From an optimization exercise on the open Yosys and OpenROAD flow, aimed at small area, a short achievable clock period and few clock cycles; shortcuts taken in it are not production practice.
At most, simulation tests tie the RTL to the original design; equivalence was not proved.
Some runs may be left out. An edit can pass the tests and still lose a function that they never use.
Function not checked in runs 3 and 4: the RTL went through the layout flow alone.
Power figures rest on the tool's default switching activity, not on a simulated workload.

==> flow/design.v <==
`timescale 100 ns / 10 ps
module floatMult16 (floatA,floatB,product);
input [15:0] floatA, floatB;
output reg [15:0] product;
reg sign;
reg signed [5:0] exponent;  
reg [9:0] mantissa;
reg [10:0] fractionA, fractionB;	 
reg [21:0] fraction;
always @ (floatA or floatB) begin
	if (floatA == 0 || floatB == 0) begin
		product = 0;
	end else begin
		sign = floatA[15] ^ floatB[15];
		exponent = floatA[14:10] + floatB[14:10] - 5'd15 + 5'd2;
		fractionA = {1'b1,floatA[9:0]};
		fractionB = {1'b1,floatB[9:0]};
		fraction = fractionA * fractionB;
		if (fraction[21] == 1'b1) begin
			fraction = fraction << 1;
			exponent = exponent - 1; 
		end else if (fraction[20] == 1'b1) begin
			fraction = fraction << 2;
			exponent = exponent - 2;
		end else if (fraction[19] == 1'b1) begin
			fraction = fraction << 3;
			exponent = exponent - 3;
		end else if (fraction[18] == 1'b1) begin
			fraction = fraction << 4;
			exponent = exponent - 4;
		end else if (fraction[17] == 1'b1) begin
			fraction = fraction << 5;
			exponent = exponent - 5;
		end else if (fraction[16] == 1'b1) begin
			fraction = fraction << 6;
			exponent = exponent - 6;
		end else if (fraction[15] == 1'b1) begin
			fraction = fraction << 7;
			exponent = exponent - 7;
		end else if (fraction[14] == 1'b1) begin
			fraction = fraction << 8;
			exponent = exponent - 8;
		end else if (fraction[13] == 1'b1) begin
			fraction = fraction << 9;
			exponent = exponent - 9;
		end else if (fraction[12] == 1'b0) begin
			fraction = fraction << 10;
			exponent = exponent - 10;
		end 
		mantissa = fraction[21:12];
		if(exponent[5]==1'b1) begin  
			product=16'b0000000000000000;
		end
		else begin
			product = {sign,exponent[4:0],mantissa};
		end
	end
end
endmodule
`timescale 100 ns / 10 ps
module floatAdd16 (floatA,floatB,sum);
input [15:0] floatA, floatB;
output reg [15:0] sum;
reg sign;
reg signed [5:0] exponent;  
reg [9:0] mantissa;
reg [4:0] exponentA, exponentB;
reg [10:0] fractionA, fractionB, fraction;	 
reg [7:0] shiftAmount;
reg cout;
always @ (floatA or floatB) begin
	exponentA = floatA[14:10];
	exponentB = floatB[14:10];
	fractionA = {1'b1,floatA[9:0]};
	fractionB = {1'b1,floatB[9:0]}; 
	exponent = exponentA;
	if (floatA == 0) begin						 
		sum = floatB;
	end else if (floatB == 0) begin					 
		sum = floatA;
	end else if (floatA[14:0] == floatB[14:0] && floatA[15]^floatB[15]==1'b1) begin
		sum=0;
	end else begin
		if (exponentB > exponentA) begin
			shiftAmount = exponentB - exponentA;
			fractionA = fractionA >> (shiftAmount);
			exponent = exponentB;
		end else if (exponentA > exponentB) begin 
			shiftAmount = exponentA - exponentB;
			fractionB = fractionB >> (shiftAmount);
			exponent = exponentA;
		end
		if (floatA[15] == floatB[15]) begin			 
			{cout,fraction} = fractionA + fractionB;
			if (cout == 1'b1) begin
				{cout,fraction} = {cout,fraction} >> 1;
				exponent = exponent + 1;
			end
			sign = floatA[15];
		end else begin						 
			if (floatA[15] == 1'b1) begin
				{cout,fraction} = fractionB - fractionA;
			end else begin
				{cout,fraction} = fractionA - fractionB;
			end
			sign = cout;
			if (cout == 1'b1) begin
				fraction = -fraction;
			end else begin
			end
			if (fraction [10] == 0) begin
				if (fraction[9] == 1'b1) begin
					fraction = fraction << 1;
					exponent = exponent - 1;
				end else if (fraction[8] == 1'b1) begin
					fraction = fraction << 2;
					exponent = exponent - 2;
				end else if (fraction[7] == 1'b1) begin
					fraction = fraction << 3;
					exponent = exponent - 3;
				end else if (fraction[6] == 1'b1) begin
					fraction = fraction << 4;
					exponent = exponent - 4;
				end else if (fraction[5] == 1'b1) begin
					fraction = fraction << 5;
					exponent = exponent - 5;
				end else if (fraction[4] == 1'b1) begin
					fraction = fraction << 6;
					exponent = exponent - 6;
				end else if (fraction[3] == 1'b1) begin
					fraction = fraction << 7;
					exponent = exponent - 7;
				end else if (fraction[2] == 1'b1) begin
					fraction = fraction << 8;
					exponent = exponent - 8;
				end else if (fraction[1] == 1'b1) begin
					fraction = fraction << 9;
					exponent = exponent - 9;
				end else if (fraction[0] == 1'b1) begin
					fraction = fraction << 10;
					exponent = exponent - 10;
				end 
			end
		end
		mantissa = fraction[9:0];
		if(exponent[5]==1'b1) begin  
			sum = 16'b0000000000000000;
		end
		else begin
			sum = {sign,exponent[4:0],mantissa};
		end		
	end		
end
endmodule
`timescale 100 ns / 10 ps
module processingElement16(clk,reset,floatA,floatB,result);
parameter DATA_WIDTH = 16;
input clk, reset;
input [DATA_WIDTH-1:0] floatA, floatB;
output reg [DATA_WIDTH-1:0] result;
wire [DATA_WIDTH-1:0] multResult;
wire [DATA_WIDTH-1:0] addResult;
floatMult16 FM (floatA,floatB,multResult);
floatAdd16 FADD (multResult,result,addResult);
always @ (posedge clk or posedge reset) begin
	if (reset == 1'b1) begin
		result <= 0;
	end else begin
		result <= addResult;
	end
end
endmodule
`timescale 100 ns / 10 ps
module convUnit (
    clk,
    reset,
    image,
    filter,
    result,
    done
);
    parameter DATA_WIDTH = 16;
    parameter D = 1;
    parameter F = 5;
    input clk, reset;
    input [D*F*F*DATA_WIDTH-1:0] image, filter;
    output [DATA_WIDTH-1:0] result;
    output reg done;   
    reg [DATA_WIDTH-1:0] selectedInput1, selectedInput2;
    integer i;
    processingElement16 PE (
        .clk   (clk),
        .reset (reset),
        .floatA(selectedInput1),
        .floatB(selectedInput2),
        .result(result)
    );
    always @(posedge clk, posedge reset) begin
        if (reset == 1'b1) begin   
            i <= 0;
            selectedInput1 <= 0;
            selectedInput2 <= 0;
            done <= 1'b0;
        end else if (i > D*F*F-1) begin  
            selectedInput1 <= 0;
            selectedInput2 <= 0;
            done <= 1'b1;
        end else begin  
            selectedInput1 <= image[DATA_WIDTH*i+:DATA_WIDTH];
            selectedInput2 <= filter[DATA_WIDTH*i+:DATA_WIDTH];
            i <= i + 1;
        end
    end
endmodule
==> flow/run.sh <==
#!/bin/bash
# synth_recipe.tcl (not shown) runs the flow's synth.tcl, then flattens the netlist and writes it again
# the make line also repeats each setting of config.mk as NAME=value (left out here)
make -C /OpenROAD-flow-scripts/flow DESIGN_CONFIG=/design/flow/config.mk WORK_HOME=/design/flow/orfs CLKGATE_MAP_FILE= SYNTH_SCRIPT=/design/flow/synth_recipe.tcl finish
==> flow/config.mk <==
export PLATFORM = sky130hd
export DESIGN_NAME = convUnit
export DESIGN_NICKNAME = convUnit
export VERILOG_FILES = /design/flow/design.v
export SDC_FILE = /design/flow/constraint.sdc
export NUM_CORES = 4
export LEC_CHECK = 0
export CAP_MARGIN = 20
export CORE_AREA = 5 5 285 285
export DIE_AREA = 0 0 290 290
export SLEW_MARGIN = 20
==> flow/constraint.sdc <==
create_clock -name core_clock -period 16.0 [get_ports {clk}]
set_input_delay 3.2000 -clock core_clock [delete_from_list [all_inputs] [get_ports {clk}]]
set_output_delay 3.2000 -clock core_clock [all_outputs]
set_load 0.01 [all_outputs]
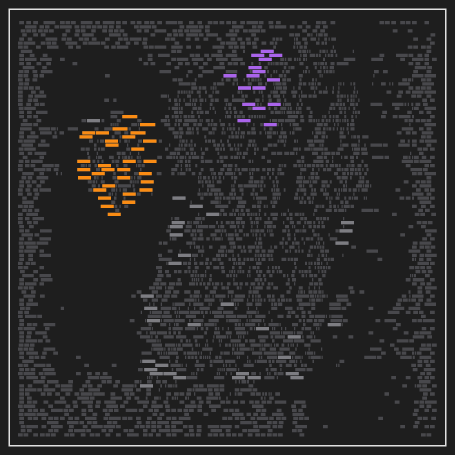
*Sequential cells coloured by netlist name, run 1*
Scale: 1.5 px per um. Other sequential cells in the stronger grey, the rest of the logic in the fainter grey.
legend:
  orange:
    name_in_the_netlist: i
    flops: 32
  purple:
    name_in_the_netlist: PE.result
    flops: 16
    where: top middle
not coloured: 33

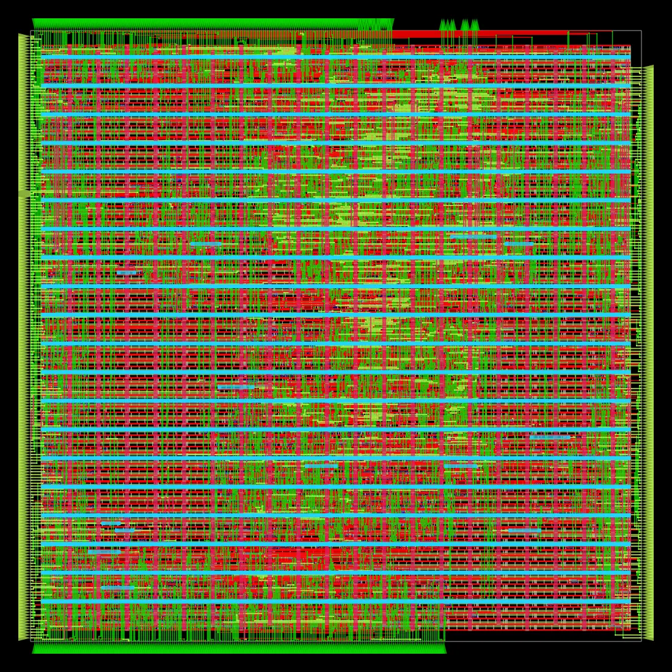
*Full-chip view from the flow's report step, run 1*
I/O pin count: 819
DIE AREA: 84100 sq um
Finished Layout Cells: 4132

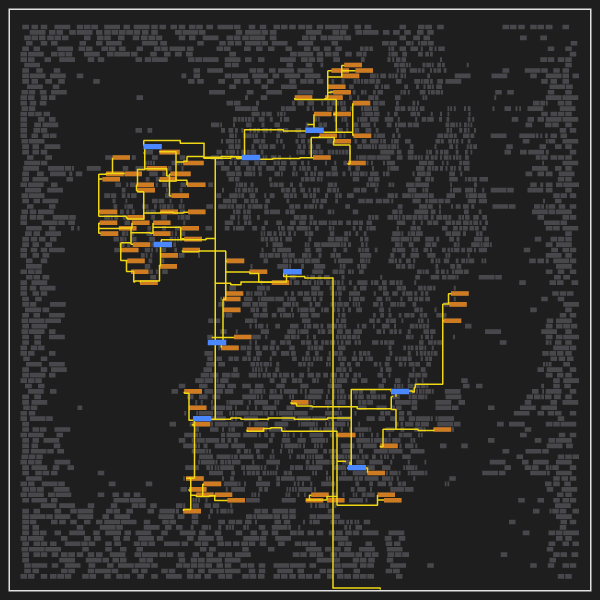
*Clock distribution, run 1*
Scale: 2 px per um.
legend:
  yellow:
    item: clock wires
    length: 1830 um
  orange:
    item: flip-flops
    count: 81
  blue:
    item: clock-net drivers
    count: 9
routed clock nets: 10

==> notes.md, run 1 <==
- Outcome: no timing/DRC/antenna violations
- HPWL Detailed: roughly 110 mm
- Placer Congestion: 1.036
- Commonest register cell after synthesis: dfrtp_1
- Hold_ws: about 0.48 ns
- Maxcap violations: 0
- Setup crit end: PE.result[10]$_DFFE_PP0P_
- Die Span X: 290 um
- Leading cell types by count after synthesis: 224 x mux4_2, 205 x inv_1, 201 x nand2_1
- Gr ovfl total: 0
- Starting Density: 27.46%
- Slowest cell on the critical path: o221ai_1
- Pin count of the biggest net entering global routing: 92
- Hold WC Path Type: reg2reg
- Hold Vio Cnt, Final: 0
- Clk_skew: around 0.013 ns
- Die Y-Extent: around 290 um
- CP peak stage delay: 0.76 ns
- Final setup vio count: 0
- Clock latency on the worst-skew pair: 0.39 ns
- CTS tree: done
- Final setup TNS: 0 ns
- Cell Area, Placed: roughly 30000 sq um
- Largest cells by area after synthesis: mux4_2 24%, dfrtp_1 9.5%, ha_1 8.5%, fa_1 8.1%, mux2i_1 3.9%
- Worst r2r dst: PE.result[10]$_DFFE_PP0P_
- Post-DRT Antenna Nets: 0
- Row count: slightly above 100
- Most numerous cell in the Yosys netlist: mux4_2
- Crit-path max FO: 24
- Nets: 4112
- P_leak: 12.39 nW
- Cts hold-fix bufs: 0
- Final Util: about two fifths
- CTS resizes: 0
- Flop-to-flop setup slack: 1.24 ns
- Synth Warn #: 4
- Max frequency: 67.73 MHz
- Area grow syn2layout: 44.26%
- Post-synth ARST share: 100.0%
- Layout cells sized above 1: about 11%
- CTS HTree Levels: 3
- Overall global routing resource usage: roughly 28%
- CP startpoint kind: register
- Post-CTS Setup Bufs: 0
- Syn Inst Count: between 2k and 2.5k
- CP Capture Type: register
- Clock sink total: 81
- Syn_area_per_cell: a little under 9 sq um
- RSZ-0062 raised after global routing: false
- Max_slew headroom: about 22%
- Port buffer count: 818
- Register area share after synthesis: 9.512%
Testbench counts for the RTL of run 1, summed over its fixed seeds: cycles 13,824.
run 1: cells in the final DEF (no fill, tap or decap), drive strengths merged, types with 17 or more instances in the layout:
| cell | instances |
|---|---|
| nand4 | 23 |
| nor4 | 28 |
| xor2 | 33 |
| nand2 | 203 |
| o21bai | 22 |
| o211ai | 25 |
| nor2 | 174 |
| clkdlybuf4s50 | 818 |
| a31oi | 26 |
| mux4 | 224 |
| o22ai | 18 |
| and2 | 66 |
| o21ai | 155 |
| a21o | 24 |
| inv | 210 |
| xnor2 | 93 |
| a21oi | 116 |
| a211oi | 29 |
| nand3 | 47 |
| buf | 41 |
| nor3 | 42 |
| o31ai | 18 |
| and3 | 22 |
| mux2i | 85 |
| fa | 86 |
| dfrtp | 81 |
| ha | 144 |
| o21a | 17 |
run 1: metrics by stage:
| stage | setup slack, ns | power (mW) |
|---|---|---|
| 5_1_grt | 0.1207 | 3.649 |
| 6_report | 1.236 | 3.457 |
| 3_3_place_gp | 1.824 | 3.146 |
| 2_1_floorplan | 3.805 | 2.237 |
| 4_1_cts | 1.550 | 3.365 |
| 3_5_place_dp | 1.573 | 3.122 |
run 1: layout make-up:
cell class / instances / area (sq um) / area share (%)
multi-input cells: 1920 / 17800 / 57.89
diodes: 7 / 17.52 / 0.05698
clock buffers: 10 / 239.0 / 0.7774
flip-flops and latches: 81 / 2043 / 6.647
clock inverters: 6 / 50.05 / 0.1628
inverters: 209 / 785.8 / 2.556
repair buffers: 859 / 8508 / 27.68
well taps: 1040 / 1301 / 4.233
run 1: where the power goes:
part	internal (mW)	switching [mW]	total (mW)
Combinational	1.14	1.82	2.96
Clock	0.112	0.110	0.222
Sequential	0.222	0.0539	0.276
run 1: kinds of logic (layout without fill, tap and decap cells):
family	after synthesis	after routing	synth area share, %
XOR/XNOR	126	126	5.284
adder cells (fa/ha/maj)	230	230	16.53
AO/OA/AOI/OAI	587	587	18.86
AND/OR/NAND/NOR	664	664	14.90
other	0	7	0
flip-flops	81	81	9.512
buffers and inverters	386	1084	7.017
multiplexers	313	313	27.90
run 1: state kept, by name, summed over array words and instances (netlist names):
signal	cells
selectedInput1	16
selectedInput2	16
done	1
i	32
PE.result	16
run 1: worst max-delay path: cells and delay by family, from the launching register on:
family	cells	cell delay, ns
muxes	1	0.18
buffers and inverters	7	0.70
DFF	1	0.55
and+or+nand+nor	8	1.70
adders and majority gates	8	3.48
AOI/OAI and AO/OA	26	8.02
run 1: per-layer routing:
| metal | part of all wire (%) | track usage [%] | vias up |
|---|---|---|---|
| met5 | 0.14 | 0 | - |
| met4 | 3.4 | 7.902 | 26 |
| met3 | 8.5 | 5.957 | 193 |
| met2 | 47 | 46.15 | 1365 |
| met1 | 41 | 36.90 | 11620 |
| li1 | - | - | 10275 |
run 1: how the worst min path moves through the flow:
stage / endpoint / from / cells past startpoint
global route: done$_DFFE_PP0N_ / done$_DFFE_PP0N_ / 1
detailed placement: done$_DFFE_PP0N_ / done$_DFFE_PP0N_ / 1
CTS: done$_DFFE_PP0N_ / done$_DFFE_PP0N_ / 1
finish: done$_DFFE_PP0N_ / done$_DFFE_PP0N_ / 1
global placement: done$_DFFE_PP0N_ / done$_DFFE_PP0N_ / 1
floorplan: i[22]$_DFFE_PP0P_ / i[22]$_DFFE_PP0P_ / 1
==> inputs of run 2 (changes only) <==
==> flow/design.v (replaced) <==
`timescale 100 ns / 10 ps
module floatMult16 (floatA, floatB, product);
input  [15:0] floatA, floatB;
output [15:0] product;
wire [21:0] p = {1'b1, floatA[9:0]} * {1'b1, floatB[9:0]};
wire [5:0]  esum = {1'b0, floatA[14:10]} + {1'b0, floatB[14:10]};
wire [6:0]  e = {1'b0, esum} - 7'd15 + {6'd0, p[21]};
wire [9:0]  m = p[21] ? p[20:11] : p[19:10];
wire        zero = (floatA == 16'd0) | (floatB == 16'd0) | e[6] | e[5];
assign product = zero ? 16'd0 : {floatA[15] ^ floatB[15], e[4:0], m};
endmodule
`timescale 100 ns / 10 ps
module floatAdd16 (floatA, floatB, sum);
input  [15:0] floatA, floatB;
output [15:0] sum;
wire a_zero = (floatA == 16'd0);
wire b_zero = (floatB == 16'd0);
wire cancel = (floatA[14:0] == floatB[14:0]) & (floatA[15] ^ floatB[15]);
wire a_big  = (floatA[14:0] >= floatB[14:0]);
wire [15:0] x = a_big ? floatA : floatB;    
wire [15:0] y = a_big ? floatB : floatA;
wire [4:0]  ex = x[14:10];
wire [4:0]  d  = x[14:10] - y[14:10];
wire [10:0] fx = {1'b1, x[9:0]};
wire [10:0] fy = {1'b1, y[9:0]} >> d;
wire        sub = floatA[15] ^ floatB[15];
wire [11:0] s   = {1'b0, fx} + {1'b0, fy};
wire [5:0]  es  = {1'b0, ex} + {5'd0, s[11]};
wire [9:0]  ms  = s[11] ? s[10:1] : s[9:0];
wire        zs  = es[5];
wire [10:0] r = fx - fy;
reg  [3:0]  lz;
integer k;
always @(*) begin
    lz = 4'd10;
    for (k = 0; k <= 10; k = k + 1)
        if (r[k]) lz = 4'd10 - k[3:0];
end
wire [10:0] rn = r << lz;
wire [5:0]  ed = {1'b0, ex} - {2'b0, lz};
wire        zd = ed[5];
wire [4:0] eo = sub ? ed[4:0] : es[4:0];
wire [9:0] mo = sub ? rn[9:0] : ms;
wire       zo = sub ? zd : zs;
assign sum = a_zero ? floatB :
             b_zero ? floatA :
             (cancel | zo) ? 16'd0 : {x[15], eo, mo};
endmodule
`timescale 100 ns / 10 ps
module processingElement16(clk,reset,floatA,floatB,valid,result);
parameter DATA_WIDTH = 16;
input clk, reset;
input [DATA_WIDTH-1:0] floatA, floatB;
input valid;
output reg [DATA_WIDTH-1:0] result;
wire [DATA_WIDTH-1:0] multResult;
wire [DATA_WIDTH-1:0] addResult;
reg  [DATA_WIDTH-1:0] product;
reg                   pvalid;
floatMult16 FM (floatA,floatB,multResult);
floatAdd16 FADD (product,result,addResult);
always @ (posedge clk) begin
	product <= multResult;
end
always @ (posedge clk or posedge reset) begin
	if (reset == 1'b1) begin
		pvalid <= 1'b0;
		result <= 0;
	end else begin
		pvalid <= valid;
		if (pvalid) result <= addResult;
	end
end
endmodule
`timescale 100 ns / 10 ps
module convUnit (
    clk,
    reset,
    image,
    filter,
    result,
    done
);
    parameter DATA_WIDTH = 16;
    parameter D = 1;
    parameter F = 5;
    localparam N = D*F*F;
    input clk, reset;
    input [N*DATA_WIDTH-1:0] image, filter;
    output [DATA_WIDTH-1:0] result;
    output reg done;   
    reg  [N-1:1] nz;       
    reg  [N-1:1] used;     
    reg          last;     
    reg          valid;    
    reg  [DATA_WIDTH-1:0] opA, opB;
    wire [N-1:1] pend = nz & ~used;
    wire [N-1:1] sel;
    wire [N-1:0] pick;
    genvar t;
    generate
        for (t = 1; t < N; t = t + 1) begin : g_sel
            if (t == 1) begin : g_first
                assign sel[t] = pend[t];
            end else begin : g_rest
                assign sel[t] = pend[t] & ~|pend[t-1:1];
            end
            assign pick[t] = sel[t] & ~reset;
        end
    endgenerate
    assign pick[0] = reset;
    wire any = |pend;
    reg [DATA_WIDTH-1:0] muxA, muxB;
    integer j;
    always @(*) begin
        muxA = 0;
        muxB = 0;
        for (j = 0; j < N; j = j + 1) begin
            muxA = muxA | ({DATA_WIDTH{pick[j]}} & image[DATA_WIDTH*j+:DATA_WIDTH]);
            muxB = muxB | ({DATA_WIDTH{pick[j]}} & filter[DATA_WIDTH*j+:DATA_WIDTH]);
        end
    end
    integer e;
    always @(posedge clk) begin
        for (e = 1; e < N; e = e + 1)
            nz[e] <= |image[DATA_WIDTH*e+:DATA_WIDTH];
        opA <= muxA;
        opB <= muxB;
        valid <= reset | (any & ~last);
    end
    always @(posedge clk, posedge reset) begin
        if (reset == 1'b1) begin
            used <= 0;
            last <= 1'b0;
            done <= 1'b0;
        end else begin
            used <= used | sel;
            last <= last | ~any;
            done <= last;
        end
    end
    processingElement16 PE (
        .clk   (clk),
        .reset (reset),
        .floatA(opA),
        .floatB(opB),
        .valid (valid),
        .result(result)
    );
endmodule
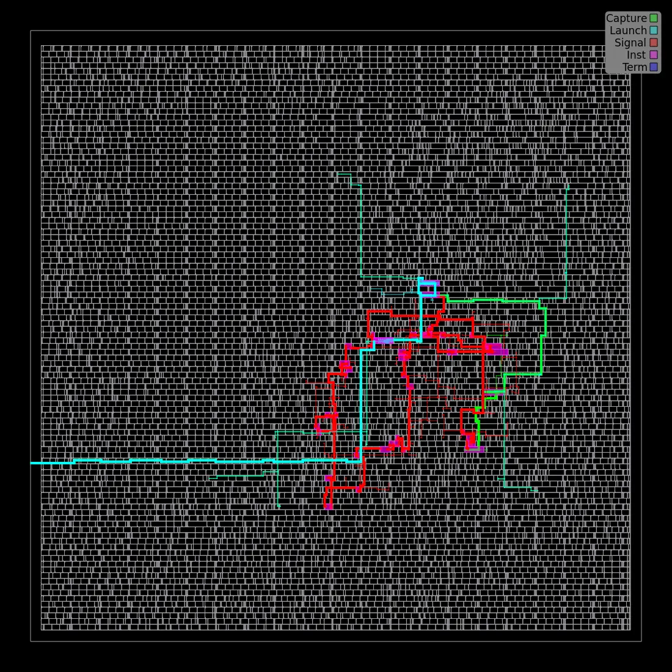
*Critical path on the layout, run 2*
final setup TNS: 0 ns
Tmin final: 10.82 ns
final setup margin: 5.182 ns

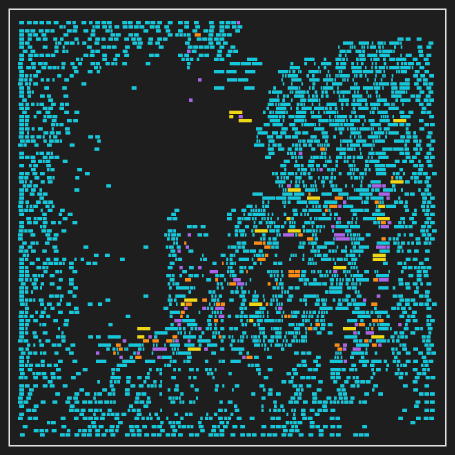
*Drive-strength map, run 2*
Scale: 1.5 px per um.
legend:
  yellow:
    size: x6 and larger
    cells: 24
    share: 0.87%
  orange:
    size: x2
    cells: 60
    share: 2.2%
  cyan:
    size: x1 and smaller
    cells: 2611
    share: 95%
  purple:
    size: x3 and x4
    cells: 63
    share: 2.3%

==> notes.md, run 2 <==
- P_leak: 10.25 nW (-17%)
- DIE AREA: 84100 sq um (unchanged)
- Hold WC Path Type: reg2reg
- Syn Inst Count: 2009 (-16%)
- CTS tree: done
- Slowest cell on the critical path: and2_1
- Starting Density: 20.96% (-6.5 points)
- Compound-gate portion of the synthesized area: 32.64% (+14 points)
- Row count: 102 (unchanged)
- Final setup vio count: 0 (unchanged)
- I/O pin count: 819 (unchanged)
- Most common cell after layout, fill and taps aside: clkdlybuf4s50_1
- Adder-cell area share of the yosys netlist: 18.53% (+2.0 points)
- RSZ-0062 raised after global routing: false
- Most frequent cells in the layout: 817 x clkdlybuf4s50_1, 182 x inv_1, 130 x a22oi_1, 130 x a221oi_1, 114 x nand2_1
- Maxcap violations: 0 (unchanged)
- Max_slew headroom: 27.06% (+5.0 points)
- CP Capture Type: register
- CTS HTree Levels: 4 (+1)
- Multi-input gate area: 12580 sq um (-29%)
- Clk_skew: 0.01443 ns (+0.001901 ns)
- Post-synth ARST share: 37.07% (-63 points)
- Max frequency: 92.43 MHz (+36%)
- CP peak stage delay: 0.84 ns (+0.08 ns)
- Top Registers: nz: 24 flops, used: 24 flops
- Post-synthesis simple-gate area fraction: 21.36% (+6.5 points)
- Pin count of the biggest net entering global routing: 48 (-48%)
- Syn_area_per_cell: 8.094 sq um (-9.3%)
- Clock latency on the worst-skew pair: 0.46 ns (+0.07 ns)
- Storage cell area: 2537 sq um (+24%)
- Most numerous cell in the Yosys netlist: inv_1
- Crit-path max FO: 26 (+8.3%)
- HPWL Detailed: 123.7 mm (+17%)
- CTS resizes: 0 (unchanged)
- Synth Warn #: 3 (-1)
- Post-DRT Antenna Nets: 0 (unchanged)
- Die Span X: 290 um (unchanged)
- Leading cell types by count after synthesis: 183 x inv_1, 130 x a221oi_1, 130 x a22oi_1
- Overall global routing resource usage: 31.43% (+3.6 points)
- Clock sink total: 116 (+43%)
- Buf/Inv on CP: 2 (-5)
- Hold Vio Cnt, Final: 0 (unchanged)
- Outcome: no timing/DRC/antenna violations
- Commonest register cell after synthesis: dfxtp_1
- Mux share of post-synthesis cell area: 2.093% (-26 points)
- Nets: 3738 (-9.1%)
- Area grow syn2layout: 61.51%
- Setup WS pre-CTS: 5.449 ns (+3.876 ns)
Testbench counts for the RTL of run 2, summed over its fixed seeds: cycles 10,736.
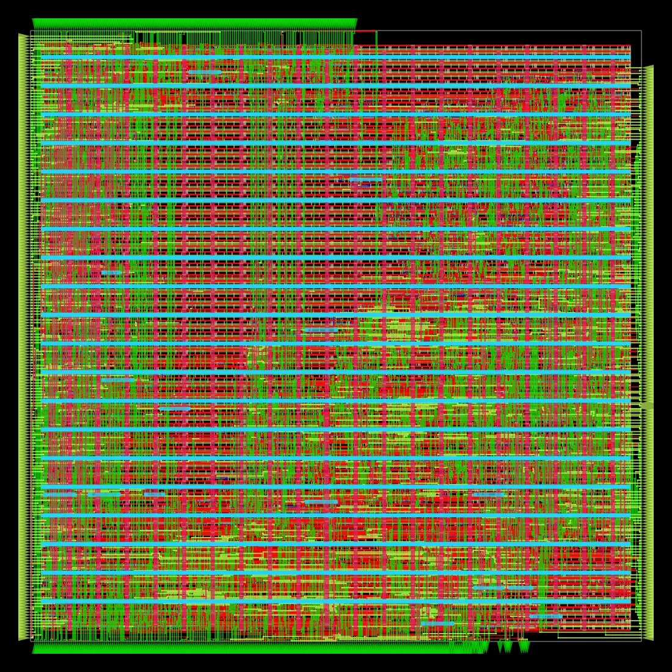
*Full-chip view from the flow's report step, run 2*
Die Y-Extent: 290 um
Finished Layout Cells: 3841
Final Util: 33.85%

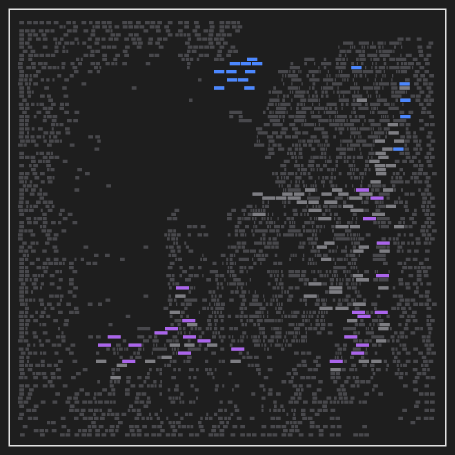
*Sequential cells coloured by netlist name, run 2*
Scale: 1.5 px per um. Other sequential cells in the stronger grey, the rest of the logic in the fainter grey.
legend:
  purple:
    name_in_the_netlist: used
    flops: 24
  blue:
    name_in_the_netlist: opB
    flops: 16
not coloured: 76

-- run 2: cell count changes after synthesis, moves of 89 or more --
cell      delta
nor2_1      -92
a221oi_1   +121
mux4_2     -223
a221o_1     +89
a22oi_1    +114
nor4_1      +89
-- run 2: worst paths after layout --
path / end / from / slack [ns]
setup / recovery: PE.result[7]$_DFFE_PP0P_ / PE.result[10]$_DFFE_PP0P_ / 5.18
hold / removal: PE.pvalid$_DFF_PP0_ / valid$_DFF_P_ / 0.32
setup reg to reg: PE.result[7]$_DFFE_PP0P_ / PE.result[10]$_DFFE_PP0P_ / 5.18
hold reg to reg: PE.pvalid$_DFF_PP0_ / valid$_DFF_P_ / 0.32
max in group asynchronous: PE.result[11]$_DFFE_PP0P_ / reset / 12.06
min in group asynchronous: used[11]$_DFF_PP0_ / reset / 2.86
-- run 2: routing by layer --
layer  wire length [um]  GRT usage, %
met1              51290         35.83
met2              66280         53.26
met3              13220         8.917
met4               9353         16.98
met5                188             0
-- run 2: final cells by class --
class                      count  area share (%)
multi-input combinational   1568           47.89
timing repair buffer         856           32.25
sequential                   116           9.661
tap                         1040           4.955
inverter                     186           2.663
clock buffer                  20           1.820
antenna                       43          0.4097
clock inverter                12          0.3478
-- run 2: power by group --
| group | internal (mW) | total [mW] | switching, mW |
|---|---|---|---|
| sequential | 0.329 | 0.389 | 0.0597 |
| combinational | 1.21 | 3.09 | 1.88 |
| clock | 0.217 | 0.375 | 0.158 |
-- run 2: per-stage QoR --
stage / cells / util [%] / instance area, sq um / hold WS [ns] / power (mW)
after floorplan: 2009 / - / 16260 / 0.3163 / 2.387
after global placement: 3766 / 32.96 / 25570 / 0.3208 / 3.435
after detailed placement: 3766 / 32.97 / 25580 / 0.3225 / 3.393
after CTS: 3798 / 33.70 / 26150 / 0.3243 / 3.795
after global routing: 3821 / 33.78 / 26210 / 0.3317 / 4.082
final: 3841 / 33.85 / 26260 / 0.3231 / 3.853
-- run 2: cells by family after synthesis --
kind of cell,Yosys count
flip-flops,116
buffers and inverters,325
XOR/XNOR,34
AND/OR/NAND/NOR,631
adder cells (fa/ha/maj),191
multiplexers,31
AO/OA/AOI/OAI,681
--- run 3 (changed files replaced; the others as in run 2) ---
removed: flow/run.sh
==> flow/design.v <==
`timescale 100 ns / 10 ps
module floatMult16 (floatA, floatB, product);
input  [15:0] floatA, floatB;
output [15:0] product;
wire [9:0] a = floatA[9:0];
wire [9:0] b = floatB[9:0];
wire [99:0] pp;
genvar gi, gj;
generate
    for (gi = 0; gi < 10; gi = gi + 1) begin : g_i
        for (gj = 0; gj < 10; gj = gj + 1) begin : g_j
            assign pp[gi*10+gj] = a[gi] & b[gj];
        end
    end
endgenerate
    wire s0 = pp[9] ^ pp[18];
    wire c0 = pp[9] & pp[18];
    wire s1 = pp[19] ^ pp[28] ^ pp[37];
    wire c1 = (pp[19] & pp[28]) | (pp[37] & (pp[19] ^ pp[28]));
    wire s2 = pp[46] ^ pp[55];
    wire c2 = pp[46] & pp[55];
    wire s3 = pp[29] ^ pp[38] ^ pp[47];
    wire c3 = (pp[29] & pp[38]) | (pp[47] & (pp[29] ^ pp[38]));
    wire s4 = pp[56] ^ pp[65];
    wire c4 = pp[56] & pp[65];
    wire s5 = pp[39] ^ pp[48] ^ pp[57];
    wire c5 = (pp[39] & pp[48]) | (pp[57] & (pp[39] ^ pp[48]));
    wire s6 = pp[6] ^ pp[15];
    wire c6 = pp[6] & pp[15];
    wire s7 = pp[7] ^ pp[16] ^ pp[25];
    wire c7 = (pp[7] & pp[16]) | (pp[25] & (pp[7] ^ pp[16]));
    wire s8 = pp[34] ^ pp[43];
    wire c8 = pp[34] & pp[43];
    wire s9 = pp[8] ^ pp[17] ^ pp[26];
    wire c9 = (pp[8] & pp[17]) | (pp[26] & (pp[8] ^ pp[17]));
    wire s10 = pp[35] ^ pp[44] ^ pp[53];
    wire c10 = (pp[35] & pp[44]) | (pp[53] & (pp[35] ^ pp[44]));
    wire s11 = pp[62] ^ pp[71];
    wire c11 = pp[62] & pp[71];
    wire s12 = pp[27] ^ pp[36] ^ pp[45];
    wire c12 = (pp[27] & pp[36]) | (pp[45] & (pp[27] ^ pp[36]));
    wire s13 = pp[54] ^ pp[63] ^ pp[72];
    wire c13 = (pp[54] & pp[63]) | (pp[72] & (pp[54] ^ pp[63]));
    wire s14 = pp[81] ^ pp[90] ^ s0;
    wire c14 = (pp[81] & pp[90]) | (s0 & (pp[81] ^ pp[90]));
    wire s15 = pp[64] ^ pp[73] ^ pp[82];
    wire c15 = (pp[64] & pp[73]) | (pp[82] & (pp[64] ^ pp[73]));
    wire s16 = pp[91] ^ a[0] ^ b[0];
    wire c16 = (pp[91] & a[0]) | (b[0] & (pp[91] ^ a[0]));
    wire s17 = s1 ^ s2 ^ c0;
    wire c17 = (s1 & s2) | (c0 & (s1 ^ s2));
    wire s18 = pp[74] ^ pp[83] ^ pp[92];
    wire c18 = (pp[74] & pp[83]) | (pp[92] & (pp[74] ^ pp[83]));
    wire s19 = a[1] ^ b[1] ^ s3;
    wire c19 = (a[1] & b[1]) | (s3 & (a[1] ^ b[1]));
    wire s20 = s4 ^ c1 ^ c2;
    wire c20 = (s4 & c1) | (c2 & (s4 ^ c1));
    wire s21 = pp[66] ^ pp[75] ^ pp[84];
    wire c21 = (pp[66] & pp[75]) | (pp[84] & (pp[66] ^ pp[75]));
    wire s22 = pp[93] ^ a[2] ^ b[2];
    wire c22 = (pp[93] & a[2]) | (b[2] & (pp[93] ^ a[2]));
    wire s23 = s5 ^ c3 ^ c4;
    wire c23 = (s5 & c3) | (c4 & (s5 ^ c3));
    wire s24 = pp[49] ^ pp[58] ^ pp[67];
    wire c24 = (pp[49] & pp[58]) | (pp[67] & (pp[49] ^ pp[58]));
    wire s25 = pp[76] ^ pp[85] ^ pp[94];
    wire c25 = (pp[76] & pp[85]) | (pp[94] & (pp[76] ^ pp[85]));
    wire s26 = a[3] ^ b[3] ^ c5;
    wire c26 = (a[3] & b[3]) | (c5 & (a[3] ^ b[3]));
    wire s27 = pp[59] ^ pp[68] ^ pp[77];
    wire c27 = (pp[59] & pp[68]) | (pp[77] & (pp[59] ^ pp[68]));
    wire s28 = pp[86] ^ pp[95] ^ a[4];
    wire c28 = (pp[86] & pp[95]) | (a[4] & (pp[86] ^ pp[95]));
    wire s29 = pp[69] ^ pp[78] ^ pp[87];
    wire c29 = (pp[69] & pp[78]) | (pp[87] & (pp[69] ^ pp[78]));
    wire s30 = pp[4] ^ pp[13];
    wire c30 = pp[4] & pp[13];
    wire s31 = pp[5] ^ pp[14] ^ pp[23];
    wire c31 = (pp[5] & pp[14]) | (pp[23] & (pp[5] ^ pp[14]));
    wire s32 = pp[32] ^ pp[41];
    wire c32 = pp[32] & pp[41];
    wire s33 = pp[24] ^ pp[33] ^ pp[42];
    wire c33 = (pp[24] & pp[33]) | (pp[42] & (pp[24] ^ pp[33]));
    wire s34 = pp[51] ^ pp[60] ^ s6;
    wire c34 = (pp[51] & pp[60]) | (s6 & (pp[51] ^ pp[60]));
    wire s35 = pp[52] ^ pp[61] ^ pp[70];
    wire c35 = (pp[52] & pp[61]) | (pp[70] & (pp[52] ^ pp[61]));
    wire s36 = s7 ^ s8 ^ c6;
    wire c36 = (s7 & s8) | (c6 & (s7 ^ s8));
    wire s37 = pp[80] ^ s9 ^ s10;
    wire c37 = (pp[80] & s9) | (s10 & (pp[80] ^ s9));
    wire s38 = s11 ^ c7 ^ c8;
    wire c38 = (s11 & c7) | (c8 & (s11 ^ c7));
    wire s39 = s12 ^ s13 ^ s14;
    wire c39 = (s12 & s13) | (s14 & (s12 ^ s13));
    wire s40 = c9 ^ c10 ^ c11;
    wire c40 = (c9 & c10) | (c11 & (c9 ^ c10));
    wire s41 = s15 ^ s16 ^ s17;
    wire c41 = (s15 & s16) | (s17 & (s15 ^ s16));
    wire s42 = c12 ^ c13 ^ c14;
    wire c42 = (c12 & c13) | (c14 & (c12 ^ c13));
    wire s43 = s18 ^ s19 ^ s20;
    wire c43 = (s18 & s19) | (s20 & (s18 ^ s19));
    wire s44 = c15 ^ c16 ^ c17;
    wire c44 = (c15 & c16) | (c17 & (c15 ^ c16));
    wire s45 = s21 ^ s22 ^ s23;
    wire c45 = (s21 & s22) | (s23 & (s21 ^ s22));
    wire s46 = c18 ^ c19 ^ c20;
    wire c46 = (c18 & c19) | (c20 & (c18 ^ c19));
    wire s47 = s24 ^ s25 ^ s26;
    wire c47 = (s24 & s25) | (s26 & (s24 ^ s25));
    wire s48 = c21 ^ c22 ^ c23;
    wire c48 = (c21 & c22) | (c23 & (c21 ^ c22));
    wire s49 = b[4] ^ s27 ^ s28;
    wire c49 = (b[4] & s27) | (s28 & (b[4] ^ s27));
    wire s50 = c24 ^ c25 ^ c26;
    wire c50 = (c24 & c25) | (c26 & (c24 ^ c25));
    wire s51 = pp[96] ^ a[5] ^ b[5];
    wire c51 = (pp[96] & a[5]) | (b[5] & (pp[96] ^ a[5]));
    wire s52 = s29 ^ c27 ^ c28;
    wire c52 = (s29 & c27) | (c28 & (s29 ^ c27));
    wire s53 = pp[79] ^ pp[88] ^ pp[97];
    wire c53 = (pp[79] & pp[88]) | (pp[97] & (pp[79] ^ pp[88]));
    wire s54 = a[6] ^ b[6] ^ c29;
    wire c54 = (a[6] & b[6]) | (c29 & (a[6] ^ b[6]));
    wire s55 = pp[89] ^ pp[98] ^ a[7];
    wire c55 = (pp[89] & pp[98]) | (a[7] & (pp[89] ^ pp[98]));
    wire s56 = pp[3] ^ pp[12];
    wire c56 = pp[3] & pp[12];
    wire s57 = pp[22] ^ pp[31] ^ pp[40];
    wire c57 = (pp[22] & pp[31]) | (pp[40] & (pp[22] ^ pp[31]));
    wire s58 = pp[50] ^ s31 ^ s32;
    wire c58 = (pp[50] & s31) | (s32 & (pp[50] ^ s31));
    wire s59 = s33 ^ s34 ^ c31;
    wire c59 = (s33 & s34) | (c31 & (s33 ^ s34));
    wire s60 = s35 ^ s36 ^ c33;
    wire c60 = (s35 & s36) | (c33 & (s35 ^ s36));
    wire s61 = s37 ^ s38 ^ c35;
    wire c61 = (s37 & s38) | (c35 & (s37 ^ s38));
    wire s62 = s39 ^ s40 ^ c37;
    wire c62 = (s39 & s40) | (c37 & (s39 ^ s40));
    wire s63 = s41 ^ s42 ^ c39;
    wire c63 = (s41 & s42) | (c39 & (s41 ^ s42));
    wire s64 = s43 ^ s44 ^ c41;
    wire c64 = (s43 & s44) | (c41 & (s43 ^ s44));
    wire s65 = s45 ^ s46 ^ c43;
    wire c65 = (s45 & s46) | (c43 & (s45 ^ s46));
    wire s66 = s47 ^ s48 ^ c45;
    wire c66 = (s47 & s48) | (c45 & (s47 ^ s48));
    wire s67 = s49 ^ s50 ^ c47;
    wire c67 = (s49 & s50) | (c47 & (s49 ^ s50));
    wire s68 = s51 ^ s52 ^ c49;
    wire c68 = (s51 & s52) | (c49 & (s51 ^ s52));
    wire s69 = s53 ^ s54 ^ c51;
    wire c69 = (s53 & s54) | (c51 & (s53 ^ s54));
    wire s70 = b[7] ^ s55 ^ c53;
    wire c70 = (b[7] & s55) | (c53 & (b[7] ^ s55));
    wire s71 = pp[99] ^ a[8] ^ b[8];
    wire c71 = (pp[99] & a[8]) | (b[8] & (pp[99] ^ a[8]));
    wire s72 = pp[2] ^ pp[11];
    wire c72 = pp[2] & pp[11];
    wire s73 = pp[21] ^ pp[30] ^ s56;
    wire c73 = (pp[21] & pp[30]) | (s56 & (pp[21] ^ pp[30]));
    wire s74 = s30 ^ s57 ^ c56;
    wire c74 = (s30 & s57) | (c56 & (s30 ^ s57));
    wire s75 = c30 ^ s58 ^ c57;
    wire c75 = (c30 & s58) | (c57 & (c30 ^ s58));
    wire s76 = c32 ^ s59 ^ c58;
    wire c76 = (c32 & s59) | (c58 & (c32 ^ s59));
    wire s77 = c34 ^ s60 ^ c59;
    wire c77 = (c34 & s60) | (c59 & (c34 ^ s60));
    wire s78 = c36 ^ s61 ^ c60;
    wire c78 = (c36 & s61) | (c60 & (c36 ^ s61));
    wire s79 = c38 ^ s62 ^ c61;
    wire c79 = (c38 & s62) | (c61 & (c38 ^ s62));
    wire s80 = c40 ^ s63 ^ c62;
    wire c80 = (c40 & s63) | (c62 & (c40 ^ s63));
    wire s81 = c42 ^ s64 ^ c63;
    wire c81 = (c42 & s64) | (c63 & (c42 ^ s64));
    wire s82 = c44 ^ s65 ^ c64;
    wire c82 = (c44 & s65) | (c64 & (c44 ^ s65));
    wire s83 = c46 ^ s66 ^ c65;
    wire c83 = (c46 & s66) | (c65 & (c46 ^ s66));
    wire s84 = c48 ^ s67 ^ c66;
    wire c84 = (c48 & s67) | (c66 & (c48 ^ s67));
    wire s85 = c50 ^ s68 ^ c67;
    wire c85 = (c50 & s68) | (c67 & (c50 ^ s68));
    wire s86 = c52 ^ s69 ^ c68;
    wire c86 = (c52 & s69) | (c68 & (c52 ^ s69));
    wire s87 = c54 ^ s70 ^ c69;
    wire c87 = (c54 & s70) | (c69 & (c54 ^ s70));
    wire s88 = c55 ^ s71 ^ c70;
    wire c88 = (c55 & s71) | (c70 & (c55 ^ s71));
    wire s89 = a[9] ^ b[9] ^ c71;
    wire c89 = (a[9] & b[9]) | (c71 & (a[9] ^ b[9]));
wire [21:0] r0 = {1'b0, 1'b1, s89, s88, s87, s86, s85, s84, s83, s82, s81, s80, s79, s78, s77, s76, s75, s74, s73, pp[20], pp[1], pp[0]};
wire [21:0] r1 = {1'b0, c89, c88, c87, c86, c85, c84, c83, c82, c81, c80, c79, c78, c77, c76, c75, c74, c73, c72, s72, pp[10], 1'b0};
wire [21:0] p = r0 + r1;
wire [5:0] esum = {1'b0, floatA[14:10]} + {1'b0, floatB[14:10]};
wire [6:0] e0 = {1'b0, esum} - 7'd15;
wire [6:0] e1 = {1'b0, esum} - 7'd14;
wire       ok0 = ~e0[6] & ~e0[5];
wire       ok1 = ~e1[6] & ~e1[5];
wire       nz  = (floatA != 16'd0) & (floatB != 16'd0);
wire [9:0] m   = p[21] ? p[20:11] : p[19:10];
wire [4:0] e   = p[21] ? e1[4:0] : e0[4:0];
wire       ok  = nz & (p[21] ? ok1 : ok0);
assign product = ok ? {floatA[15] ^ floatB[15], e, m} : 16'd0;
endmodule
`timescale 100 ns / 10 ps
module floatAdd16 (floatA, floatB, sum);
input  [15:0] floatA, floatB;
output [15:0] sum;
wire        sa = floatA[15], sb = floatB[15];
wire [4:0]  ea = floatA[14:10], eb = floatB[14:10];
wire [10:0] fa = {1'b1, floatA[9:0]};
wire [10:0] fb = {1'b1, floatB[9:0]};
wire        sub = sa ^ sb;
wire a_zero = (floatA == 16'd0);
wire b_zero = (floatB == 16'd0);
wire cancel = (floatA[14:0] == floatB[14:0]) & sub;
wire [5:0] dab = {1'b0, ea} - {1'b0, eb};
wire [5:0] dba = {1'b0, eb} - {1'b0, ea};
wire       age = ~dab[5];                  
wire [10:0] sha = (dba[4] | (dba[3:0] > 4'd10)) ? 11'd0 : (fa >> dba[3:0]);
wire [10:0] shb = (dab[4] | (dab[3:0] > 4'd10)) ? 11'd0 : (fb >> dab[3:0]);
wire [4:0]  xe  = age ? ea : eb;
wire        xs  = age ? sa : sb;
wire [10:0] fx  = age ? fa : fb;
wire [10:0] fys = age ? shb : sha;
wire [4:0]  xe_p1 = xe + 5'd1;
wire [4:0]  xe_m1 = xe - 5'd1;
wire        xe_max = (xe == 5'd31);
wire        xe_min = (xe == 5'd0);
wire [11:0] s   = {1'b0, fx} + {1'b0, fys};
wire [10:0] r   = fx - fys;                
wire [14:0] res_add  = s[11] ? {xe_p1, s[10:1]} : {xe, s[9:0]};
wire        v_add    = ~(s[11] & xe_max);
wire [14:0] res_fsub = r[10] ? {xe, r[9:0]} : {xe_m1, r[8:0], 1'b0};
wire        v_fsub   = ~(~r[10] & xe_min);
wire        d0  = (ea == eb);
wire        da1 = (dab == 6'd1);             
wire        db1 = (dba == 6'd1);             
wire [11:0] r0  = {1'b0, fa} - {1'b0, fb};   
wire [10:0] r1  = fb - fa;                   
wire [10:0] r2  = fa - {1'b0, fb[10:1]};     
wire [10:0] r3  = fb - {1'b0, fa[10:1]};     
wire [10:0] rc  = d0 ? (r0[11] ? r1 : r0[10:0]) : (da1 ? r2 : r3);
wire        sc  = d0 ? (r0[11] ? sb : sa) : (da1 ? sa : sb);
wire        close = sub & (d0 | da1 | db1);
reg  [3:0]  lz;
integer k;
always @(*) begin
    lz = 4'd10;
    for (k = 0; k <= 10; k = k + 1)
        if (rc[k]) lz = 4'd10 - k[3:0];
end
wire [10:0] rn = rc << lz;
wire [5:0]  ec = {1'b0, xe} - {2'b0, lz};
wire use_b = a_zero;
wire use_a = ~a_zero & b_zero;
wire use_c = ~a_zero & ~b_zero & ~cancel & close;
wire use_s = ~a_zero & ~b_zero & ~cancel & ~close & sub;
wire use_d = ~a_zero & ~b_zero & ~cancel & ~sub;
assign sum = ({16{use_b}} & floatB)
           | ({16{use_a}} & floatA)
           | ({16{use_c & ~ec[5]}} & {sc, ec[4:0], rn[9:0]})
           | ({16{use_s & v_fsub}} & {xs, res_fsub})
           | ({16{use_d & v_add}}  & {xs, res_add});
endmodule
`timescale 100 ns / 10 ps
module processingElement16(clk,reset,floatA,floatB,valid,result);
parameter DATA_WIDTH = 16;
input clk, reset;
input [DATA_WIDTH-1:0] floatA, floatB;
input valid;
output reg [DATA_WIDTH-1:0] result;
wire [DATA_WIDTH-1:0] multResult;
wire [DATA_WIDTH-1:0] addResult;
reg  [DATA_WIDTH-1:0] product;
reg                   pvalid;
floatMult16 FM (floatA,floatB,multResult);
floatAdd16 FADD (product,result,addResult);
always @ (posedge clk) begin
	product <= multResult;
end
always @ (posedge clk or posedge reset) begin
	if (reset == 1'b1) begin
		pvalid <= 1'b0;
		result <= 0;
	end else begin
		pvalid <= valid;
		if (pvalid) result <= addResult;
	end
end
endmodule
`timescale 100 ns / 10 ps
module convUnit (
    clk,
    reset,
    image,
    filter,
    result,
    done
);
    parameter DATA_WIDTH = 16;
    parameter D = 1;
    parameter F = 5;
    localparam N = D*F*F;
    input clk, reset;
    input [N*DATA_WIDTH-1:0] image, filter;
    output [DATA_WIDTH-1:0] result;
    output reg done;   
    reg  [N-1:1] pend;     
    reg          last;     
    reg          valid;    
    reg  [DATA_WIDTH-1:0] opA, opB;
    wire [N-1:1] sel;      
    wire [N-1:0] pick;
    genvar t;
    generate
        for (t = 1; t < N; t = t + 1) begin : g_sel
            if (t == 1) begin : g_first
                assign sel[t] = pend[t];
            end else begin : g_rest
                assign sel[t] = pend[t] & ~|pend[t-1:1];
            end
            assign pick[t] = sel[t] & ~reset;
        end
    endgenerate
    assign pick[0] = reset;
    wire any = |pend;
    reg [DATA_WIDTH-1:0] muxA, muxB;
    reg [N-1:1] nz;
    integer j;
    always @(*) begin
        muxA = 0;
        muxB = 0;
        for (j = 0; j < N; j = j + 1) begin
            muxA = muxA | ({DATA_WIDTH{pick[j]}} & image[DATA_WIDTH*j+:DATA_WIDTH]);
            muxB = muxB | ({DATA_WIDTH{pick[j]}} & filter[DATA_WIDTH*j+:DATA_WIDTH]);
        end
        for (j = 1; j < N; j = j + 1)
            nz[j] = |image[DATA_WIDTH*j+:DATA_WIDTH];
    end
    always @(posedge clk) begin
        pend  <= reset ? nz : (pend & ~sel);
        opA   <= muxA;
        opB   <= muxB;
        valid <= reset | any;
    end
    always @(posedge clk, posedge reset) begin
        if (reset == 1'b1) begin
            last <= 1'b0;
            done <= 1'b0;
        end else begin
            last <= ~any;
            done <= last;
        end
    end
    processingElement16 PE (
        .clk   (clk),
        .reset (reset),
        .floatA(opA),
        .floatB(opB),
        .valid (valid),
        .result(result)
    );
endmodule
==> flow/flow/run.sh <==
#!/bin/bash
set -euo pipefail
export BUFFER_PORTS_ARGS="-buffer_cell sky130_fd_sc_hd__buf_1"
export SETUP_SLACK_MARGIN="${MARGIN:-$(cat flow/margin.txt)}"
bash standard.sh > standard.log 2>&1
==> flow/flow/margin.txt <==
10
==> flow/standard.sh <==
#!/bin/bash
# synth_recipe.tcl (not shown) runs the flow's synth.tcl, then flattens the netlist and writes it again
# the make line also repeats each setting of config.mk as NAME=value (left out here)
make -C /OpenROAD-flow-scripts/flow DESIGN_CONFIG=/design/flow/config.mk WORK_HOME=/design/flow/orfs CLKGATE_MAP_FILE= SYNTH_SCRIPT=/design/flow/synth_recipe.tcl "${@:-finish}"
==> flow/config.mk <==
export PLATFORM = sky130hd
export DESIGN_NAME = convUnit
export DESIGN_NICKNAME = convUnit
export VERILOG_FILES = /design/flow/design.v
export SDC_FILE = /design/flow/constraint.sdc
export NUM_CORES = 4
export LEC_CHECK = 0
export CAP_MARGIN = 20
export CORE_AREA = 5 5 225 225
export DIE_AREA = 0 0 230 230
export SLEW_MARGIN = 20
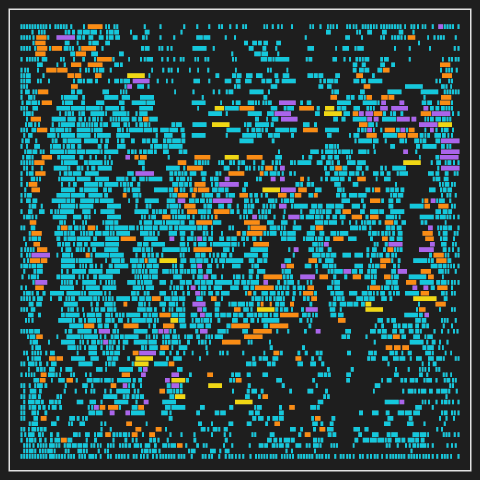
*Drive-strength map, run 3*
Scale: 2 px per um.
legend:
  purple:
    size: x3 and x4
    cells: 86
    share: 2.8%
  yellow:
    size: x6 and larger
    cells: 21
    share: 0.69%
  orange:
    size: x2
    cells: 193
    share: 6.3%
  cyan:
    size: x1 and smaller
    cells: 2752
    share: 90%

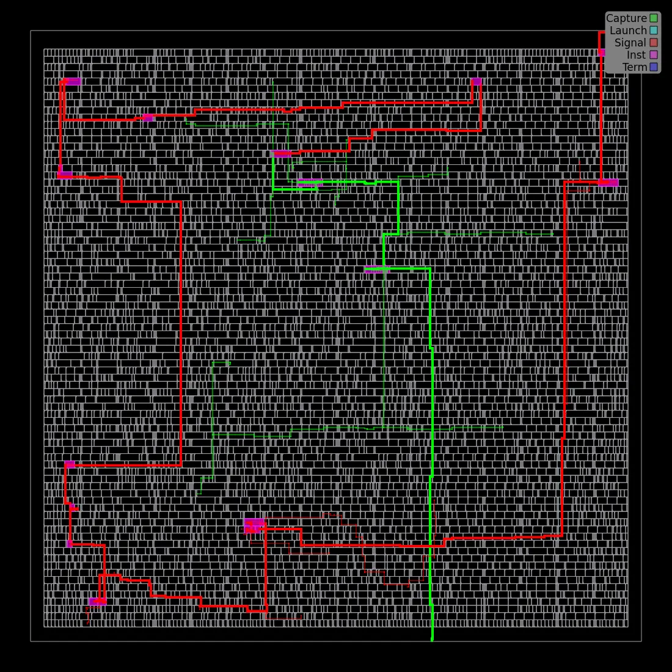
*Critical path on the layout, run 3*
Final Util: 47.54%
Tmin final: 6.103 ns

==> notes.md, run 3 <==
- Outcome: no timing/DRC/antenna violations
- Hold_ws: 0.3393 ns (+0.01621 ns)
- Dpl cells: 3631 (-3.6%)
- Max frequency: 163.8 MHz (+77%)
- Crit-path max FO: 16 (-38%)
- Hold Vio Cnt, Final: 0 (unchanged)
- Commonest register cell after synthesis: dfxtp_1
- Highest routed layer: met5
- Die Span X: 230 um (-21%)
- Syn Inst Count: 2322 (+16%)
- WL met3: 18.64 mm (+41%)
- Pwr per Cell Area: 249.3 nW/um^2
- Largest register by flop count: pend
- P_leak: 8.694 nW (-15%)
- Post-DRT Antenna Nets: 0 (unchanged)
- Die Y-Extent: 230 um (-21%)
- Syn_area_per_cell: 7.585 sq um (-6.3%)
- Leading cell types by count after synthesis: 176 x a22oi_1, 170 x inv_1, 159 x a21oi_1
- Clock latency on the worst-skew pair: 0.40 ns (-0.06 ns)
- Clock sink total: 92 (-21%)
- RSZ-0062 raised after global routing: true
- WL met2: 54.81 mm (-17%)
- Finished Layout Cells: 3703 (-3.6%)
- Setup WS pre-CTS: 8.460 ns (+3.011 ns)
- Nets: 4053 (+8.4%)
- Starting Density: 36.81% (+16 points)
- Overall global routing resource usage: 47.91% (+16 points)
- Adder-cell area share of the yosys netlist: 18.33% (-0.20 points)
- CTS tree: done
- Hold WC Path Type: reg2reg
- Final setup margin: 9.897 ns (+4.715 ns)
- Post-synth ARST share: 20.65% (-16 points)
- Final Total Pwr: 5.671 mW (+47%)
- CP Capture Type: register
- Area grow syn2layout: 29.16%
- Post-synthesis simple-gate area fraction: 21.06% (-0.30 points)
- Met1 WL: 50.82 mm (-0.92%)
- Compound-gate portion of the synthesized area: 35.98% (+3.3 points)
- Final setup TNS: 0 ns (unchanged)
- Maxcap violations: 0 (unchanged)
- Most numerous cell in the Yosys netlist: a22oi_1
- Most common cell after layout, fill and taps aside: buf_1
- HPWL Detailed: 113.6 mm (-8.2%)
- Most frequent cells in the layout: 817 x buf_1, 172 x a22oi_1, 170 x inv_1, 150 x nand2_1, 143 x nor2_1
- CP startpoint kind: input pin
- Max_slew headroom: 25.27% (-1.8 points)
- Iter 0 DRT Violations: approximately 4.4k
- Synth Warn #: 3 (unchanged)
- Mux share of post-synthesis cell area: 3.211% (+1.1 points)
- CTS HTree Levels: 3 (-1)
- Row count: 80 (-22%)
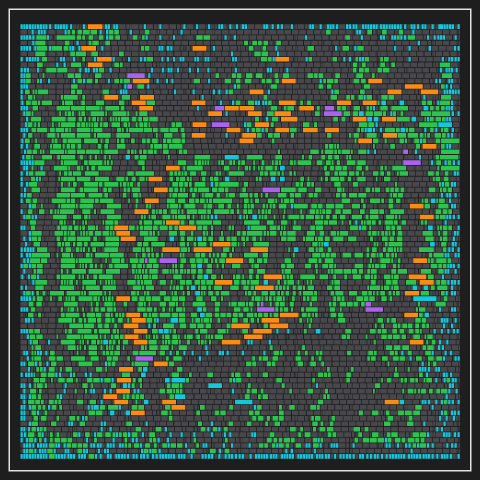
*Placed cells, one colour a class, run 3*
Scale: 2 px per um. Fill, decap, tap and diode cells in grey.
legend:
  orange:
    class: registers
    cells: 92
    share_of_their_area: 9.0%
  green:
    class: remaining logic cells
    cells: 2072
    share_of_their_area: 73%
  cyan:
    class: remaining buffers and delay cells
    cells: 872
    share_of_their_area: 16%
  purple:
    class: clock drivers and dummy loads
    cells: 16
    share_of_their_area: 1.3%

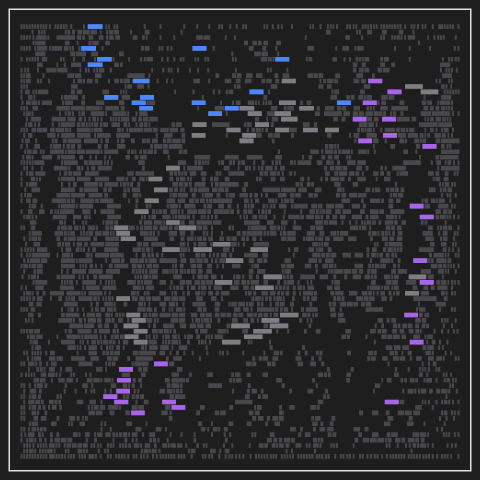
*Sequential cells coloured by netlist name, run 3*
Scale: 2 px per um. Other sequential cells in the stronger grey, the rest of the logic in the fainter grey.
legend:
  blue:
    name_in_the_netlist: opB
    flops: 16
  purple:
    name_in_the_netlist: pend
    flops: 24
    where: spread over the die
not coloured: 52

-- run 3: path summary, 6_finish.rpt --
check	start	end	slack, ns	cells past startpoint
max	reset	opB[10]$_DFF_P_	9.90	15
min	valid$_DFF_P_	PE.pvalid$_DFF_PP0_	0.34	0
max reg2reg	opB[8]$_DFF_P_	PE.product[14]$_SDFF_PN0_	10.22	18
min reg2reg	valid$_DFF_P_	PE.pvalid$_DFF_PP0_	0.34	0
max in group asynchronous	reset	last$_DFF_PP0_	12.16	3
min in group asynchronous	reset	PE.result[5]$_DFFE_PP0P_	2.93	2
-- run 3: per-layer routing --
layer / up-vias / GRT usage, %
met5: - / 0
met2: 2336 / 66.74
li1: 10498 / -
met3: 517 / 20.36
met4: 36 / 33.01
met1: 12463 / 59.48
-- run 3: cell families (layout without fill, tap and decap cells) --
family                     after synthesis  in the layout
AOI/OAI and AO/OA                      872            873
muxes                                   46             46
other                                    0             36
adders and majority gates              204            204
DFF                                     92             92
xor gates and xnor gates                61             61
buffers and inverters                  333           1061
and+or+nand+nor                        714            715
-- run 3: final cells by class --
type	count	area (sq um)	share of cell area, %
Multi-Input combinational cell	1899	15390	67.66
Timing Repair Buffer	872	3581	15.74
Sequential cell	92	1974	8.679
Tap cell	615	769.5	3.383
Inverter	173	655.6	2.882
Clock buffer	11	252.7	1.111
Antenna cell	36	90.09	0.3960
Clock inverter	5	33.78	0.1485
-- run 3: timing repair --
| action | CTS | global route |
|---|---|---|
| gates resized for setup | 109 | 110 |
| pin swaps | 3 | 16 |
| setup buffers | 1 | 15 |
| setup endpoints to repair | 64 | 64 |
| hold buffers | 0 | 0 |
| gates cloned | 2 | 2 |
-- run 3: critical path: stages --
cell and delay [ns]:
buf_4 0.17, buf_12 0.17, nor3_1 0.08, and3_4 0.23
buf_12 0.16, a22o_1 0.24, a21oi_2 0.13, o21ai_0 0.13
a21oi_1 0.20, nand3_2 0.25, a221oi_2 0.24, nand2_1 0.12
a221oi_2 0.30, nand3_2 0.26, a221o_1 0.44
-- run 3: power breakdown --
part           total (mW)  internal (mW)  switching (mW)
clock network       0.227          0.114           0.113
registers           0.439          0.292           0.148
logic                5.00           1.93            3.08
==> inputs of run 4 (changes only) <==
==> flow/run.sh (new file) <==
#!/bin/bash
# synth_recipe.tcl (not shown) runs the flow's synth.tcl, then flattens the netlist and writes it again
# the make line also repeats each setting of config.mk as NAME=value (left out here)
make -C /OpenROAD-flow-scripts/flow DESIGN_CONFIG=/design/flow/config.mk WORK_HOME=/design/flow/orfs CLKGATE_MAP_FILE= SYNTH_SCRIPT=/design/flow/synth_recipe.tcl finish
removed: flow/flow/run.sh
removed: flow/flow/margin.txt
removed: flow/standard.sh
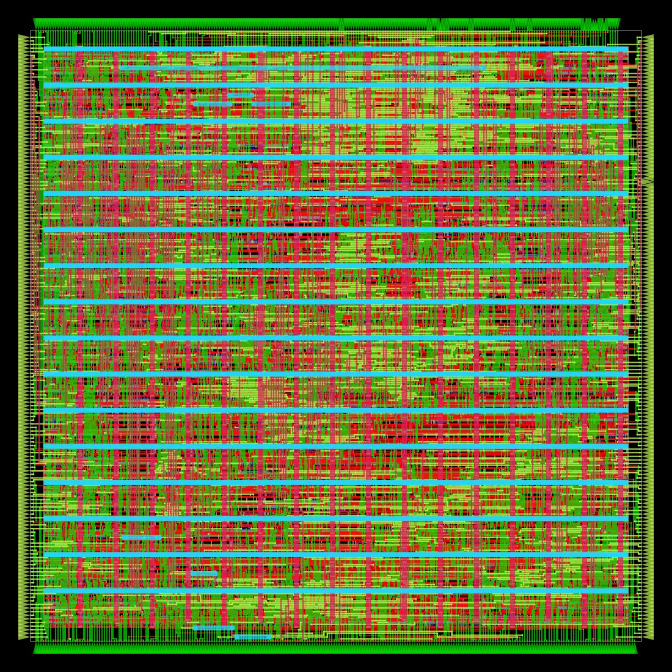
*Full-chip view from the flow's report step, run 4*
Final Util: 55.78%
Finished Layout Cells: 3679
Die Span X: 230 um
design area: 26690 sq um

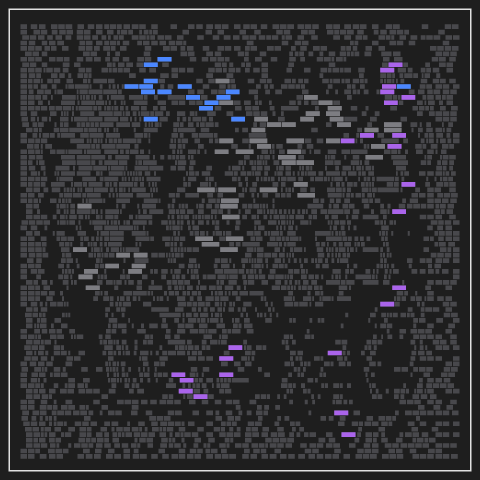
*Sequential cells coloured by netlist name, run 4*
Scale: 2 px per um. Other sequential cells in the stronger grey, the rest of the logic in the fainter grey.
legend:
  purple:
    name_in_the_netlist: pend
    flops: 24
  blue:
    name_in_the_netlist: opB
    flops: 16
not coloured: 52

==> notes.md, run 4 <==
- Required time worst endpoint: about 16 ns
- Starting Density: 36.81% (unchanged)
- Post-DRT Antenna Nets: 0 (unchanged)
- Overall global routing resource usage: 46.38% (-1.5 points)
- Maxcap violations: 0 (unchanged)
- Most numerous cell in the Yosys netlist: a22oi_1
- Syn_area_per_cell: 7.585 sq um (unchanged)
- Final setup margin: 8.649 ns (-1.248 ns)
- Mux share of post-synthesis cell area: 3.211% (unchanged)
- Pwr per Cell Area: 207.8 nW/um^2 (-17%)
- WL per Instance: approximately 36 um
- Tmin final: 7.351 ns (+1.248 ns)
- Hold WC Path Type: reg2reg
- Setup WS pre-CTS: 8.510 ns (+0.05039 ns)
- Adder-cell area share of the yosys netlist: 18.33% (unchanged)
- Leading cell types by count after synthesis: 176 x a22oi_1, 170 x inv_1, 159 x a21oi_1
- Hold Vio Cnt, Final: 0 (unchanged)
- CTS HTree Levels: 3 (unchanged)
- Clk_skew: 0.02667 ns
- Max_slew headroom: 18.15% (-7.1 points)
- Post-synthesis simple-gate area fraction: 21.06% (unchanged)
- Synth Warn #: 3 (unchanged)
- Peak supply drop: 0.2073 mV
- Largest register by flop count: pend
- Clock sink total: 92 (unchanged)
- Crit-path max FO: 38 (+22)
- Nets: 4034 (-0.47%)
- Number of synthesized flops with an enable pin: 0
- Compound-gate portion of the synthesized area: 35.98% (unchanged)
- CP Capture Type: register
- Max frequency: 136.0 MHz (-17%)
- Post-synth ARST share: 20.65% (unchanged)
- Layout cells sized above 1: ~3.9%
- CP startpoint kind: input pin
- CTS tree: done
- Syn Inst Count: 2322 (unchanged)
- Most common cell after layout, fill and taps aside: clkdlybuf4s50_1
- Clock latency on the worst-skew pair: 0.39 ns (about the same)
- Final setup TNS: 0 ns (unchanged)
- Most frequent cells in the layout: 817 x clkdlybuf4s50_1, 176 x a22oi_1, 170 x inv_1, 159 x a21oi_1, 152 x nand2_1
- Largest family of logic cells by synthesized area: compound AO/OA/AOI/OAI gates
- Outcome: no timing/DRC/antenna violations
- Commonest register cell after synthesis: dfxtp_1
- RSZ-0062 raised after global routing: false
- P_leak: 10.49 nW (+21%)
- HPWL Detailed: 111.1 mm (-2.2%)
- Row count: 80 (unchanged)
- Pin count of the biggest net entering global routing: 47
- CTS resizes: 0 (-100%)
- Post-CTS Setup Bufs: 0 (-1)
- Iter 0 DRT Violations: 4349 (-2.0%)
- Area grow syn2layout: 51.55%
- Cts hold-fix bufs: 0 (unchanged)
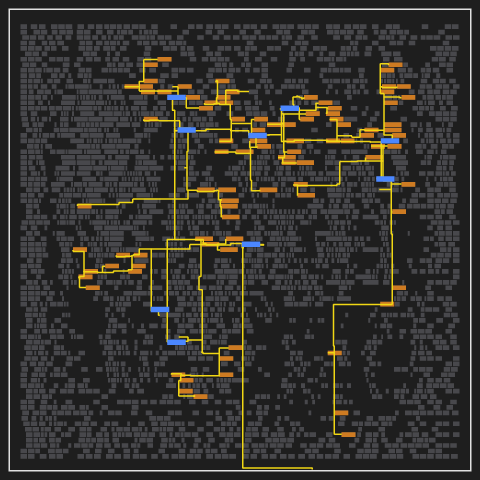
*Clock distribution, run 4*
Scale: 2 px per um.
legend:
  blue:
    item: clock-net drivers
    count: 9
  yellow:
    item: clock wires
    length: 1690 um
  orange:
    item: flip-flops
    count: 92
routed clock nets: 10

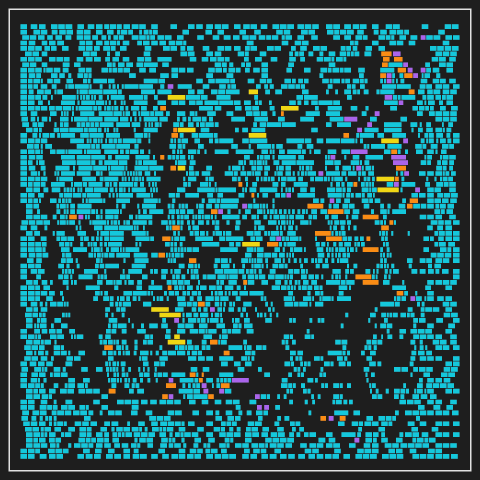
*Drive-strength map, run 4*
Scale: 2 px per um.
legend:
  cyan:
    size: x1 and smaller
    cells: 2916
    share: 96%
  purple:
    size: x3 and x4
    cells: 45
    share: 1.5%
  orange:
    size: x2
    cells: 58
    share: 1.9%
  yellow:
    size: x6 and larger
    cells: 14
    share: 0.46%

run 4: cell types whose count changed in the layout (fill, tap and decap cells not counted), sizes merged:
| cell | before | now |
|---|---|---|
| clkbuf | 12 | 10 |
| a211oi | 16 | 15 |
| clkdlybuf4s50 | 0 | 817 |
| buf | 870 | 38 |
| clkinvlp | 3 | 0 |
| bufbuf | 1 | 0 |
| nand2 | 154 | 153 |
| diode | 36 | 31 |
| clkinv | 2 | 4 |
| bufinv | 0 | 2 |
run 4: kinds of logic after synthesis:
logic type,after synthesis
XOR/XNOR,61
buffers and inverters,333
AO/OA/AOI/OAI,872
AND/OR/NAND/NOR,714
adder cells (fa/ha/maj),204
multiplexers,46
flip-flops,92
run 4: path summary, 6_finish.rpt:
| check | depth (start not counted) | startpoint | to | slack (ns) |
|---|---|---|---|---|
| worst max-delay path | 14 | reset | opB[14]$_DFF_P_ | 8.65 |
| worst min-delay path | 0 | valid$_DFF_P_ | PE.pvalid$_DFF_PP0_ | 0.36 |
| worst max register to register | 23 | PE.product[10]$_SDFF_PN0_ | PE.result[15]$_DFFE_PP0P_ | 9.11 |
| worst min register to register | 0 | valid$_DFF_P_ | PE.pvalid$_DFF_PP0_ | 0.36 |
| max in group asynchronous | 4 | reset | PE.result[6]$_DFFE_PP0P_ | 11.91 |
| min in group asynchronous | 4 | reset | last$_DFF_PP0_ | 3.77 |
run 4: power by group:
group	internal, mW	switching (mW)
logic	1.92	2.94
clock network	0.143	0.112
registers	0.289	0.142
run 4: stage by stage:
| stage | cells | utilization, % | hold WS [ns] | total power, mW |
|---|---|---|---|---|
| 3_5_place_dp | 3632 | 54.92 | 0.3216 | 5.054 |
| 5_1_grt | 3672 | 55.75 | 0.3573 | 5.904 |
| 4_1_cts | 3648 | 55.62 | 0.3638 | 5.350 |
| 2_1_floorplan | 2322 | - | 0.3163 | 3.658 |
| 6_report | 3679 | 55.78 | 0.3561 | 5.548 |
| 3_3_place_gp | 3631 | 54.90 | 0.3190 | 5.002 |
run 4: worst max-delay path: stages:
cell and delay, ns:
buf_4 0.42, nor3_1 0.17, and3_1 0.45, buf_4 0.33
a22o_1 0.26, a21oi_1 0.17, o21ai_0 0.18, a21oi_1 0.25
nand3_1 0.25, a221oi_1 0.27, nand2_1 0.11, a221oi_1 0.96
nand3_1 0.15, a221o_1 0.33
run 4: layout make-up:
class                   instances  area, sq um  share of cell area (%)
diodes                         31        77.57                  0.2906
clock buffers                  10        239.0                  0.8954
clock inverters                 6        93.84                  0.3516
inverters                     173        649.4                   2.433
multi-input cells            1897        14460                   54.19
flip-flops and latches         92         1937                   7.257
well taps                     615        769.5                   2.883
repair buffers                855         8461                   31.70
run 4: layer usage:
metal	wire length, um	track usage, %	vias to the layer above
met3	17790	16.81	440
met4	10650	28.97	16
met1	48780	58.42	12122
met5	217	2.114	-
li1	-	-	10435
met2	53170	67.03	2314
==> inputs of run 5 (changes only) <==
--- a/flow/design.v
+++ b/flow/design.v
@@ -202,10 +202,9 @@
 wire       ok0 = ~e0[6] & ~e0[5];
 wire       ok1 = ~e1[6] & ~e1[5];
 wire       nz  = (floatA != 16'd0) & (floatB != 16'd0);
-wire [9:0] m   = p[21] ? p[20:11] : p[19:10];
-wire [4:0] e   = p[21] ? e1[4:0] : e0[4:0];
-wire       ok  = nz & (p[21] ? ok1 : ok0);
-assign product = ok ? {floatA[15] ^ floatB[15], e, m} : 16'd0;
+wire [15:0] q0 = (nz & ok0) ? {floatA[15] ^ floatB[15], e0[4:0], p[19:10]} : 16'd0;
+wire [15:0] q1 = (nz & ok1) ? {floatA[15] ^ floatB[15], e1[4:0], p[20:11]} : 16'd0;
+assign product = p[21] ? q1 : q0;
 endmodule
 `timescale 100 ns / 10 ps
 module floatAdd16 (floatA, floatB, sum);
@@ -269,30 +268,38 @@
            | ({16{use_d & v_add}}  & {xs, res_add});
 endmodule
 `timescale 100 ns / 10 ps
-module processingElement16(clk,reset,floatA,floatB,valid,result);
+module processingElement16(reset, pend, image, filter, opA, opB, nz);
 parameter DATA_WIDTH = 16;
-input clk, reset;
-input [DATA_WIDTH-1:0] floatA, floatB;
-input valid;
-output reg [DATA_WIDTH-1:0] result;
-wire [DATA_WIDTH-1:0] multResult;
-wire [DATA_WIDTH-1:0] addResult;
-reg  [DATA_WIDTH-1:0] product;
-reg                   pvalid;
-floatMult16 FM (floatA,floatB,multResult);
-floatAdd16 FADD (product,result,addResult);
-always @ (posedge clk) begin
-	product <= multResult;
-end
-always @ (posedge clk or posedge reset) begin
-	if (reset == 1'b1) begin
-		pvalid <= 1'b0;
-		result <= 0;
-	end else begin
-		pvalid <= valid;
-		if (pvalid) result <= addResult;
+parameter N = 25;
+input  reset;
+input  [N-1:1] pend;
+input  [N*DATA_WIDTH-1:0] image, filter;
+output [DATA_WIDTH-1:0] opA, opB;
+output reg [N-1:1] nz;
+wire [N-1:1] sel;
+genvar t;
+generate
+	for (t = 1; t < N; t = t + 1) begin : g_sel
+		if (t == 1) begin : g_first
+			assign sel[t] = pend[t];
+		end else begin : g_rest
+			assign sel[t] = pend[t] & ~|pend[t-1:1];
+		end
+	end
+endgenerate
+reg [DATA_WIDTH-1:0] muxA, muxB;
+integer j;
+always @(*) begin
+	muxA = 0;
+	muxB = 0;
+	for (j = 1; j < N; j = j + 1) begin
+		muxA = muxA | ({DATA_WIDTH{sel[j]}} & image[DATA_WIDTH*j+:DATA_WIDTH]);
+		muxB = muxB | ({DATA_WIDTH{sel[j]}} & filter[DATA_WIDTH*j+:DATA_WIDTH]);
+		nz[j] = |image[DATA_WIDTH*j+:DATA_WIDTH];
 	end
 end
+assign opA = reset ? image[DATA_WIDTH-1:0]  : muxA;
+assign opB = reset ? filter[DATA_WIDTH-1:0] : muxB;
 endmodule
 `timescale 100 ns / 10 ps
 module convUnit (
@@ -309,61 +316,45 @@
     localparam N = D*F*F;
     input clk, reset;
     input [N*DATA_WIDTH-1:0] image, filter;
-    output [DATA_WIDTH-1:0] result;
+    output reg [DATA_WIDTH-1:0] result;
     output reg done;   
-    reg  [N-1:1] pend;     
-    reg          last;     
-    reg          valid;    
-    reg  [DATA_WIDTH-1:0] opA, opB;
-    wire [N-1:1] sel;      
-    wire [N-1:0] pick;
-    genvar t;
-    generate
-        for (t = 1; t < N; t = t + 1) begin : g_sel
-            if (t == 1) begin : g_first
-                assign sel[t] = pend[t];
-            end else begin : g_rest
-                assign sel[t] = pend[t] & ~|pend[t-1:1];
-            end
-            assign pick[t] = sel[t] & ~reset;
-        end
-    endgenerate
-    assign pick[0] = reset;
+    reg  [N-1:1] pend;      
+    reg          last;      
+    reg          valid;     
+    reg          pvalid;    
+    reg  [DATA_WIDTH-1:0] opA, opB, product;
+    wire [N-1:1] nz;
+    wire [DATA_WIDTH-1:0] selA, selB, multResult, addResult;
     wire any = |pend;
-    reg [DATA_WIDTH-1:0] muxA, muxB;
-    reg [N-1:1] nz;
-    integer j;
-    always @(*) begin
-        muxA = 0;
-        muxB = 0;
-        for (j = 0; j < N; j = j + 1) begin
-            muxA = muxA | ({DATA_WIDTH{pick[j]}} & image[DATA_WIDTH*j+:DATA_WIDTH]);
-            muxB = muxB | ({DATA_WIDTH{pick[j]}} & filter[DATA_WIDTH*j+:DATA_WIDTH]);
-        end
-        for (j = 1; j < N; j = j + 1)
-            nz[j] = |image[DATA_WIDTH*j+:DATA_WIDTH];
-    end
+    processingElement16 #(.DATA_WIDTH(DATA_WIDTH), .N(N)) SEL (
+        .reset (reset),
+        .pend  (pend),
+        .image (image),
+        .filter(filter),
+        .opA   (selA),
+        .opB   (selB),
+        .nz    (nz)
+    );
+    floatMult16 FM (opA, opB, multResult);
+    floatAdd16 FADD (product, result, addResult);
     always @(posedge clk) begin
-        pend  <= reset ? nz : (pend & ~sel);
-        opA   <= muxA;
-        opB   <= muxB;
-        valid <= reset | any;
+        pend    <= reset ? nz : (pend & (pend - 1'b1));
+        opA     <= selA;
+        opB     <= selB;
+        valid   <= reset | any;
+        product <= multResult;
     end
     always @(posedge clk, posedge reset) begin
         if (reset == 1'b1) begin
-            last <= 1'b0;
-            done <= 1'b0;
+            last   <= 1'b0;
+            done   <= 1'b0;
+            pvalid <= 1'b0;
+            result <= 0;
         end else begin
-            last <= ~any;
-            done <= last;
+            last   <= ~any;
+            done   <= last;
+            pvalid <= valid;
+            if (pvalid) result <= addResult;
         end
     end
-    processingElement16 PE (
-        .clk   (clk),
-        .reset (reset),
-        .floatA(opA),
-        .floatB(opB),
-        .valid (valid),
-        .result(result)
-    );
 endmodule
==> flow/flow/run.sh (new file) <==
#!/bin/bash
set -euo pipefail
export BUFFER_PORTS_ARGS="-buffer_cell sky130_fd_sc_hd__buf_1"
export SETUP_SLACK_MARGIN="${MARGIN:-$(cat flow/margin.txt)}"
bash standard.sh > standard.log 2>&1
==> flow/flow/margin.txt (new file) <==
10.5
==> flow/standard.sh (new file) <==
#!/bin/bash
# synth_recipe.tcl (not shown) runs the flow's synth.tcl, then flattens the netlist and writes it again
# the make line also repeats each setting of config.mk as NAME=value (left out here)
make -C /OpenROAD-flow-scripts/flow DESIGN_CONFIG=/design/flow/config.mk WORK_HOME=/design/flow/orfs CLKGATE_MAP_FILE= SYNTH_SCRIPT=/design/flow/synth_recipe.tcl "${@:-finish}"
--- a/flow/config.mk
+++ b/flow/config.mk
@@ -6,6 +6,6 @@
 export NUM_CORES = 4
 export LEC_CHECK = 0
 export CAP_MARGIN = 20
-export CORE_AREA = 5 5 225 225
-export DIE_AREA = 0 0 230 230
+export CORE_AREA = 5 5 245 245
+export DIE_AREA = 0 0 250 250
 export SLEW_MARGIN = 20
removed: flow/run.sh
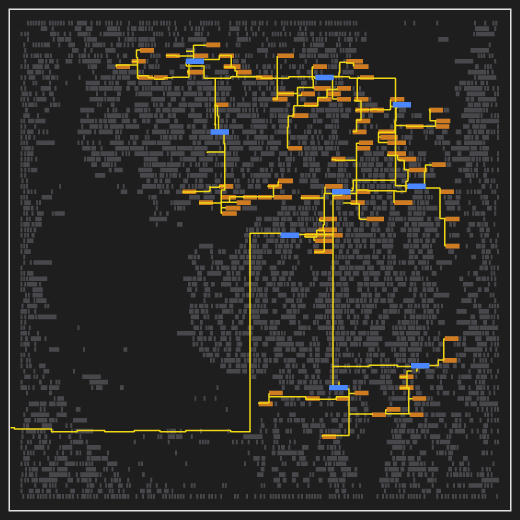
*Clock distribution, run 5*
Scale: 2 px per um.
legend:
  orange:
    item: flip-flops
    count: 92
  yellow:
    item: clock wires
    length: 1710 um
  blue:
    item: clock-net drivers
    count: 9
routed clock nets: 10

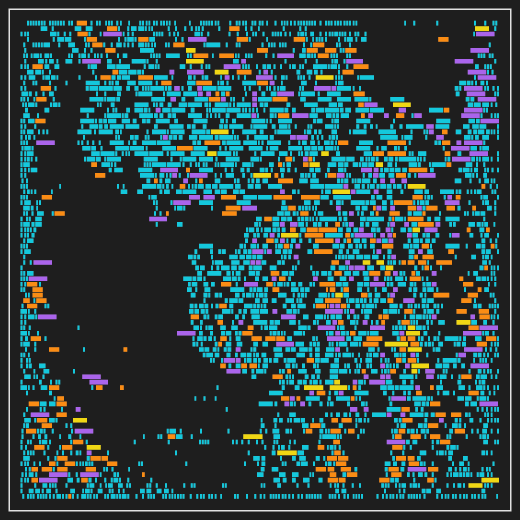
*Drive-strength map, run 5*
Scale: 2 px per um.
legend:
  purple:
    size: x3 and x4
    cells: 195
    share: 6.1%
  yellow:
    size: x6 and larger
    cells: 36
    share: 1.1%
  cyan:
    size: x1 and smaller
    cells: 2681
    share: 84%
  orange:
    size: x2
    cells: 273
    share: 8.6%

==> notes.md, run 5 <==
- Required time worst endpoint: 16.25 ns (about the same)
- Area grow syn2layout: 40.32%
- WL per Instance: 29.96 um (-16%)
- Outcome: no timing/DRC/antenna violations
- Leading cell types by count after synthesis: 325 x nand2_1, 178 x inv_1, 148 x nor2_1
- Syn Inst Count: 2372 (+2.2%)
- Post-synthesis simple-gate area fraction: 24.55% (+3.5 points)
- Most frequent cells in the layout: 815 x buf_1, 310 x nand2_1, 172 x inv_1, 136 x nor2_1, 115 x nor4_1
- Largest family of logic cells by synthesized area: compound AO/OA/AOI/OAI gates
- Final setup TNS: 0 ns (unchanged)
- Starting Density: 30.56% (-6.3 points)
- Tmin final: 5.662 ns (-1.689 ns)
- CP Capture Type: register
- Crit-path max FO: 11 (-71%)
- Max frequency: 176.6 MHz (+30%)
- Layout cells sized above 1: 15.82% (+12 points)
- HP Start: valid$_DFF_P_
- Hold Vio Cnt, Final: 0 (unchanged)
- Reg2Reg Depth: 21 (-8.7%)
- CTS tree: done
- Compound-gate portion of the synthesized area: 33.44% (-2.5 points)
- Pin count of the biggest net entering global routing: 39 (-17%)
- Number of synthesized flops with an enable pin: 0 (unchanged)
- Overall global routing resource usage: 34.68% (-12 points)
- Die Span X: 250 um (+8.7%)
- CTS HTree Levels: 3 (unchanged)
- Critical path startpoint: reset
- RSZ-0062 raised after global routing: true
- Most numerous cell in the Yosys netlist: nand2_1
- Syn_area_per_cell: 7.390 sq um (-2.6%)
- Most common cell after layout, fill and taps aside: buf_1
- Clock sink total: 92 (unchanged)
Testbench counts for the RTL of run 5, summed over its fixed seeds: cycles 10,736.
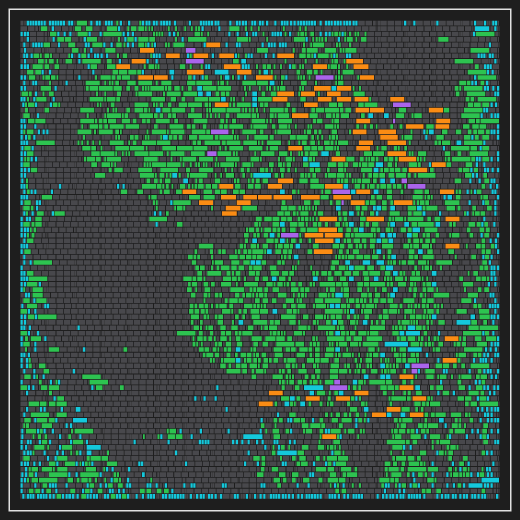
*Placed cells, one colour a class, run 5*
Scale: 2 px per um. Fill, decap, tap and diode cells in grey.
legend:
  cyan:
    class: remaining buffers and delay cells
    cells: 946
    share_of_their_area: 18%
  green:
    class: remaining logic cells
    cells: 2131
    share_of_their_area: 72%
  orange:
    class: registers
    cells: 92
    share_of_their_area: 8.4%
  purple:
    class: clock drivers and dummy loads
    cells: 16
    share_of_their_area: 1.2%

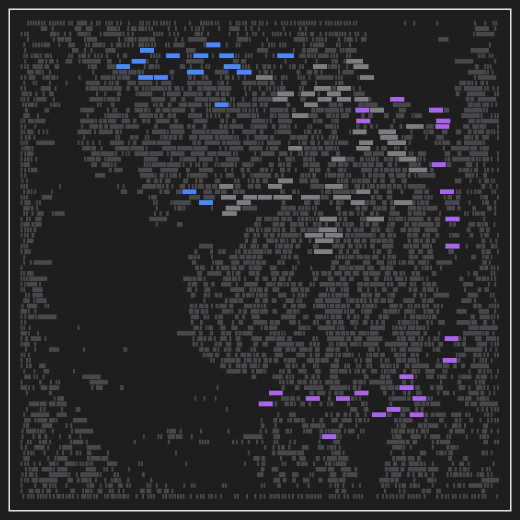
*Sequential cells coloured by netlist name, run 5*
Scale: 2 px per um. Other sequential cells in the stronger grey, the rest of the logic in the fainter grey.
legend:
  purple:
    name_in_the_netlist: pend
    flops: 24
  blue:
    name_in_the_netlist: opB
    flops: 16

==> run 5: where the power goes <==
part	switching, mW	total [mW]	internal [mW]
clock	0.108	0.224	0.116
combinational	3.17	5.52	2.34
sequential	0.112	0.403	0.291
==> run 5: timing repair <==
item,CTS,global route
resized for setup,215,188
setup endpoints to repair,63,64
hold buffers,0,0
setup buffers,25,60
gates cloned,5,5
pin swaps,91,123
==> run 5: area by class of cell <==
| class | count | area (sq um) | area share, % |
|---|---|---|---|
| Multi-Input combinational cell | 1952 | 16370 | 66.56 |
| Timing Repair Buffer | 946 | 4285 | 17.42 |
| Sequential cell | 92 | 1992 | 8.099 |
| Tap cell | 765 | 957.2 | 3.892 |
| Inverter | 179 | 684.4 | 2.783 |
| Clock buffer | 13 | 260.3 | 1.058 |
| Clock inverter | 3 | 26.28 | 0.1068 |
| Antenna cell | 8 | 20.02 | 0.08140 |
==> run 5: metal layers <==
metal / wire length, um / GRT usage, %
met5: 58 / 1.236
met4: 5587 / 11.46
met3: 14520 / 10.98
met2: 53980 / 56.77
met1: 44430 / 43.36
==> run 5: cells by family (layout without fill, tap and decap cells) <==
family / Yosys count / count (layout)
AOI/OAI and AO/OA: 773 / 773
xor gates and xnor gates: 49 / 49
adders and majority gates: 204 / 204
buffers and inverters: 330 / 1141
DFF: 92 / 92
muxes: 42 / 42
other: 0 / 8
and+or+nand+nor: 882 / 884
==> run 5: stage by stage <==
stage          cells  power [mW]  setup WS, ns  hold WS (ns)  utilization [%]
6_report        3958       6.142         10.34        0.3390            42.87
5_1_grt         3956       6.576         10.28        0.3519            42.87
4_1_cts         3883       5.376         10.41        0.3425            40.11
3_5_place_dp    3837       4.830         9.005        0.3329            37.10
3_3_place_gp    3836       4.852         8.953        0.3192            37.09
2_1_floorplan   2372       3.671         10.51        0.3163                -
==> run 5: worst paths after layout <==
| path | slack, ns | to |
|---|---|---|
| setup reg to reg | 10.57 | product[1]$_DFF_P_ |
| setup / recovery | 10.34 | opA[13]$_DFF_P_ |
| hold reg to reg | 0.34 | pvalid$_DFF_PP0_ |
| hold / removal | 0.34 | pvalid$_DFF_PP0_ |
| min in group asynchronous | 3.19 | result[9]$_DFFE_PP0P_ |
| max in group asynchronous | 11.90 | result[11]$_DFFE_PP0P_ |
==> run 5: worst max-delay path, stage by stage <==
cell       delay [ns]
clkbuf_16        0.16
buf_16           0.18
a221oi_4         0.19
nand3_2          0.13
a221oi_2         0.20
nand3_2          0.16
a221o_1          0.37
a221oi_2         0.29
nand2_2          0.15
a221o_1          0.33
a221oi_4         0.32
a41oi_2          0.18
==> inputs of run 6 (changes only) <==
==> flow/flow/margin.txt (replaced) <==
0
--- a/flow/config.mk
+++ b/flow/config.mk
@@ -5,6 +5,7 @@
 export SDC_FILE = /design/flow/constraint.sdc
 export NUM_CORES = 4
 export LEC_CHECK = 0
+export ABC_AREA = 1
 export CAP_MARGIN = 20
 export CORE_AREA = 5 5 245 245
 export DIE_AREA = 0 0 250 250
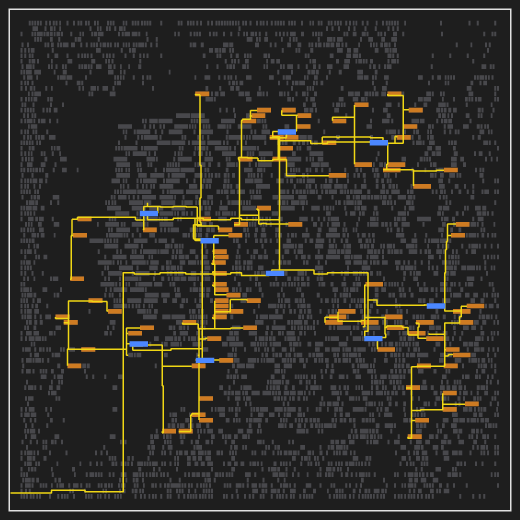
*Clock distribution, run 6*
Scale: 2 px per um.
legend:
  yellow:
    item: clock wires
    length: 2010 um
  blue:
    item: clock-net drivers
    count: 9
  orange:
    item: flip-flops
    count: 92
routed clock nets: 10

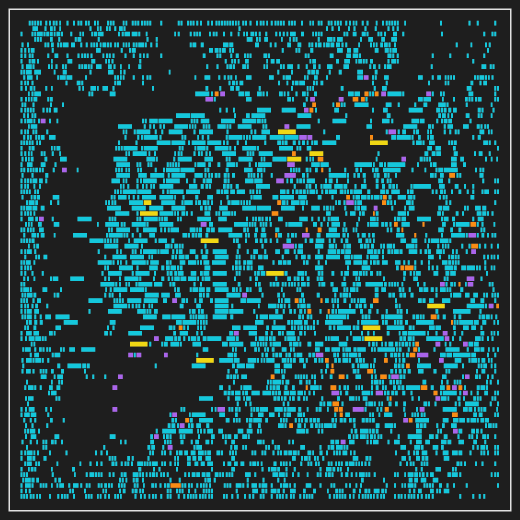
*Drive-strength map, run 6*
Scale: 2 px per um.
legend:
  purple:
    size: x3 and x4
    cells: 64
    share: 1.7%
  orange:
    size: x2
    cells: 69
    share: 1.8%
  cyan:
    size: x1 and smaller
    cells: 3586
    share: 96%
  yellow:
    size: x6 and larger
    cells: 13
    share: 0.35%

==> notes.md, run 6 <==
- WP data arrival: 6.21 ns
- RSZ-0062 raised after global routing: false
- CTS tree: done
- Syn Inst Count: 2989 (+26%)
- Max_slew headroom: 21.12%
- Final setup TNS: 0 ns (unchanged)
- Fillers: 6568
- Layout cells sized above 1: 3.912% (-12 points)
- First drt pass iteration count: 6
- Syn_area_per_cell: 6.233 sq um (-16%)
- Clk_skew: roughly 0.015 ns
- Area grow syn2layout: 22.14%
- Max frequency: 168.5 MHz (-4.6%)
- Synthesized flop and latch total: 92
- Period Utilization, post-route: 37.10%
- Number of synthesized flops with an enable pin: 0 (unchanged)
- CTS resizes: 0 (-100%)
- Storage cell area: 1937 sq um (-2.8%)
- Vias: 25.43k
- Critical path class: reg2reg
- Required time worst endpoint: 16.28 ns (+0.03 ns)
- Max reg flops: 24
- Post-Syn Nets: 3995
- CTS HTree Levels: 3 (unchanged)
- Hold Vio Cnt, Final: 0 (unchanged)
- Largest register by flop count: pend
- HPWL Detailed: 103.2 mm
- Peak supply drop: 0.1764 mV
- Clock root cell: clkbuf_16
- Leading cell types by count after synthesis: 763 x nand2_1, 486 x inv_1, 157 x o21ai_0
- P_leak: 10.45 nW
- Maxcap violations: 0
- WL per Instance: 26.61 um (-11%)
- Final setup vio count: 0
- Crit-path max FO: 12 (+1)
- CP Capture Type: register
- Most frequent cells in the layout: 817 x buf_1, 763 x nand2_1, 486 x inv_1, 157 x o21ai_0, 138 x nor2_1
- Max Slew Vio Count: 0
- Starting Density: 32.47% (+1.9 points)
- Clock sink total: 92 (unchanged)
- Most numerous cell in the Yosys netlist: nand2_1
- CTS Buf Count: 9
- Pin count of the biggest net entering global routing: 43 (+10%)
- Post-CTS Setup Bufs: 0 (-100%)
- Most common cell after layout, fill and taps aside: buf_1
- Multi-input gate area: 14250 sq um (-13%)
- Antenna violations before repair: 17
- Outcome: no timing/DRC/antenna violations
- Post-synth ARST share: 20.65%
- Cts hold-fix bufs: 0 (unchanged)
- Commonest register cell after synthesis: dfxtp_1
- Overall global routing resource usage: 36.05% (+1.4 points)
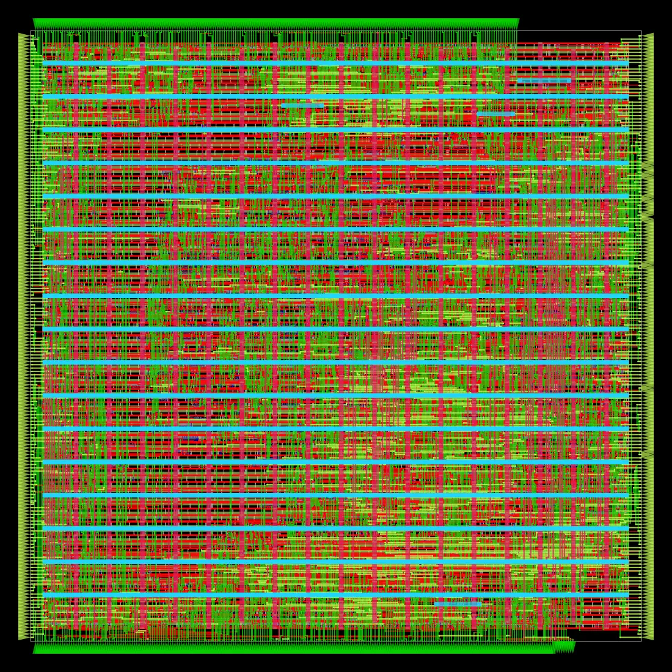
*Full-chip view from the flow's report step, run 6*
Die Span X: 250 um
DIE AREA: 62500 sq um
design area: 22750 sq um
Final Util: 39.67%

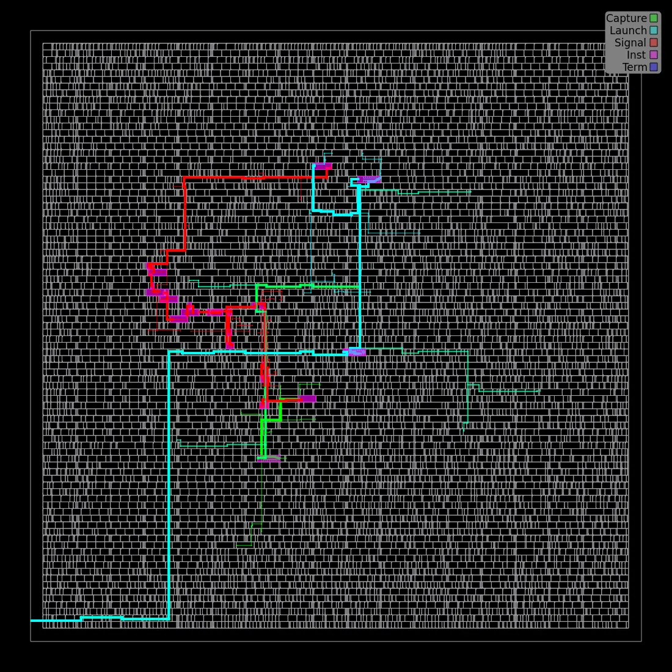
*Critical path on the layout, run 6*
final setup margin: 10.06 ns
Tmin final: 5.935 ns
Finished Layout Cells: 4506

[run 6: metal layers]
metal / GRT usage [%] / vias to the layer above / part of all wire, %
met5: 0 / - / 0.056
met4: 15.20 / 8 / 5.1
met3: 7.993 / 255 / 9.9
met2: 58.37 / 1560 / 45
met1: 46.45 / 11946 / 40
li1: - / 11659 / -
[run 6: worst max-delay path: stages (launching register included)]
cell and delay, ns:
dfxtp_1 0.73, nand2_1 0.10, inv_1 0.11, fa_1 0.17, inv_1 0.05, fa_1 0.47, inv_1 0.05, fa_1 0.45
fa_1 0.55, inv_1 0.05, fa_1 0.49, inv_1 0.04, ha_1 0.35, a21oi_1 0.17, o21ai_0 0.08, a2111oi_0 0.49
o21ai_0 0.18, a31oi_1 0.29, inv_1 0.07, nand3_1 0.26, clkinv_1 0.31, a32o_1 0.34
[run 6: logic make-up (layout without fill, tap and decap cells)]
group / after synthesis / count (layout) / synth area share, %
buffers and inverters: 641 / 1384 / 13.45
and+or+nand+nor: 1300 / 1300 / 31.04
other: 0 / 9 / 0
adders and majority gates: 204 / 204 / 17.33
xor gates and xnor gates: 61 / 61 / 2.868
DFF: 92 / 92 / 10.40
AOI/OAI and AO/OA: 690 / 690 / 24.86
muxes: 1 / 1 / 0.05373
[run 6: cell type report]
| cell class | count | share of cell area (%) |
|---|---|---|
| Timing Repair Buffer | 859 | 14.85 |
| Inverter | 509 | 8.424 |
| Sequential cell | 92 | 8.512 |
| Antenna cell | 9 | 0.09898 |
| Tap cell | 765 | 4.207 |
| Multi-Input combinational cell | 2256 | 62.63 |
| Clock inverter | 4 | 0.1430 |
| Clock buffer | 12 | 1.133 |
[run 6: per-stage QoR]
stage	total power [mW]	hold slack [ns]	cells	setup slack (ns)	cell area [sq um]
2_1_floorplan	4.417	0.3163	2989	10.80	18630
3_3_place_gp	5.730	0.3185	4481	10.15	22430
3_5_place_dp	5.686	0.3255	4481	10.13	22440
4_1_cts	5.950	0.3340	4497	10.10	22730
5_1_grt	6.656	0.3358	4501	9.553	22740
6_report	6.095	0.3335	4506	10.06	22750
[run 6: final timing paths]
path                                startpoint                endpoint  slack [ns]  cells past startpoint
worst max-delay path            opA[5]$_DFF_P_     product[13]$_DFF_P_       10.06                     21
worst min-delay path             valid$_DFF_P_        pvalid$_DFF_PP0_        0.33                      0
worst max register to register  opA[5]$_DFF_P_     product[13]$_DFF_P_       10.06                     21
worst min register to register   valid$_DFF_P_        pvalid$_DFF_PP0_        0.33                      0
max in group asynchronous                reset  result[11]$_DFFE_PP0P_       11.62                      5
min in group asynchronous                reset        pvalid$_DFF_PP0_        3.47                      4
[run 6: where the power goes]
part,total [mW],internal (mW),switching [mW],leakage (nW)
logic,5.43,1.88,3.55,9.47
clock network,0.231,0.116,0.115,0.140
registers,0.428,0.304,0.124,0.845
==> inputs of run 7 (changes only) <==
==> flow/flow/margin.txt (replaced) <==
12
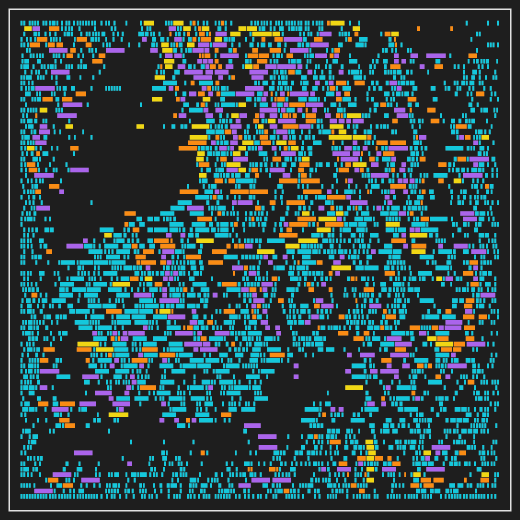
*Drive-strength map, run 7*
Scale: 2 px per um.
legend:
  orange:
    size: x2
    cells: 309
    share: 8.0%
  purple:
    size: x3 and x4
    cells: 298
    share: 7.7%
  yellow:
    size: x6 and larger
    cells: 84
    share: 2.2%
  cyan:
    size: x1 and smaller
    cells: 3161
    share: 82%

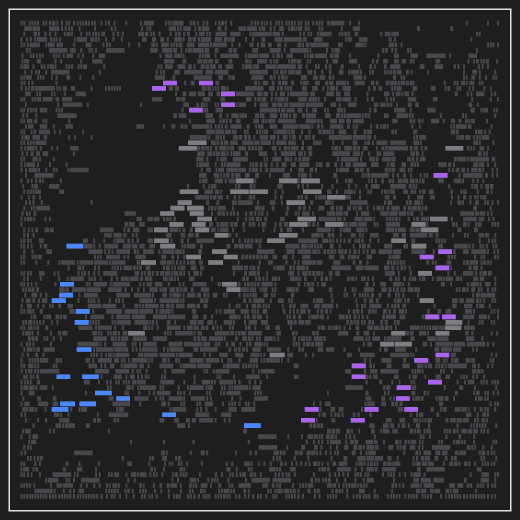
*Sequential cells coloured by netlist name, run 7*
Scale: 2 px per um. Other sequential cells in the stronger grey, the rest of the logic in the fainter grey.
legend:
  blue:
    name_in_the_netlist: opB
    flops: 16
    where: bottom left
  purple:
    name_in_the_netlist: pend
    flops: 24

==> notes.md, run 7 <==
- Outcome: no timing/DRC/antenna violations
- HPWL Detailed: 108.9 mm (+5.5%)
- Most common cell after layout, fill and taps aside: buf_1
- Clock sink total: 92 (unchanged)
- First drt pass iteration count: 5 (-1)
- WL per Instance: 28.33 um (+6.5%)
- CTS Buf Count: 9 (unchanged)
- Max reg flops: 24 (unchanged)
- DIE AREA: 62500 sq um (unchanged)
- CTS HTree Levels: 3 (unchanged)
- Hold Vio Cnt, Final: 0 (unchanged)
- Period Utilization, post-route: 31.25% (-5.8 points)
- Layout cells sized above 1: 17.94% (+14 points)
- Max frequency: 200.0 MHz (+19%)
- CP Capture Type: register
- WP data arrival: 5.29 ns (-0.92 ns)
- Starting Density: 32.47% (unchanged)
- Antenna violations before repair: 45 (+28)
- Final setup vio count: 0 (unchanged)
- Crit-path cells: nand2_1 -> inv_1 -> fa_1 -> fa_2 -> fa_2 -> fa_1 -> fa_1 -> ha_4 -> a21oi_2 -> o21ai_1 -> a21oi_2 -> inv_1 -> a21oi_2 -> o21bai_2 -> nand2_1 -> nand2_1 -> nand2_1 -> nand2_2 -> nand3_2 -> nand2_2 -> xor2_2 -> a22o_1
- Slowest cell on the critical path: fa_1
- Peak supply drop: 0.2590 mV (+47%)
- Die Span X: 250 um (unchanged)
- Post-Syn Nets: 3995 (unchanged)
- Area grow syn2layout: 43.95%
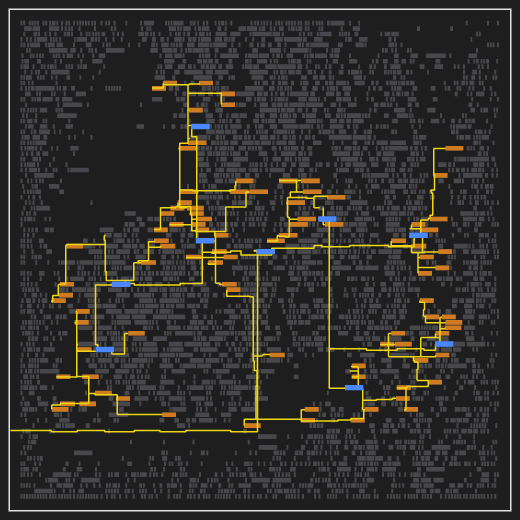
*Clock distribution, run 7*
Scale: 2 px per um.
legend:
  blue:
    item: clock-net drivers
    count: 9
  yellow:
    item: clock wires
    length: 1920 um
  orange:
    item: flip-flops
    count: 92
routed clock nets: 10

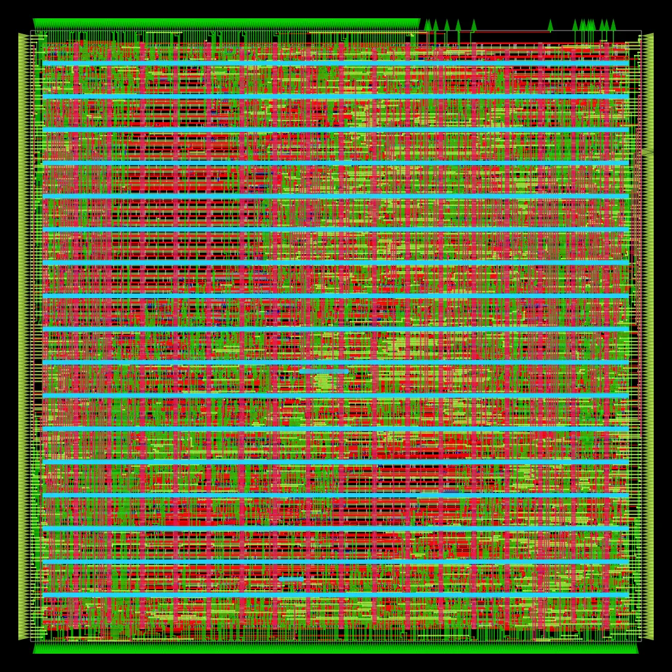
*Full-chip view from the flow's report step, run 7*
Die Y-Extent: 250 um
Finished Layout Cells: 4651
Final Util: 46.75%
routed wire length: 131.8 mm
row count: 88

==> run 7: cell counts after synthesis <==
No cell type changed its count.
==> run 7: per-layer routing <==
metal	vias up	GRT usage [%]	part of all wire (%)
met4	4	32.20	10
met1	12759	45.98	36
met5	-	0	0.020
met2	1841	61.56	44
li1	11930	-	-
met3	464	9.275	10
==> run 7: final timing paths <==
check	endpoint	cells after the start	slack, ns
max in group asynchronous	result[6]$_DFFE_PP0P_	4	12.59
min reg2reg	pvalid$_DFF_PP0_	0	0.33
max	product[8]$_DFF_P_	22	11.00
max reg2reg	product[8]$_DFF_P_	22	11.00
min in group asynchronous	result[5]$_DFFE_PP0P_	4	3.18
min	pvalid$_DFF_PP0_	0	0.33
==> run 7: area by class of cell <==
cell class              count  area (sq um)  share of cell area [%]
flip-flops and latches     92          2012                   7.503
diodes                     34         85.08                  0.3173
multi-input cells        2259         16630                   62.00
clock inverters             5         66.31                  0.2473
well taps                 765         957.2                   3.569
repair buffers            976          4810                   17.94
clock buffers              11         264.0                  0.9845
inverters                 509          1996                   7.442
==> run 7: critical path: cells and delay by family (launching register included) <==
family | cells | cell delay, ns
AO/OA/AOI/OAI | 6 | 0.91
flip-flops | 1 | 0.40
AND/OR/NAND/NOR | 7 | 0.50
buffers and inverters | 2 | 0.13
XOR/XNOR | 1 | 0.15
adder cells (fa/ha/maj) | 6 | 2.78
==> run 7: timing repair <==
action	4_1_cts	5_1_grt
cloned	5	1
pin swaps	145	93
buffers inserted	95	27
endpoints found under the setup margin	113	93
resized for setup	415	174
==> run 7: logic make-up after synthesis <==
family	Yosys count	share of synthesized area [%]
buffers and inverters	641	13.45
adders and majority gates	204	17.33
DFF	92	10.40
muxes	1	0.05373
xor gates and xnor gates	61	2.868
AOI/OAI and AO/OA	690	24.86
and+or+nand+nor	1300	31.04
==> run 7: power breakdown <==
group | switching, mW | internal (mW)
clock | 0.118 | 0.137
sequential | 0.129 | 0.311
combinational | 4.38 | 2.84
total | 4.63 | 3.29
==> run 7: per-stage QoR <==
step	cells	power [mW]	utilization (%)	area, sq um	worst slack [ns]
finish	4651	7.912	46.75	26820	11.00
global route	4649	8.470	46.74	26810	10.83
CTS	4588	7.374	45.02	25820	11.03
detailed placement	4472	6.071	39.72	22790	10.52
global placement	4471	6.154	39.71	22780	10.49
floorplan	2989	4.732	-	19180	11.22
==> inputs of run 8 (changes only) <==
==> flow/flow/margin.txt (replaced) <==
10
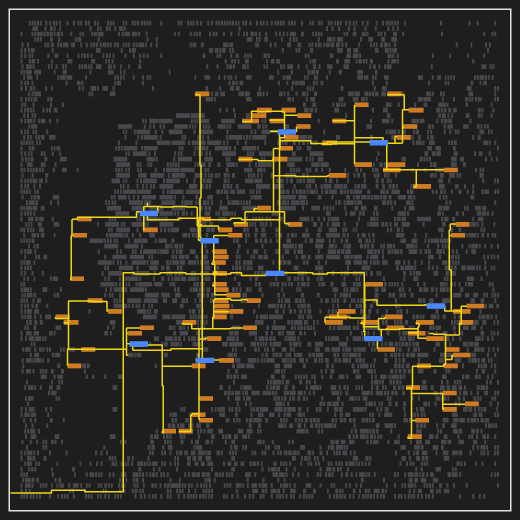
*Clock distribution, run 8*
Scale: 2 px per um.
legend:
  blue:
    item: clock-net drivers
    count: 9
  orange:
    item: flip-flops
    count: 92
  yellow:
    item: clock wires
    length: 2000 um
routed clock nets: 10

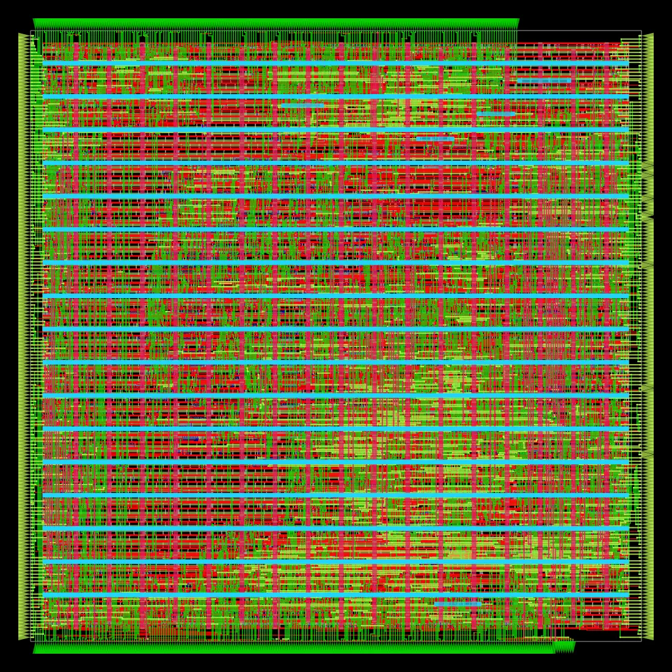
*Full-chip view from the flow's report step, run 8*
Finished Layout Cells: 4508
routed wire length: 120.1 mm
Final Util: 39.79%
design area: 22830 sq um

==> notes.md, run 8 <==
- Outcome: no timing/DRC/antenna violations
- DIE AREA: 62500 sq um (unchanged)
- First drt pass iteration count: 8 (+3)
- Die Y-Extent: 250 um (unchanged)
- CP Capture Type: register
- Critical path class: reg2reg
- Period Utilization, post-route: 35.14% (+3.9 points)
- Clock sink total: 92 (unchanged)
- WP data arrival: 5.88 ns (+0.59 ns)
- Flop-to-flop setup slack: 10.38 ns (-0.62 ns)
- Multi-input gate area: 14280 sq um (-14%)
- Commonest register cell after synthesis: dfxtp_1
- Row count: 88 (unchanged)
- Max frequency: 177.9 MHz (-11%)
- Dpl cells: 4481 (+0.20%)
- Cts hold-fix bufs: 0
- Netlist Area Pre-Place: 18630 sq um
- CTS HTree Levels: 3 (unchanged)
- Starting Density: 32.47% (unchanged)
- Final Total Pwr: 6.119 mW (-23%)
- Area grow syn2layout: 22.53%
- CP peak stage delay: about 0.71 ns
- Most common cell after layout, fill and taps aside: buf_1
- Largest cells by area after synthesis: nand2_1 15%, inv_1 9.8%, fa_1 9.7%, dfxtp_1 7.8%, ha_1 7.7%
- Max_slew headroom: 21.89%
- Setup crit end: result[6]$_DFFE_PP0P_
- Setup WS pre-CTS: 10.13 ns (-0.3870 ns)
- Hold WC Path Type: reg2reg
- Reg2Reg Depth: 29 (+32%)
- Slowest cell on the critical path: fa_2
- Final setup margin: 10.38 ns (-0.6220 ns)
- Antenna violations before repair: 17 (-62%)
- Cell Area, Placed: 22440 sq um (-1.5%)
- Hold Vio Cnt, Final: 0 (unchanged)
- Final setup vio count: 0 (unchanged)
- Worst r2r dst: result[6]$_DFFE_PP0P_
- CP most frequent cell: inv_1
- Leading cell types by count after synthesis: 763 x nand2_1, 486 x inv_1, 157 x o21ai_0
- First-pass GRT wire length: 167.4 mm
- Layout cells sized above 1: 4.578% (-13 points)
- Synth Warn #: 3
- Post-Syn Nets: 3995 (unchanged)
- HPWL Detailed: 103.2 mm (-5.2%)
- Max reg flops: 24 (unchanged)
- CTS tree: done
- WL per Instance: 26.63 um (-6.0%)
- Peak supply drop: 0.1773 mV (-32%)
- Max Slew Vio Count: 0
- Die Span X: 250 um (unchanged)
- P_leak: 10.47 nW
- CTS Buf Count: 9 (unchanged)
- Storage cell area: 1956 sq um (-2.8%)
- HP Start: valid$_DFF_P_
- Most numerous cell in the Yosys netlist: nand2_1
- Clock latency on the worst-skew pair: 0.40 ns
- I/O pin count: 819
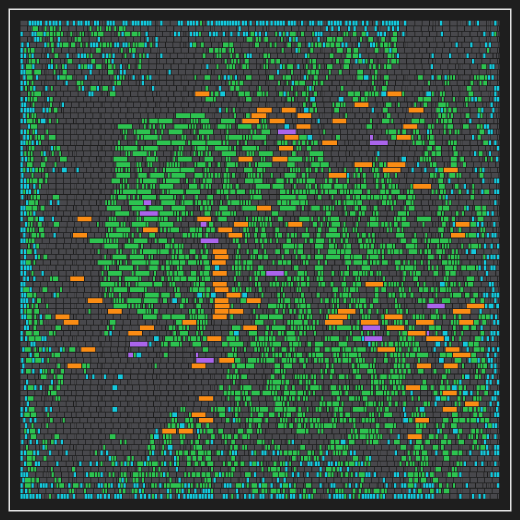
*Placed cells, one colour a class, run 8*
Scale: 2 px per um. Fill, decap, tap and diode cells in grey.
legend:
  green:
    class: remaining logic cells
    cells: 2765
    share_of_their_area: 74%
  purple:
    class: clock drivers and dummy loads
    cells: 16
    share_of_their_area: 1.3%
  orange:
    class: registers
    cells: 92
    share_of_their_area: 9.0%
  cyan:
    class: remaining buffers and delay cells
    cells: 862
    share_of_their_area: 16%

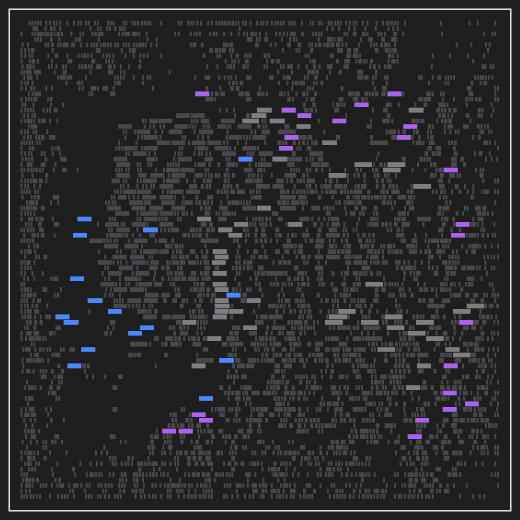
*Sequential cells coloured by netlist name, run 8*
Scale: 2 px per um. Other sequential cells in the stronger grey, the rest of the logic in the fainter grey.
legend:
  purple:
    name_in_the_netlist: pend
    flops: 24
  blue:
    name_in_the_netlist: opB
    flops: 16
not coloured: 52

-- run 8: where the power goes --
part | switching (mW) | leakage, nW | internal [mW]
registers | 0.125 | 0.844 | 0.305
logic | 3.56 | 9.48 | 1.89
clock network | 0.114 | 0.140 | 0.116
-- run 8: cell families after synthesis --
family          after synthesis  synth area share (%)
compound gates              690                 24.86
xor+xnor                     61                 2.868
fa+ha+maj                   204                 17.33
buf+inv                     641                 13.45
flops                        92                 10.40
mux                           1               0.05373
simple gates               1300                 31.04
-- run 8: routing by layer --
layer | track usage (%) | up-vias | wire length, um | part of all wire, %
li1 | - | 11657 | - | -
met1 | 46.45 | 11995 | 47200 | 39
met2 | 58.37 | 1546 | 54020 | 45
met3 | 7.993 | 236 | 12440 | 10
met4 | 15.20 | 10 | 6321 | 5.3
met5 | 0 | - | 80 | 0.067
-- run 8: worst min-delay path by stage --
stage,endpoint,slack [ns],depth (start not counted)
final,pvalid$_DFF_PP0_,0.34,0
after global routing,pvalid$_DFF_PP0_,0.34,0
after global placement,pvalid$_DFF_PP0_,0.32,0
after CTS,pvalid$_DFF_PP0_,0.33,0
after floorplan,pvalid$_DFF_PP0_,0.32,0
after detailed placement,pvalid$_DFF_PP0_,0.33,0
-- run 8: cell type report --
cell class	instances	area share, %
Timing Repair Buffer	862	14.90
Inverter	509	8.431
Clock buffer	12	1.129
Clock inverter	4	0.1425
Multi-Input combinational cell	2256	62.54
Tap cell	765	4.193
Sequential cell	92	8.568
Antenna cell	8	0.08771
-- run 8: what timing repair did --
item | 4_1_cts | 5_1_grt
gates resized for setup | 0 | 24
setup buffers | 0 | 3
setup endpoints to repair | 0 | 31
endpoints found under the hold margin | 0 | 0
-- run 8: worst max-delay path, delay by kind of cell, from the launching register on --
kind,cells,cell delay (ns)
adders and majority gates,3,1.38
and+or+nand+nor,14,2.01
DFF,1,0.46
buffers and inverters,7,0.88
AOI/OAI and AO/OA,5,0.72
==> inputs of run 9 (changes only) <==
==> flow/flow/margin.txt (replaced) <==
11
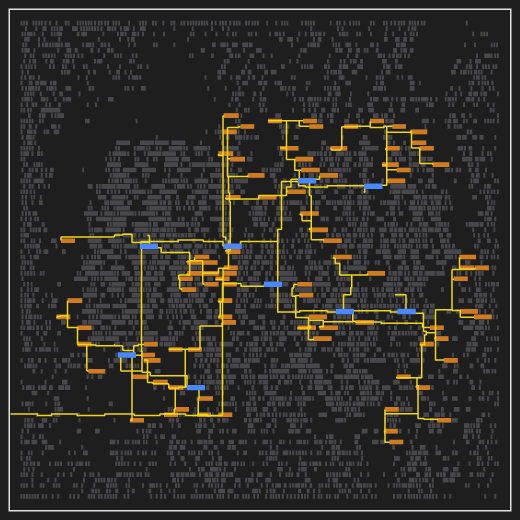
*Clock distribution, run 9*
Scale: 2 px per um.
legend:
  yellow:
    item: clock wires
    length: 1920 um
  orange:
    item: flip-flops
    count: 92
  blue:
    item: clock-net drivers
    count: 9
routed clock nets: 10

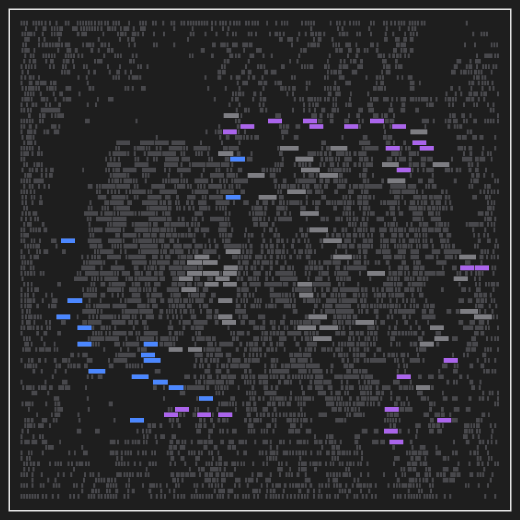
*Sequential cells coloured by netlist name, run 9*
Scale: 2 px per um. Other sequential cells in the stronger grey, the rest of the logic in the fainter grey.
legend:
  blue:
    name_in_the_netlist: opB
    flops: 16
  purple:
    name_in_the_netlist: pend
    flops: 24

==> notes.md, run 9 <==
- Most numerous cell in the Yosys netlist: nand2_1
- Max Slew Vio Count: 0 (unchanged)
- Leading cell types by count after synthesis: 763 x nand2_1, 486 x inv_1, 157 x o21ai_0
- P_leak: 11.02 nW (+5.3%)
- Largest cells by area after synthesis: nand2_1 15%, inv_1 9.8%, fa_1 9.7%, dfxtp_1 7.8%, ha_1 7.7%
- Netlist Area Pre-Place: 18630 sq um (unchanged)
- Outcome: no timing/DRC/antenna violations
- Layout cells sized above 1: 10.78% (+6.2 points)
- CTS Buf Count: 9 (unchanged)
- Adder-cell area share of the yosys netlist: 17.33% (unchanged)
- WL per Instance: 26.79 um (+0.59%)
- Iter 0 DRT Violations: 2980
- HPWL Detailed: 103.9 mm (+0.63%)
- Post-Syn Nets: 3995 (unchanged)
- I/O pin count: 819 (unchanged)
- M3 GR Usage: 9.556% (+1.6 points)
- CP Capture Type: register
- Period Utilization, post-route: 31.25% (-3.9 points)
- Hold depth: 0 (unchanged)
- Compound-gate portion of the synthesized area: 24.86% (unchanged)
- Largest family of logic cells by synthesized area: simple AND/OR/NAND/NOR gates
- Max_slew headroom: 20.37% (-1.5 points)
- Pin count of the biggest net entering global routing: 59
- DIE AREA: 62500 sq um (unchanged)
- Storage cell area: 2008 sq um (+2.7%)
- Row count: 88 (unchanged)
- Area grow syn2layout: 30.67%
- Met2 Use GR: 57.45% (-0.92 points)
- Flop-to-flop setup slack: 11.00 ns (+0.62 ns)
- Multi-input gate area: 14960 sq um (+4.8%)
- First-pass GRT wire length: 170.8 mm (+2.0%)
- Most common cell after layout, fill and taps aside: buf_1
- Hold path endpoint: done$_DFF_PP0_
- Commonest register cell after synthesis: dfxtp_1
- First drt pass iteration count: 6 (-2)
- Xor and xnor area share after synthesis: 2.868% (unchanged)
- Max frequency: 200.0 MHz (+12%)
- M1 GR Usage: 47.64% (+1.2 points)
- Final setup vio count: 0 (unchanged)
- CTS HTree Levels: 3 (unchanged)
- Cts hold-fix bufs: 0 (unchanged)
- Hold Vio Cnt, Final: 0 (unchanged)
- Die Y-Extent: 250 um (unchanged)
- Synth Warn #: 3 (unchanged)
- Die Span X: 250 um (unchanged)
- Clock sink total: 92 (unchanged)
- Most Crowded Layer GR: met2
- WP data arrival: 5.27 ns (-0.61 ns)
- Antenna violations before repair: 10 (-7)
- Critical path class: reg2reg
- Post-synthesis simple-gate area fraction: 31.04% (unchanged)
- Cell Area, Placed: 22440 sq um (about the same)
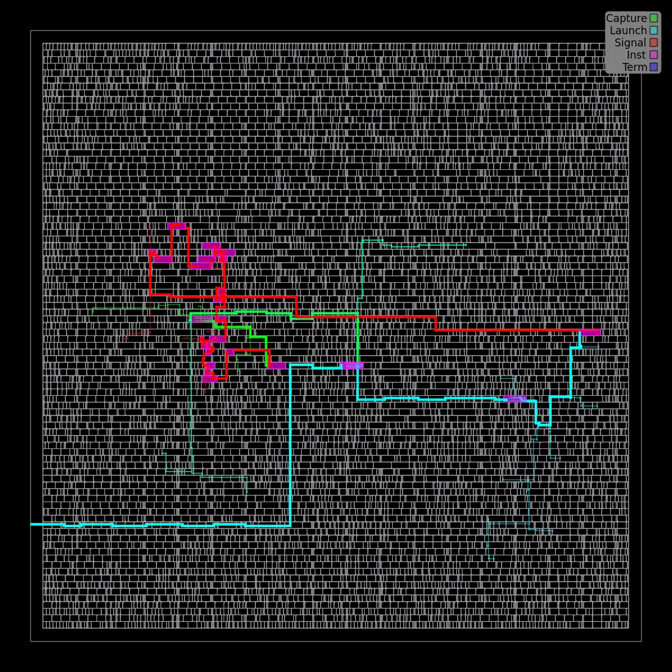
*Critical path on the layout, run 9*
Tmin final: 5.001 ns
Finished Layout Cells: 4604
Final Util: 42.44%
final setup margin: 11.00 ns

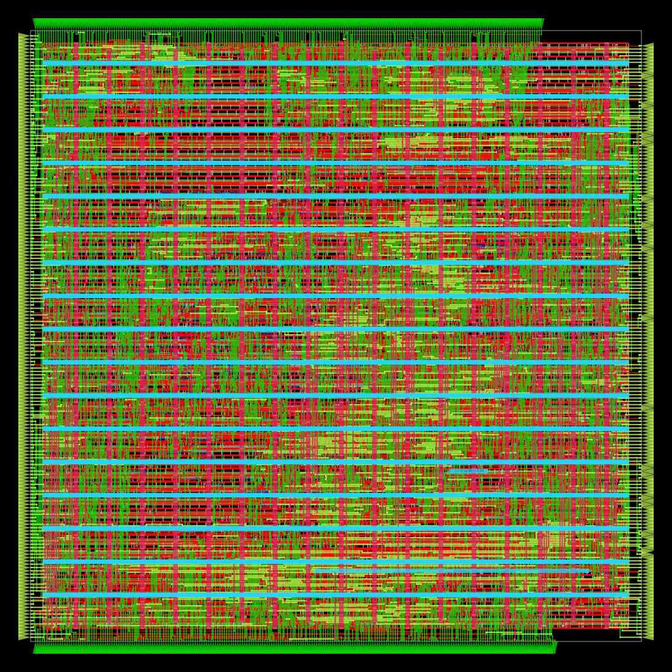
*Full-chip view from the flow's report step, run 9*
routed wire length: 123.3 mm
design area: 24340 sq um

## run 9: cell counts after synthesis
No cell type changed its count.
## run 9: metrics by stage
step	std cells	setup WS, ns	power (mW)	utilization [%]
6_report	4604	11.00	7.404	42.44
5_1_grt	4601	10.85	8.012	42.42
4_1_cts	4519	10.96	6.421	40.54
3_5_place_dp	4479	10.06	5.764	39.12
3_3_place_gp	4476	10.07	5.846	39.07
2_1_floorplan	2989	11.04	4.429	-
## run 9: kinds of logic after synthesis
kind of cell               after synthesis
buffers and inverters                  641
and+or+nand+nor                       1300
adders and majority gates              204
AOI/OAI and AO/OA                      690
DFF                                     92
muxes                                    1
xor gates and xnor gates                61
## run 9: cell type report
class                   count  area share, %
multi-input cells        2257          61.45
repair buffers            957          17.00
flip-flops and latches     92          8.249
inverters                 509          8.069
well taps                 765          3.932
clock buffers              10         0.9817
clock inverters             6         0.2210
diodes                      7        0.07196
repair inverters            1        0.02056
## run 9: how the worst max path moves through the flow
stage | to | from
after detailed placement | product[13]$_DFF_P_ | opA[3]$_DFF_P_
after CTS | product[13]$_DFF_P_ | opA[3]$_DFF_P_
after global routing | product[8]$_DFF_P_ | opA[5]$_DFF_P_
after floorplan | product[8]$_DFF_P_ | opB[7]$_DFF_P_
after global placement | product[13]$_DFF_P_ | opA[3]$_DFF_P_
final | product[8]$_DFF_P_ | opA[3]$_DFF_P_
## run 9: routing by layer
layer | part of all wire (%) | vias up
li1 | - | 11870
met1 | 39 | 12229
met2 | 44 | 1705
met3 | 11 | 265
met4 | 5.6 | 4
met5 | 0.10 | -
## run 9: power by group
| part | total [mW] | switching [mW] | internal (mW) |
|---|---|---|---|
| Combinational | 6.74 | 4.17 | 2.57 |
| Sequential | 0.430 | 0.120 | 0.310 |
| Clock | 0.235 | 0.122 | 0.113 |
| Total | 7.40 | 4.41 | 3.00 |
## run 9: what timing repair did
action	4_1_cts	5_1_grt
gates cloned	1	1
setup endpoints to repair	36	35
gates resized for setup	104	143
setup buffers	23	77
pin swaps	15	69
## run 9: critical path, stage by stage, from the launching register on
cell and delay (ns):
dfxtp_4 0.42, nand2_1 0.08, inv_1 0.05, fa_1 0.56
fa_1 0.46, fa_2 0.59, fa_1 0.42, fa_1 0.54
ha_4 0.23, a21oi_2 0.18, o21ai_2 0.07, a21oi_2 0.13
inv_1 0.06, a21oi_2 0.17, o21bai_4 0.11, nand2_1 0.09
nand2_2 0.06, nand2_1 0.07, nand2_2 0.07, nand3_2 0.07
nand2_2 0.06, xor2_2 0.15, a22o_1 0.21
==> inputs of run 10 (changes only) <==
--- a/flow/config.mk
+++ b/flow/config.mk
@@ -6,7 +6,7 @@
 export NUM_CORES = 4
 export LEC_CHECK = 0
 export ABC_AREA = 1
-export CAP_MARGIN = 20
+export CAP_MARGIN = 0
 export CORE_AREA = 5 5 245 245
 export DIE_AREA = 0 0 250 250
-export SLEW_MARGIN = 20
+export SLEW_MARGIN = 0
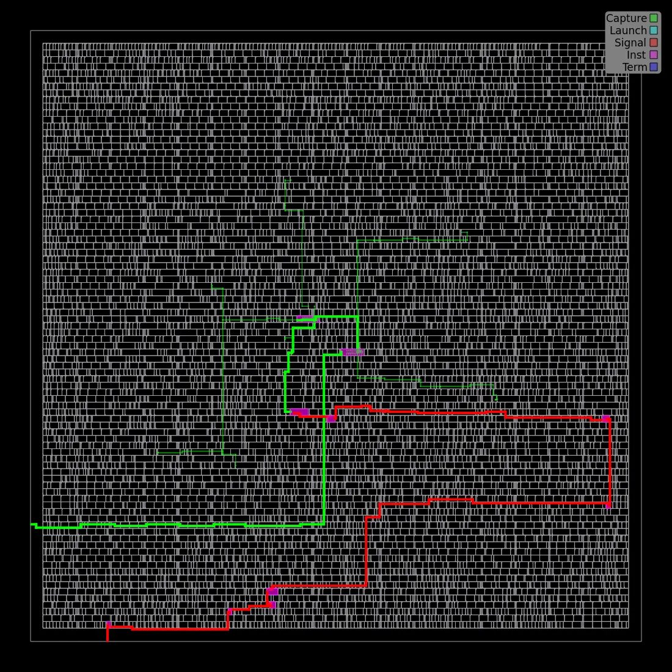
*Critical path on the layout, run 10*
Tmin final: 5.042 ns
Finished Layout Cells: 4584
Final Util: 42.15%
final setup margin: 10.96 ns

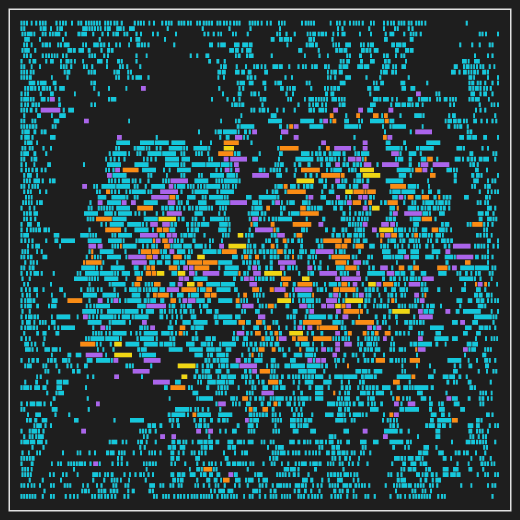
*Drive-strength map, run 10*
Scale: 2 px per um.
legend:
  yellow:
    size: x6 and larger
    cells: 26
    share: 0.68%
  purple:
    size: x3 and x4
    cells: 192
    share: 5.0%
  cyan:
    size: x1 and smaller
    cells: 3421
    share: 90%
  orange:
    size: x2
    cells: 173
    share: 4.5%

==> notes.md, run 10 <==
- Period Utilization, post-route: 31.51% (+0.26 points)
- Switching Share: 59.73% (+0.20 points)
- CTS HTree Levels: 3 (unchanged)
- Switching power total: 4.371 mW (-0.84%)
- Hold path endpoint: done$_DFF_PP0_
- Die Y-Extent: 250 um (unchanged)
- Most common cell after layout, fill and taps aside: buf_1
- Hold Vio Cnt, Final: 0 (unchanged)
- Met1 WL: 49.02 mm (+1.2%)
- WL met2: 53.68 mm (-1.1%)
- WL met3: 12.85 mm (-4.9%)
- CP Capture Type: register
- Post-Syn Nets: 3995 (unchanged)
- First-pass GRT wire length: 170.4 mm (-0.23%)
- Row count: 88 (unchanged)
- Commonest register cell after synthesis: dfxtp_1
- Outcome: no timing/DRC/antenna violations
- Top delay family on crit path: compound AO/OA/AOI/OAI gates
- CTS Buf Count: 9 (unchanged)
- WL per Instance: 26.84 um (+0.20%)
- Critical path class: in2reg
- I/O pin count: 819 (unchanged)
- Area grow syn2layout: 29.78%
- Highest routed layer: met5
- CP peak stage delay: 0.70 ns (+0.11 ns)
- Crit-path cells: buf_1 -> inv_1 -> o22ai_1 -> a211oi_2 -> nand3_1 -> a211oi_1 -> a41oi_1
- Hold depth: 0 (unchanged)
- HPWL Detailed: 103.7 mm (-0.17%)
- Most numerous cell in the Yosys netlist: nand2_1
- Max_slew headroom: 8.129% (-12 points)
- Largest cells by area after synthesis: nand2_1 15%, inv_1 9.8%, fa_1 9.7%, dfxtp_1 7.8%, ha_1 7.7%
- DIE AREA: 62500 sq um (unchanged)
- Iter 0 DRT Violations: 3097 (+3.9%)
- Sequential Power Share: 5.9% (about the same)
- Leading cell types by count after synthesis: 763 x nand2_1, 486 x inv_1, 157 x o21ai_0
- Synth Warn #: 3 (unchanged)
- Buf/Inv on CP: 2 (unchanged)
- Antenna violations before repair: 14 (+4)
- Netlist Area Pre-Place: 18630 sq um (unchanged)
- First drt pass iteration count: 9 (+3)
- Die Span X: 250 um (unchanged)
- Max frequency: 198.3 MHz (-0.82%)
- Clock network fraction of total power: 3.2% (about the same)
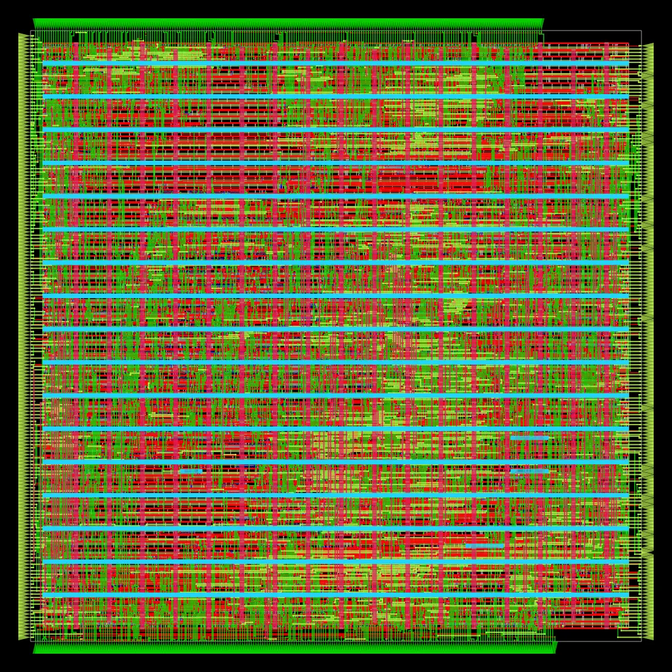
*Full-chip view from the flow's report step, run 10*
routed wire length: 123.1 mm
design area: 24180 sq um

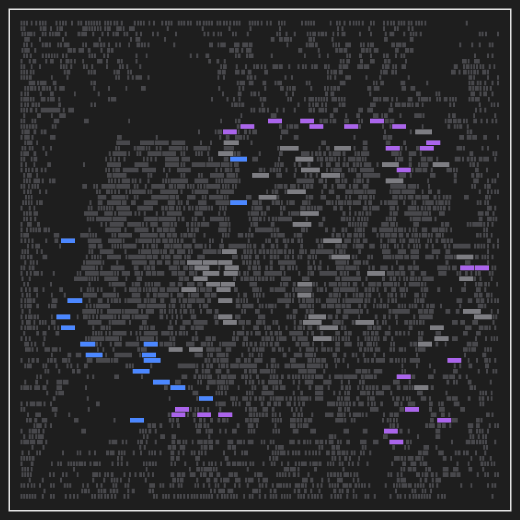
*Sequential cells coloured by netlist name, run 10*
Scale: 2 px per um. Other sequential cells in the stronger grey, the rest of the logic in the fainter grey.
legend:
  purple:
    name_in_the_netlist: pend
    flops: 24
  blue:
    name_in_the_netlist: opB
    flops: 16
not coloured: 52

==> run 10: cell counts after synthesis <==
No cell type changed its count.
==> run 10: logic make-up after synthesis <==
logic type	share of synthesized area (%)
adders and majority gates	17.33
DFF	10.40
and+or+nand+nor	31.04
muxes	0.05373
xor gates and xnor gates	2.868
buffers and inverters	13.45
AOI/OAI and AO/OA	24.86
==> run 10: cell type report <==
type                    count  area (sq um)  area share, %
inverters                 509          1958          8.099
diodes                      7         17.52        0.07245
clock buffers               9         225.2         0.9315
flip-flops and latches     92          2014          8.332
repair buffers            938          3999          16.54
well taps                 765         957.2          3.959
multi-input cells        2257         14940          61.81
clock inverters             7         62.56         0.2588
==> run 10: power by group through the flow <==
stage                     Sequential [mW]  Clock [mW]  Combinational, mW
after global routing                0.432       0.243               7.24
final                               0.431       0.235               6.65
after global placement              0.436           0               5.41
after detailed placement            0.438           0               5.33
after floorplan                     0.368           0               4.06
after CTS                           0.434       0.235               5.75
==> run 10: through the flow <==
| stage | area [sq um] | utilization [%] | power (mW) | hold slack, ns | setup slack, ns |
|---|---|---|---|---|---|
| floorplan | 18650 | - | 4.429 | 0.3163 | 11.04 |
| global placement | 22420 | 39.07 | 5.846 | 0.3352 | 10.07 |
| detailed placement | 22430 | 39.09 | 5.764 | 0.3389 | 10.05 |
| CTS | 23290 | 40.60 | 6.424 | 0.3592 | 10.99 |
| global route | 24170 | 42.14 | 7.912 | 0.3858 | 10.86 |
| finish | 24180 | 42.15 | 7.318 | 0.3636 | 10.96 |
==> run 10: how the worst max path moves through the flow <==
stage | startpoint | endpoint | slack [ns] | depth (start not counted)
after floorplan | opB[7]$_DFF_P_ | product[8]$_DFF_P_ | 11.04 | 21
after global placement | opA[3]$_DFF_P_ | product[13]$_DFF_P_ | 10.07 | 19
after detailed placement | opA[3]$_DFF_P_ | product[13]$_DFF_P_ | 10.05 | 19
after CTS | opA[3]$_DFF_P_ | product[13]$_DFF_P_ | 10.99 | 19
after global routing | opA[3]$_DFF_P_ | product[8]$_DFF_P_ | 10.86 | 24
final | image[122] | opA[10]$_DFF_P_ | 10.96 | 7
==> run 10: repair_timing <==
item	CTS	global route
setup endpoints to repair	36	32
setup buffers	33	50
gates cloned	1	0
gates resized for setup	101	149
hold endpoints to repair	0	0
hold buffers	0	0
pin swaps	16	62
==> run 10: layer usage <==
| metal | vias to the layer above | track usage, % |
|---|---|---|
| met5 | - | 0 |
| li1 | 11820 | - |
| met2 | 1736 | 57.21 |
| met1 | 12066 | 47.58 |
| met4 | 8 | 17.31 |
| met3 | 301 | 9.327 |

==> re-timing with driven ports <==
In the flow no input, the clock included, has a driving cell. The finished layouts below were timed again as built, in two steps.
Step 1: set_driving_cell puts a clkbuf_16 on clk and a buf_2 on each other input, an assumption about the parent block.
Step 2 times the ports against the registers' clock, not the clock port: input delays grow and output delays shrink by t, the midpoint of the rising clock arrivals with the driver on.
Slacks: ideal ports / drivers / drivers and shift; pairs: ideal ports / drivers.
| run | shift t [ns] | slack for setup (ns) | clock arrival spread, ns | slew at the worst register clock pin (ns) |
|---|---|---|---|---|
| run 1 | 0.447 | 1.236 / 1.236 / 1.236 | 0.015 / 0.015 | 0.08 / 0.08 |
| run 2 | 0.518 | 5.182 / 5.182 / 5.182 | 0.015 / 0.014 | 0.07 / 0.07 |
| run 3 | 0.446 | 9.897 / 9.916 / 9.470 | 0.013 / 0.012 | 0.08 / 0.08 |
| run 4 | 0.424 | 8.649 / 8.659 / 8.235 | 0.026 / 0.026 | 0.09 / 0.09 |
| run 5 | 0.446 | 10.338 / 10.351 / 9.905 | 0.016 / 0.016 | 0.07 / 0.07 |
| run 6 | 0.451 | 10.065 / 10.065 / 10.065 | 0.017 / 0.016 | 0.08 / 0.08 |
| run 7 | 0.452 | 11.000 / 11.000 / 10.998 | 0.017 / 0.017 | 0.08 / 0.08 |
| run 8 | 0.451 | 10.378 / 10.378 / 10.330 | 0.017 / 0.016 | 0.08 / 0.08 |
| run 9 | 0.440 | 10.999 / 10.999 / 10.634 | 0.019 / 0.019 | 0.09 / 0.09 |
| run 10 | 0.444 | 10.958 / 10.995 / 10.551 | 0.023 / 0.023 | 0.10 / 0.10 |
After both steps setup and hold are still met in every run listed. The setup slack of run 5, which loses most, moves by +0.013 ns with the drivers and by -0.433 ns with both steps.
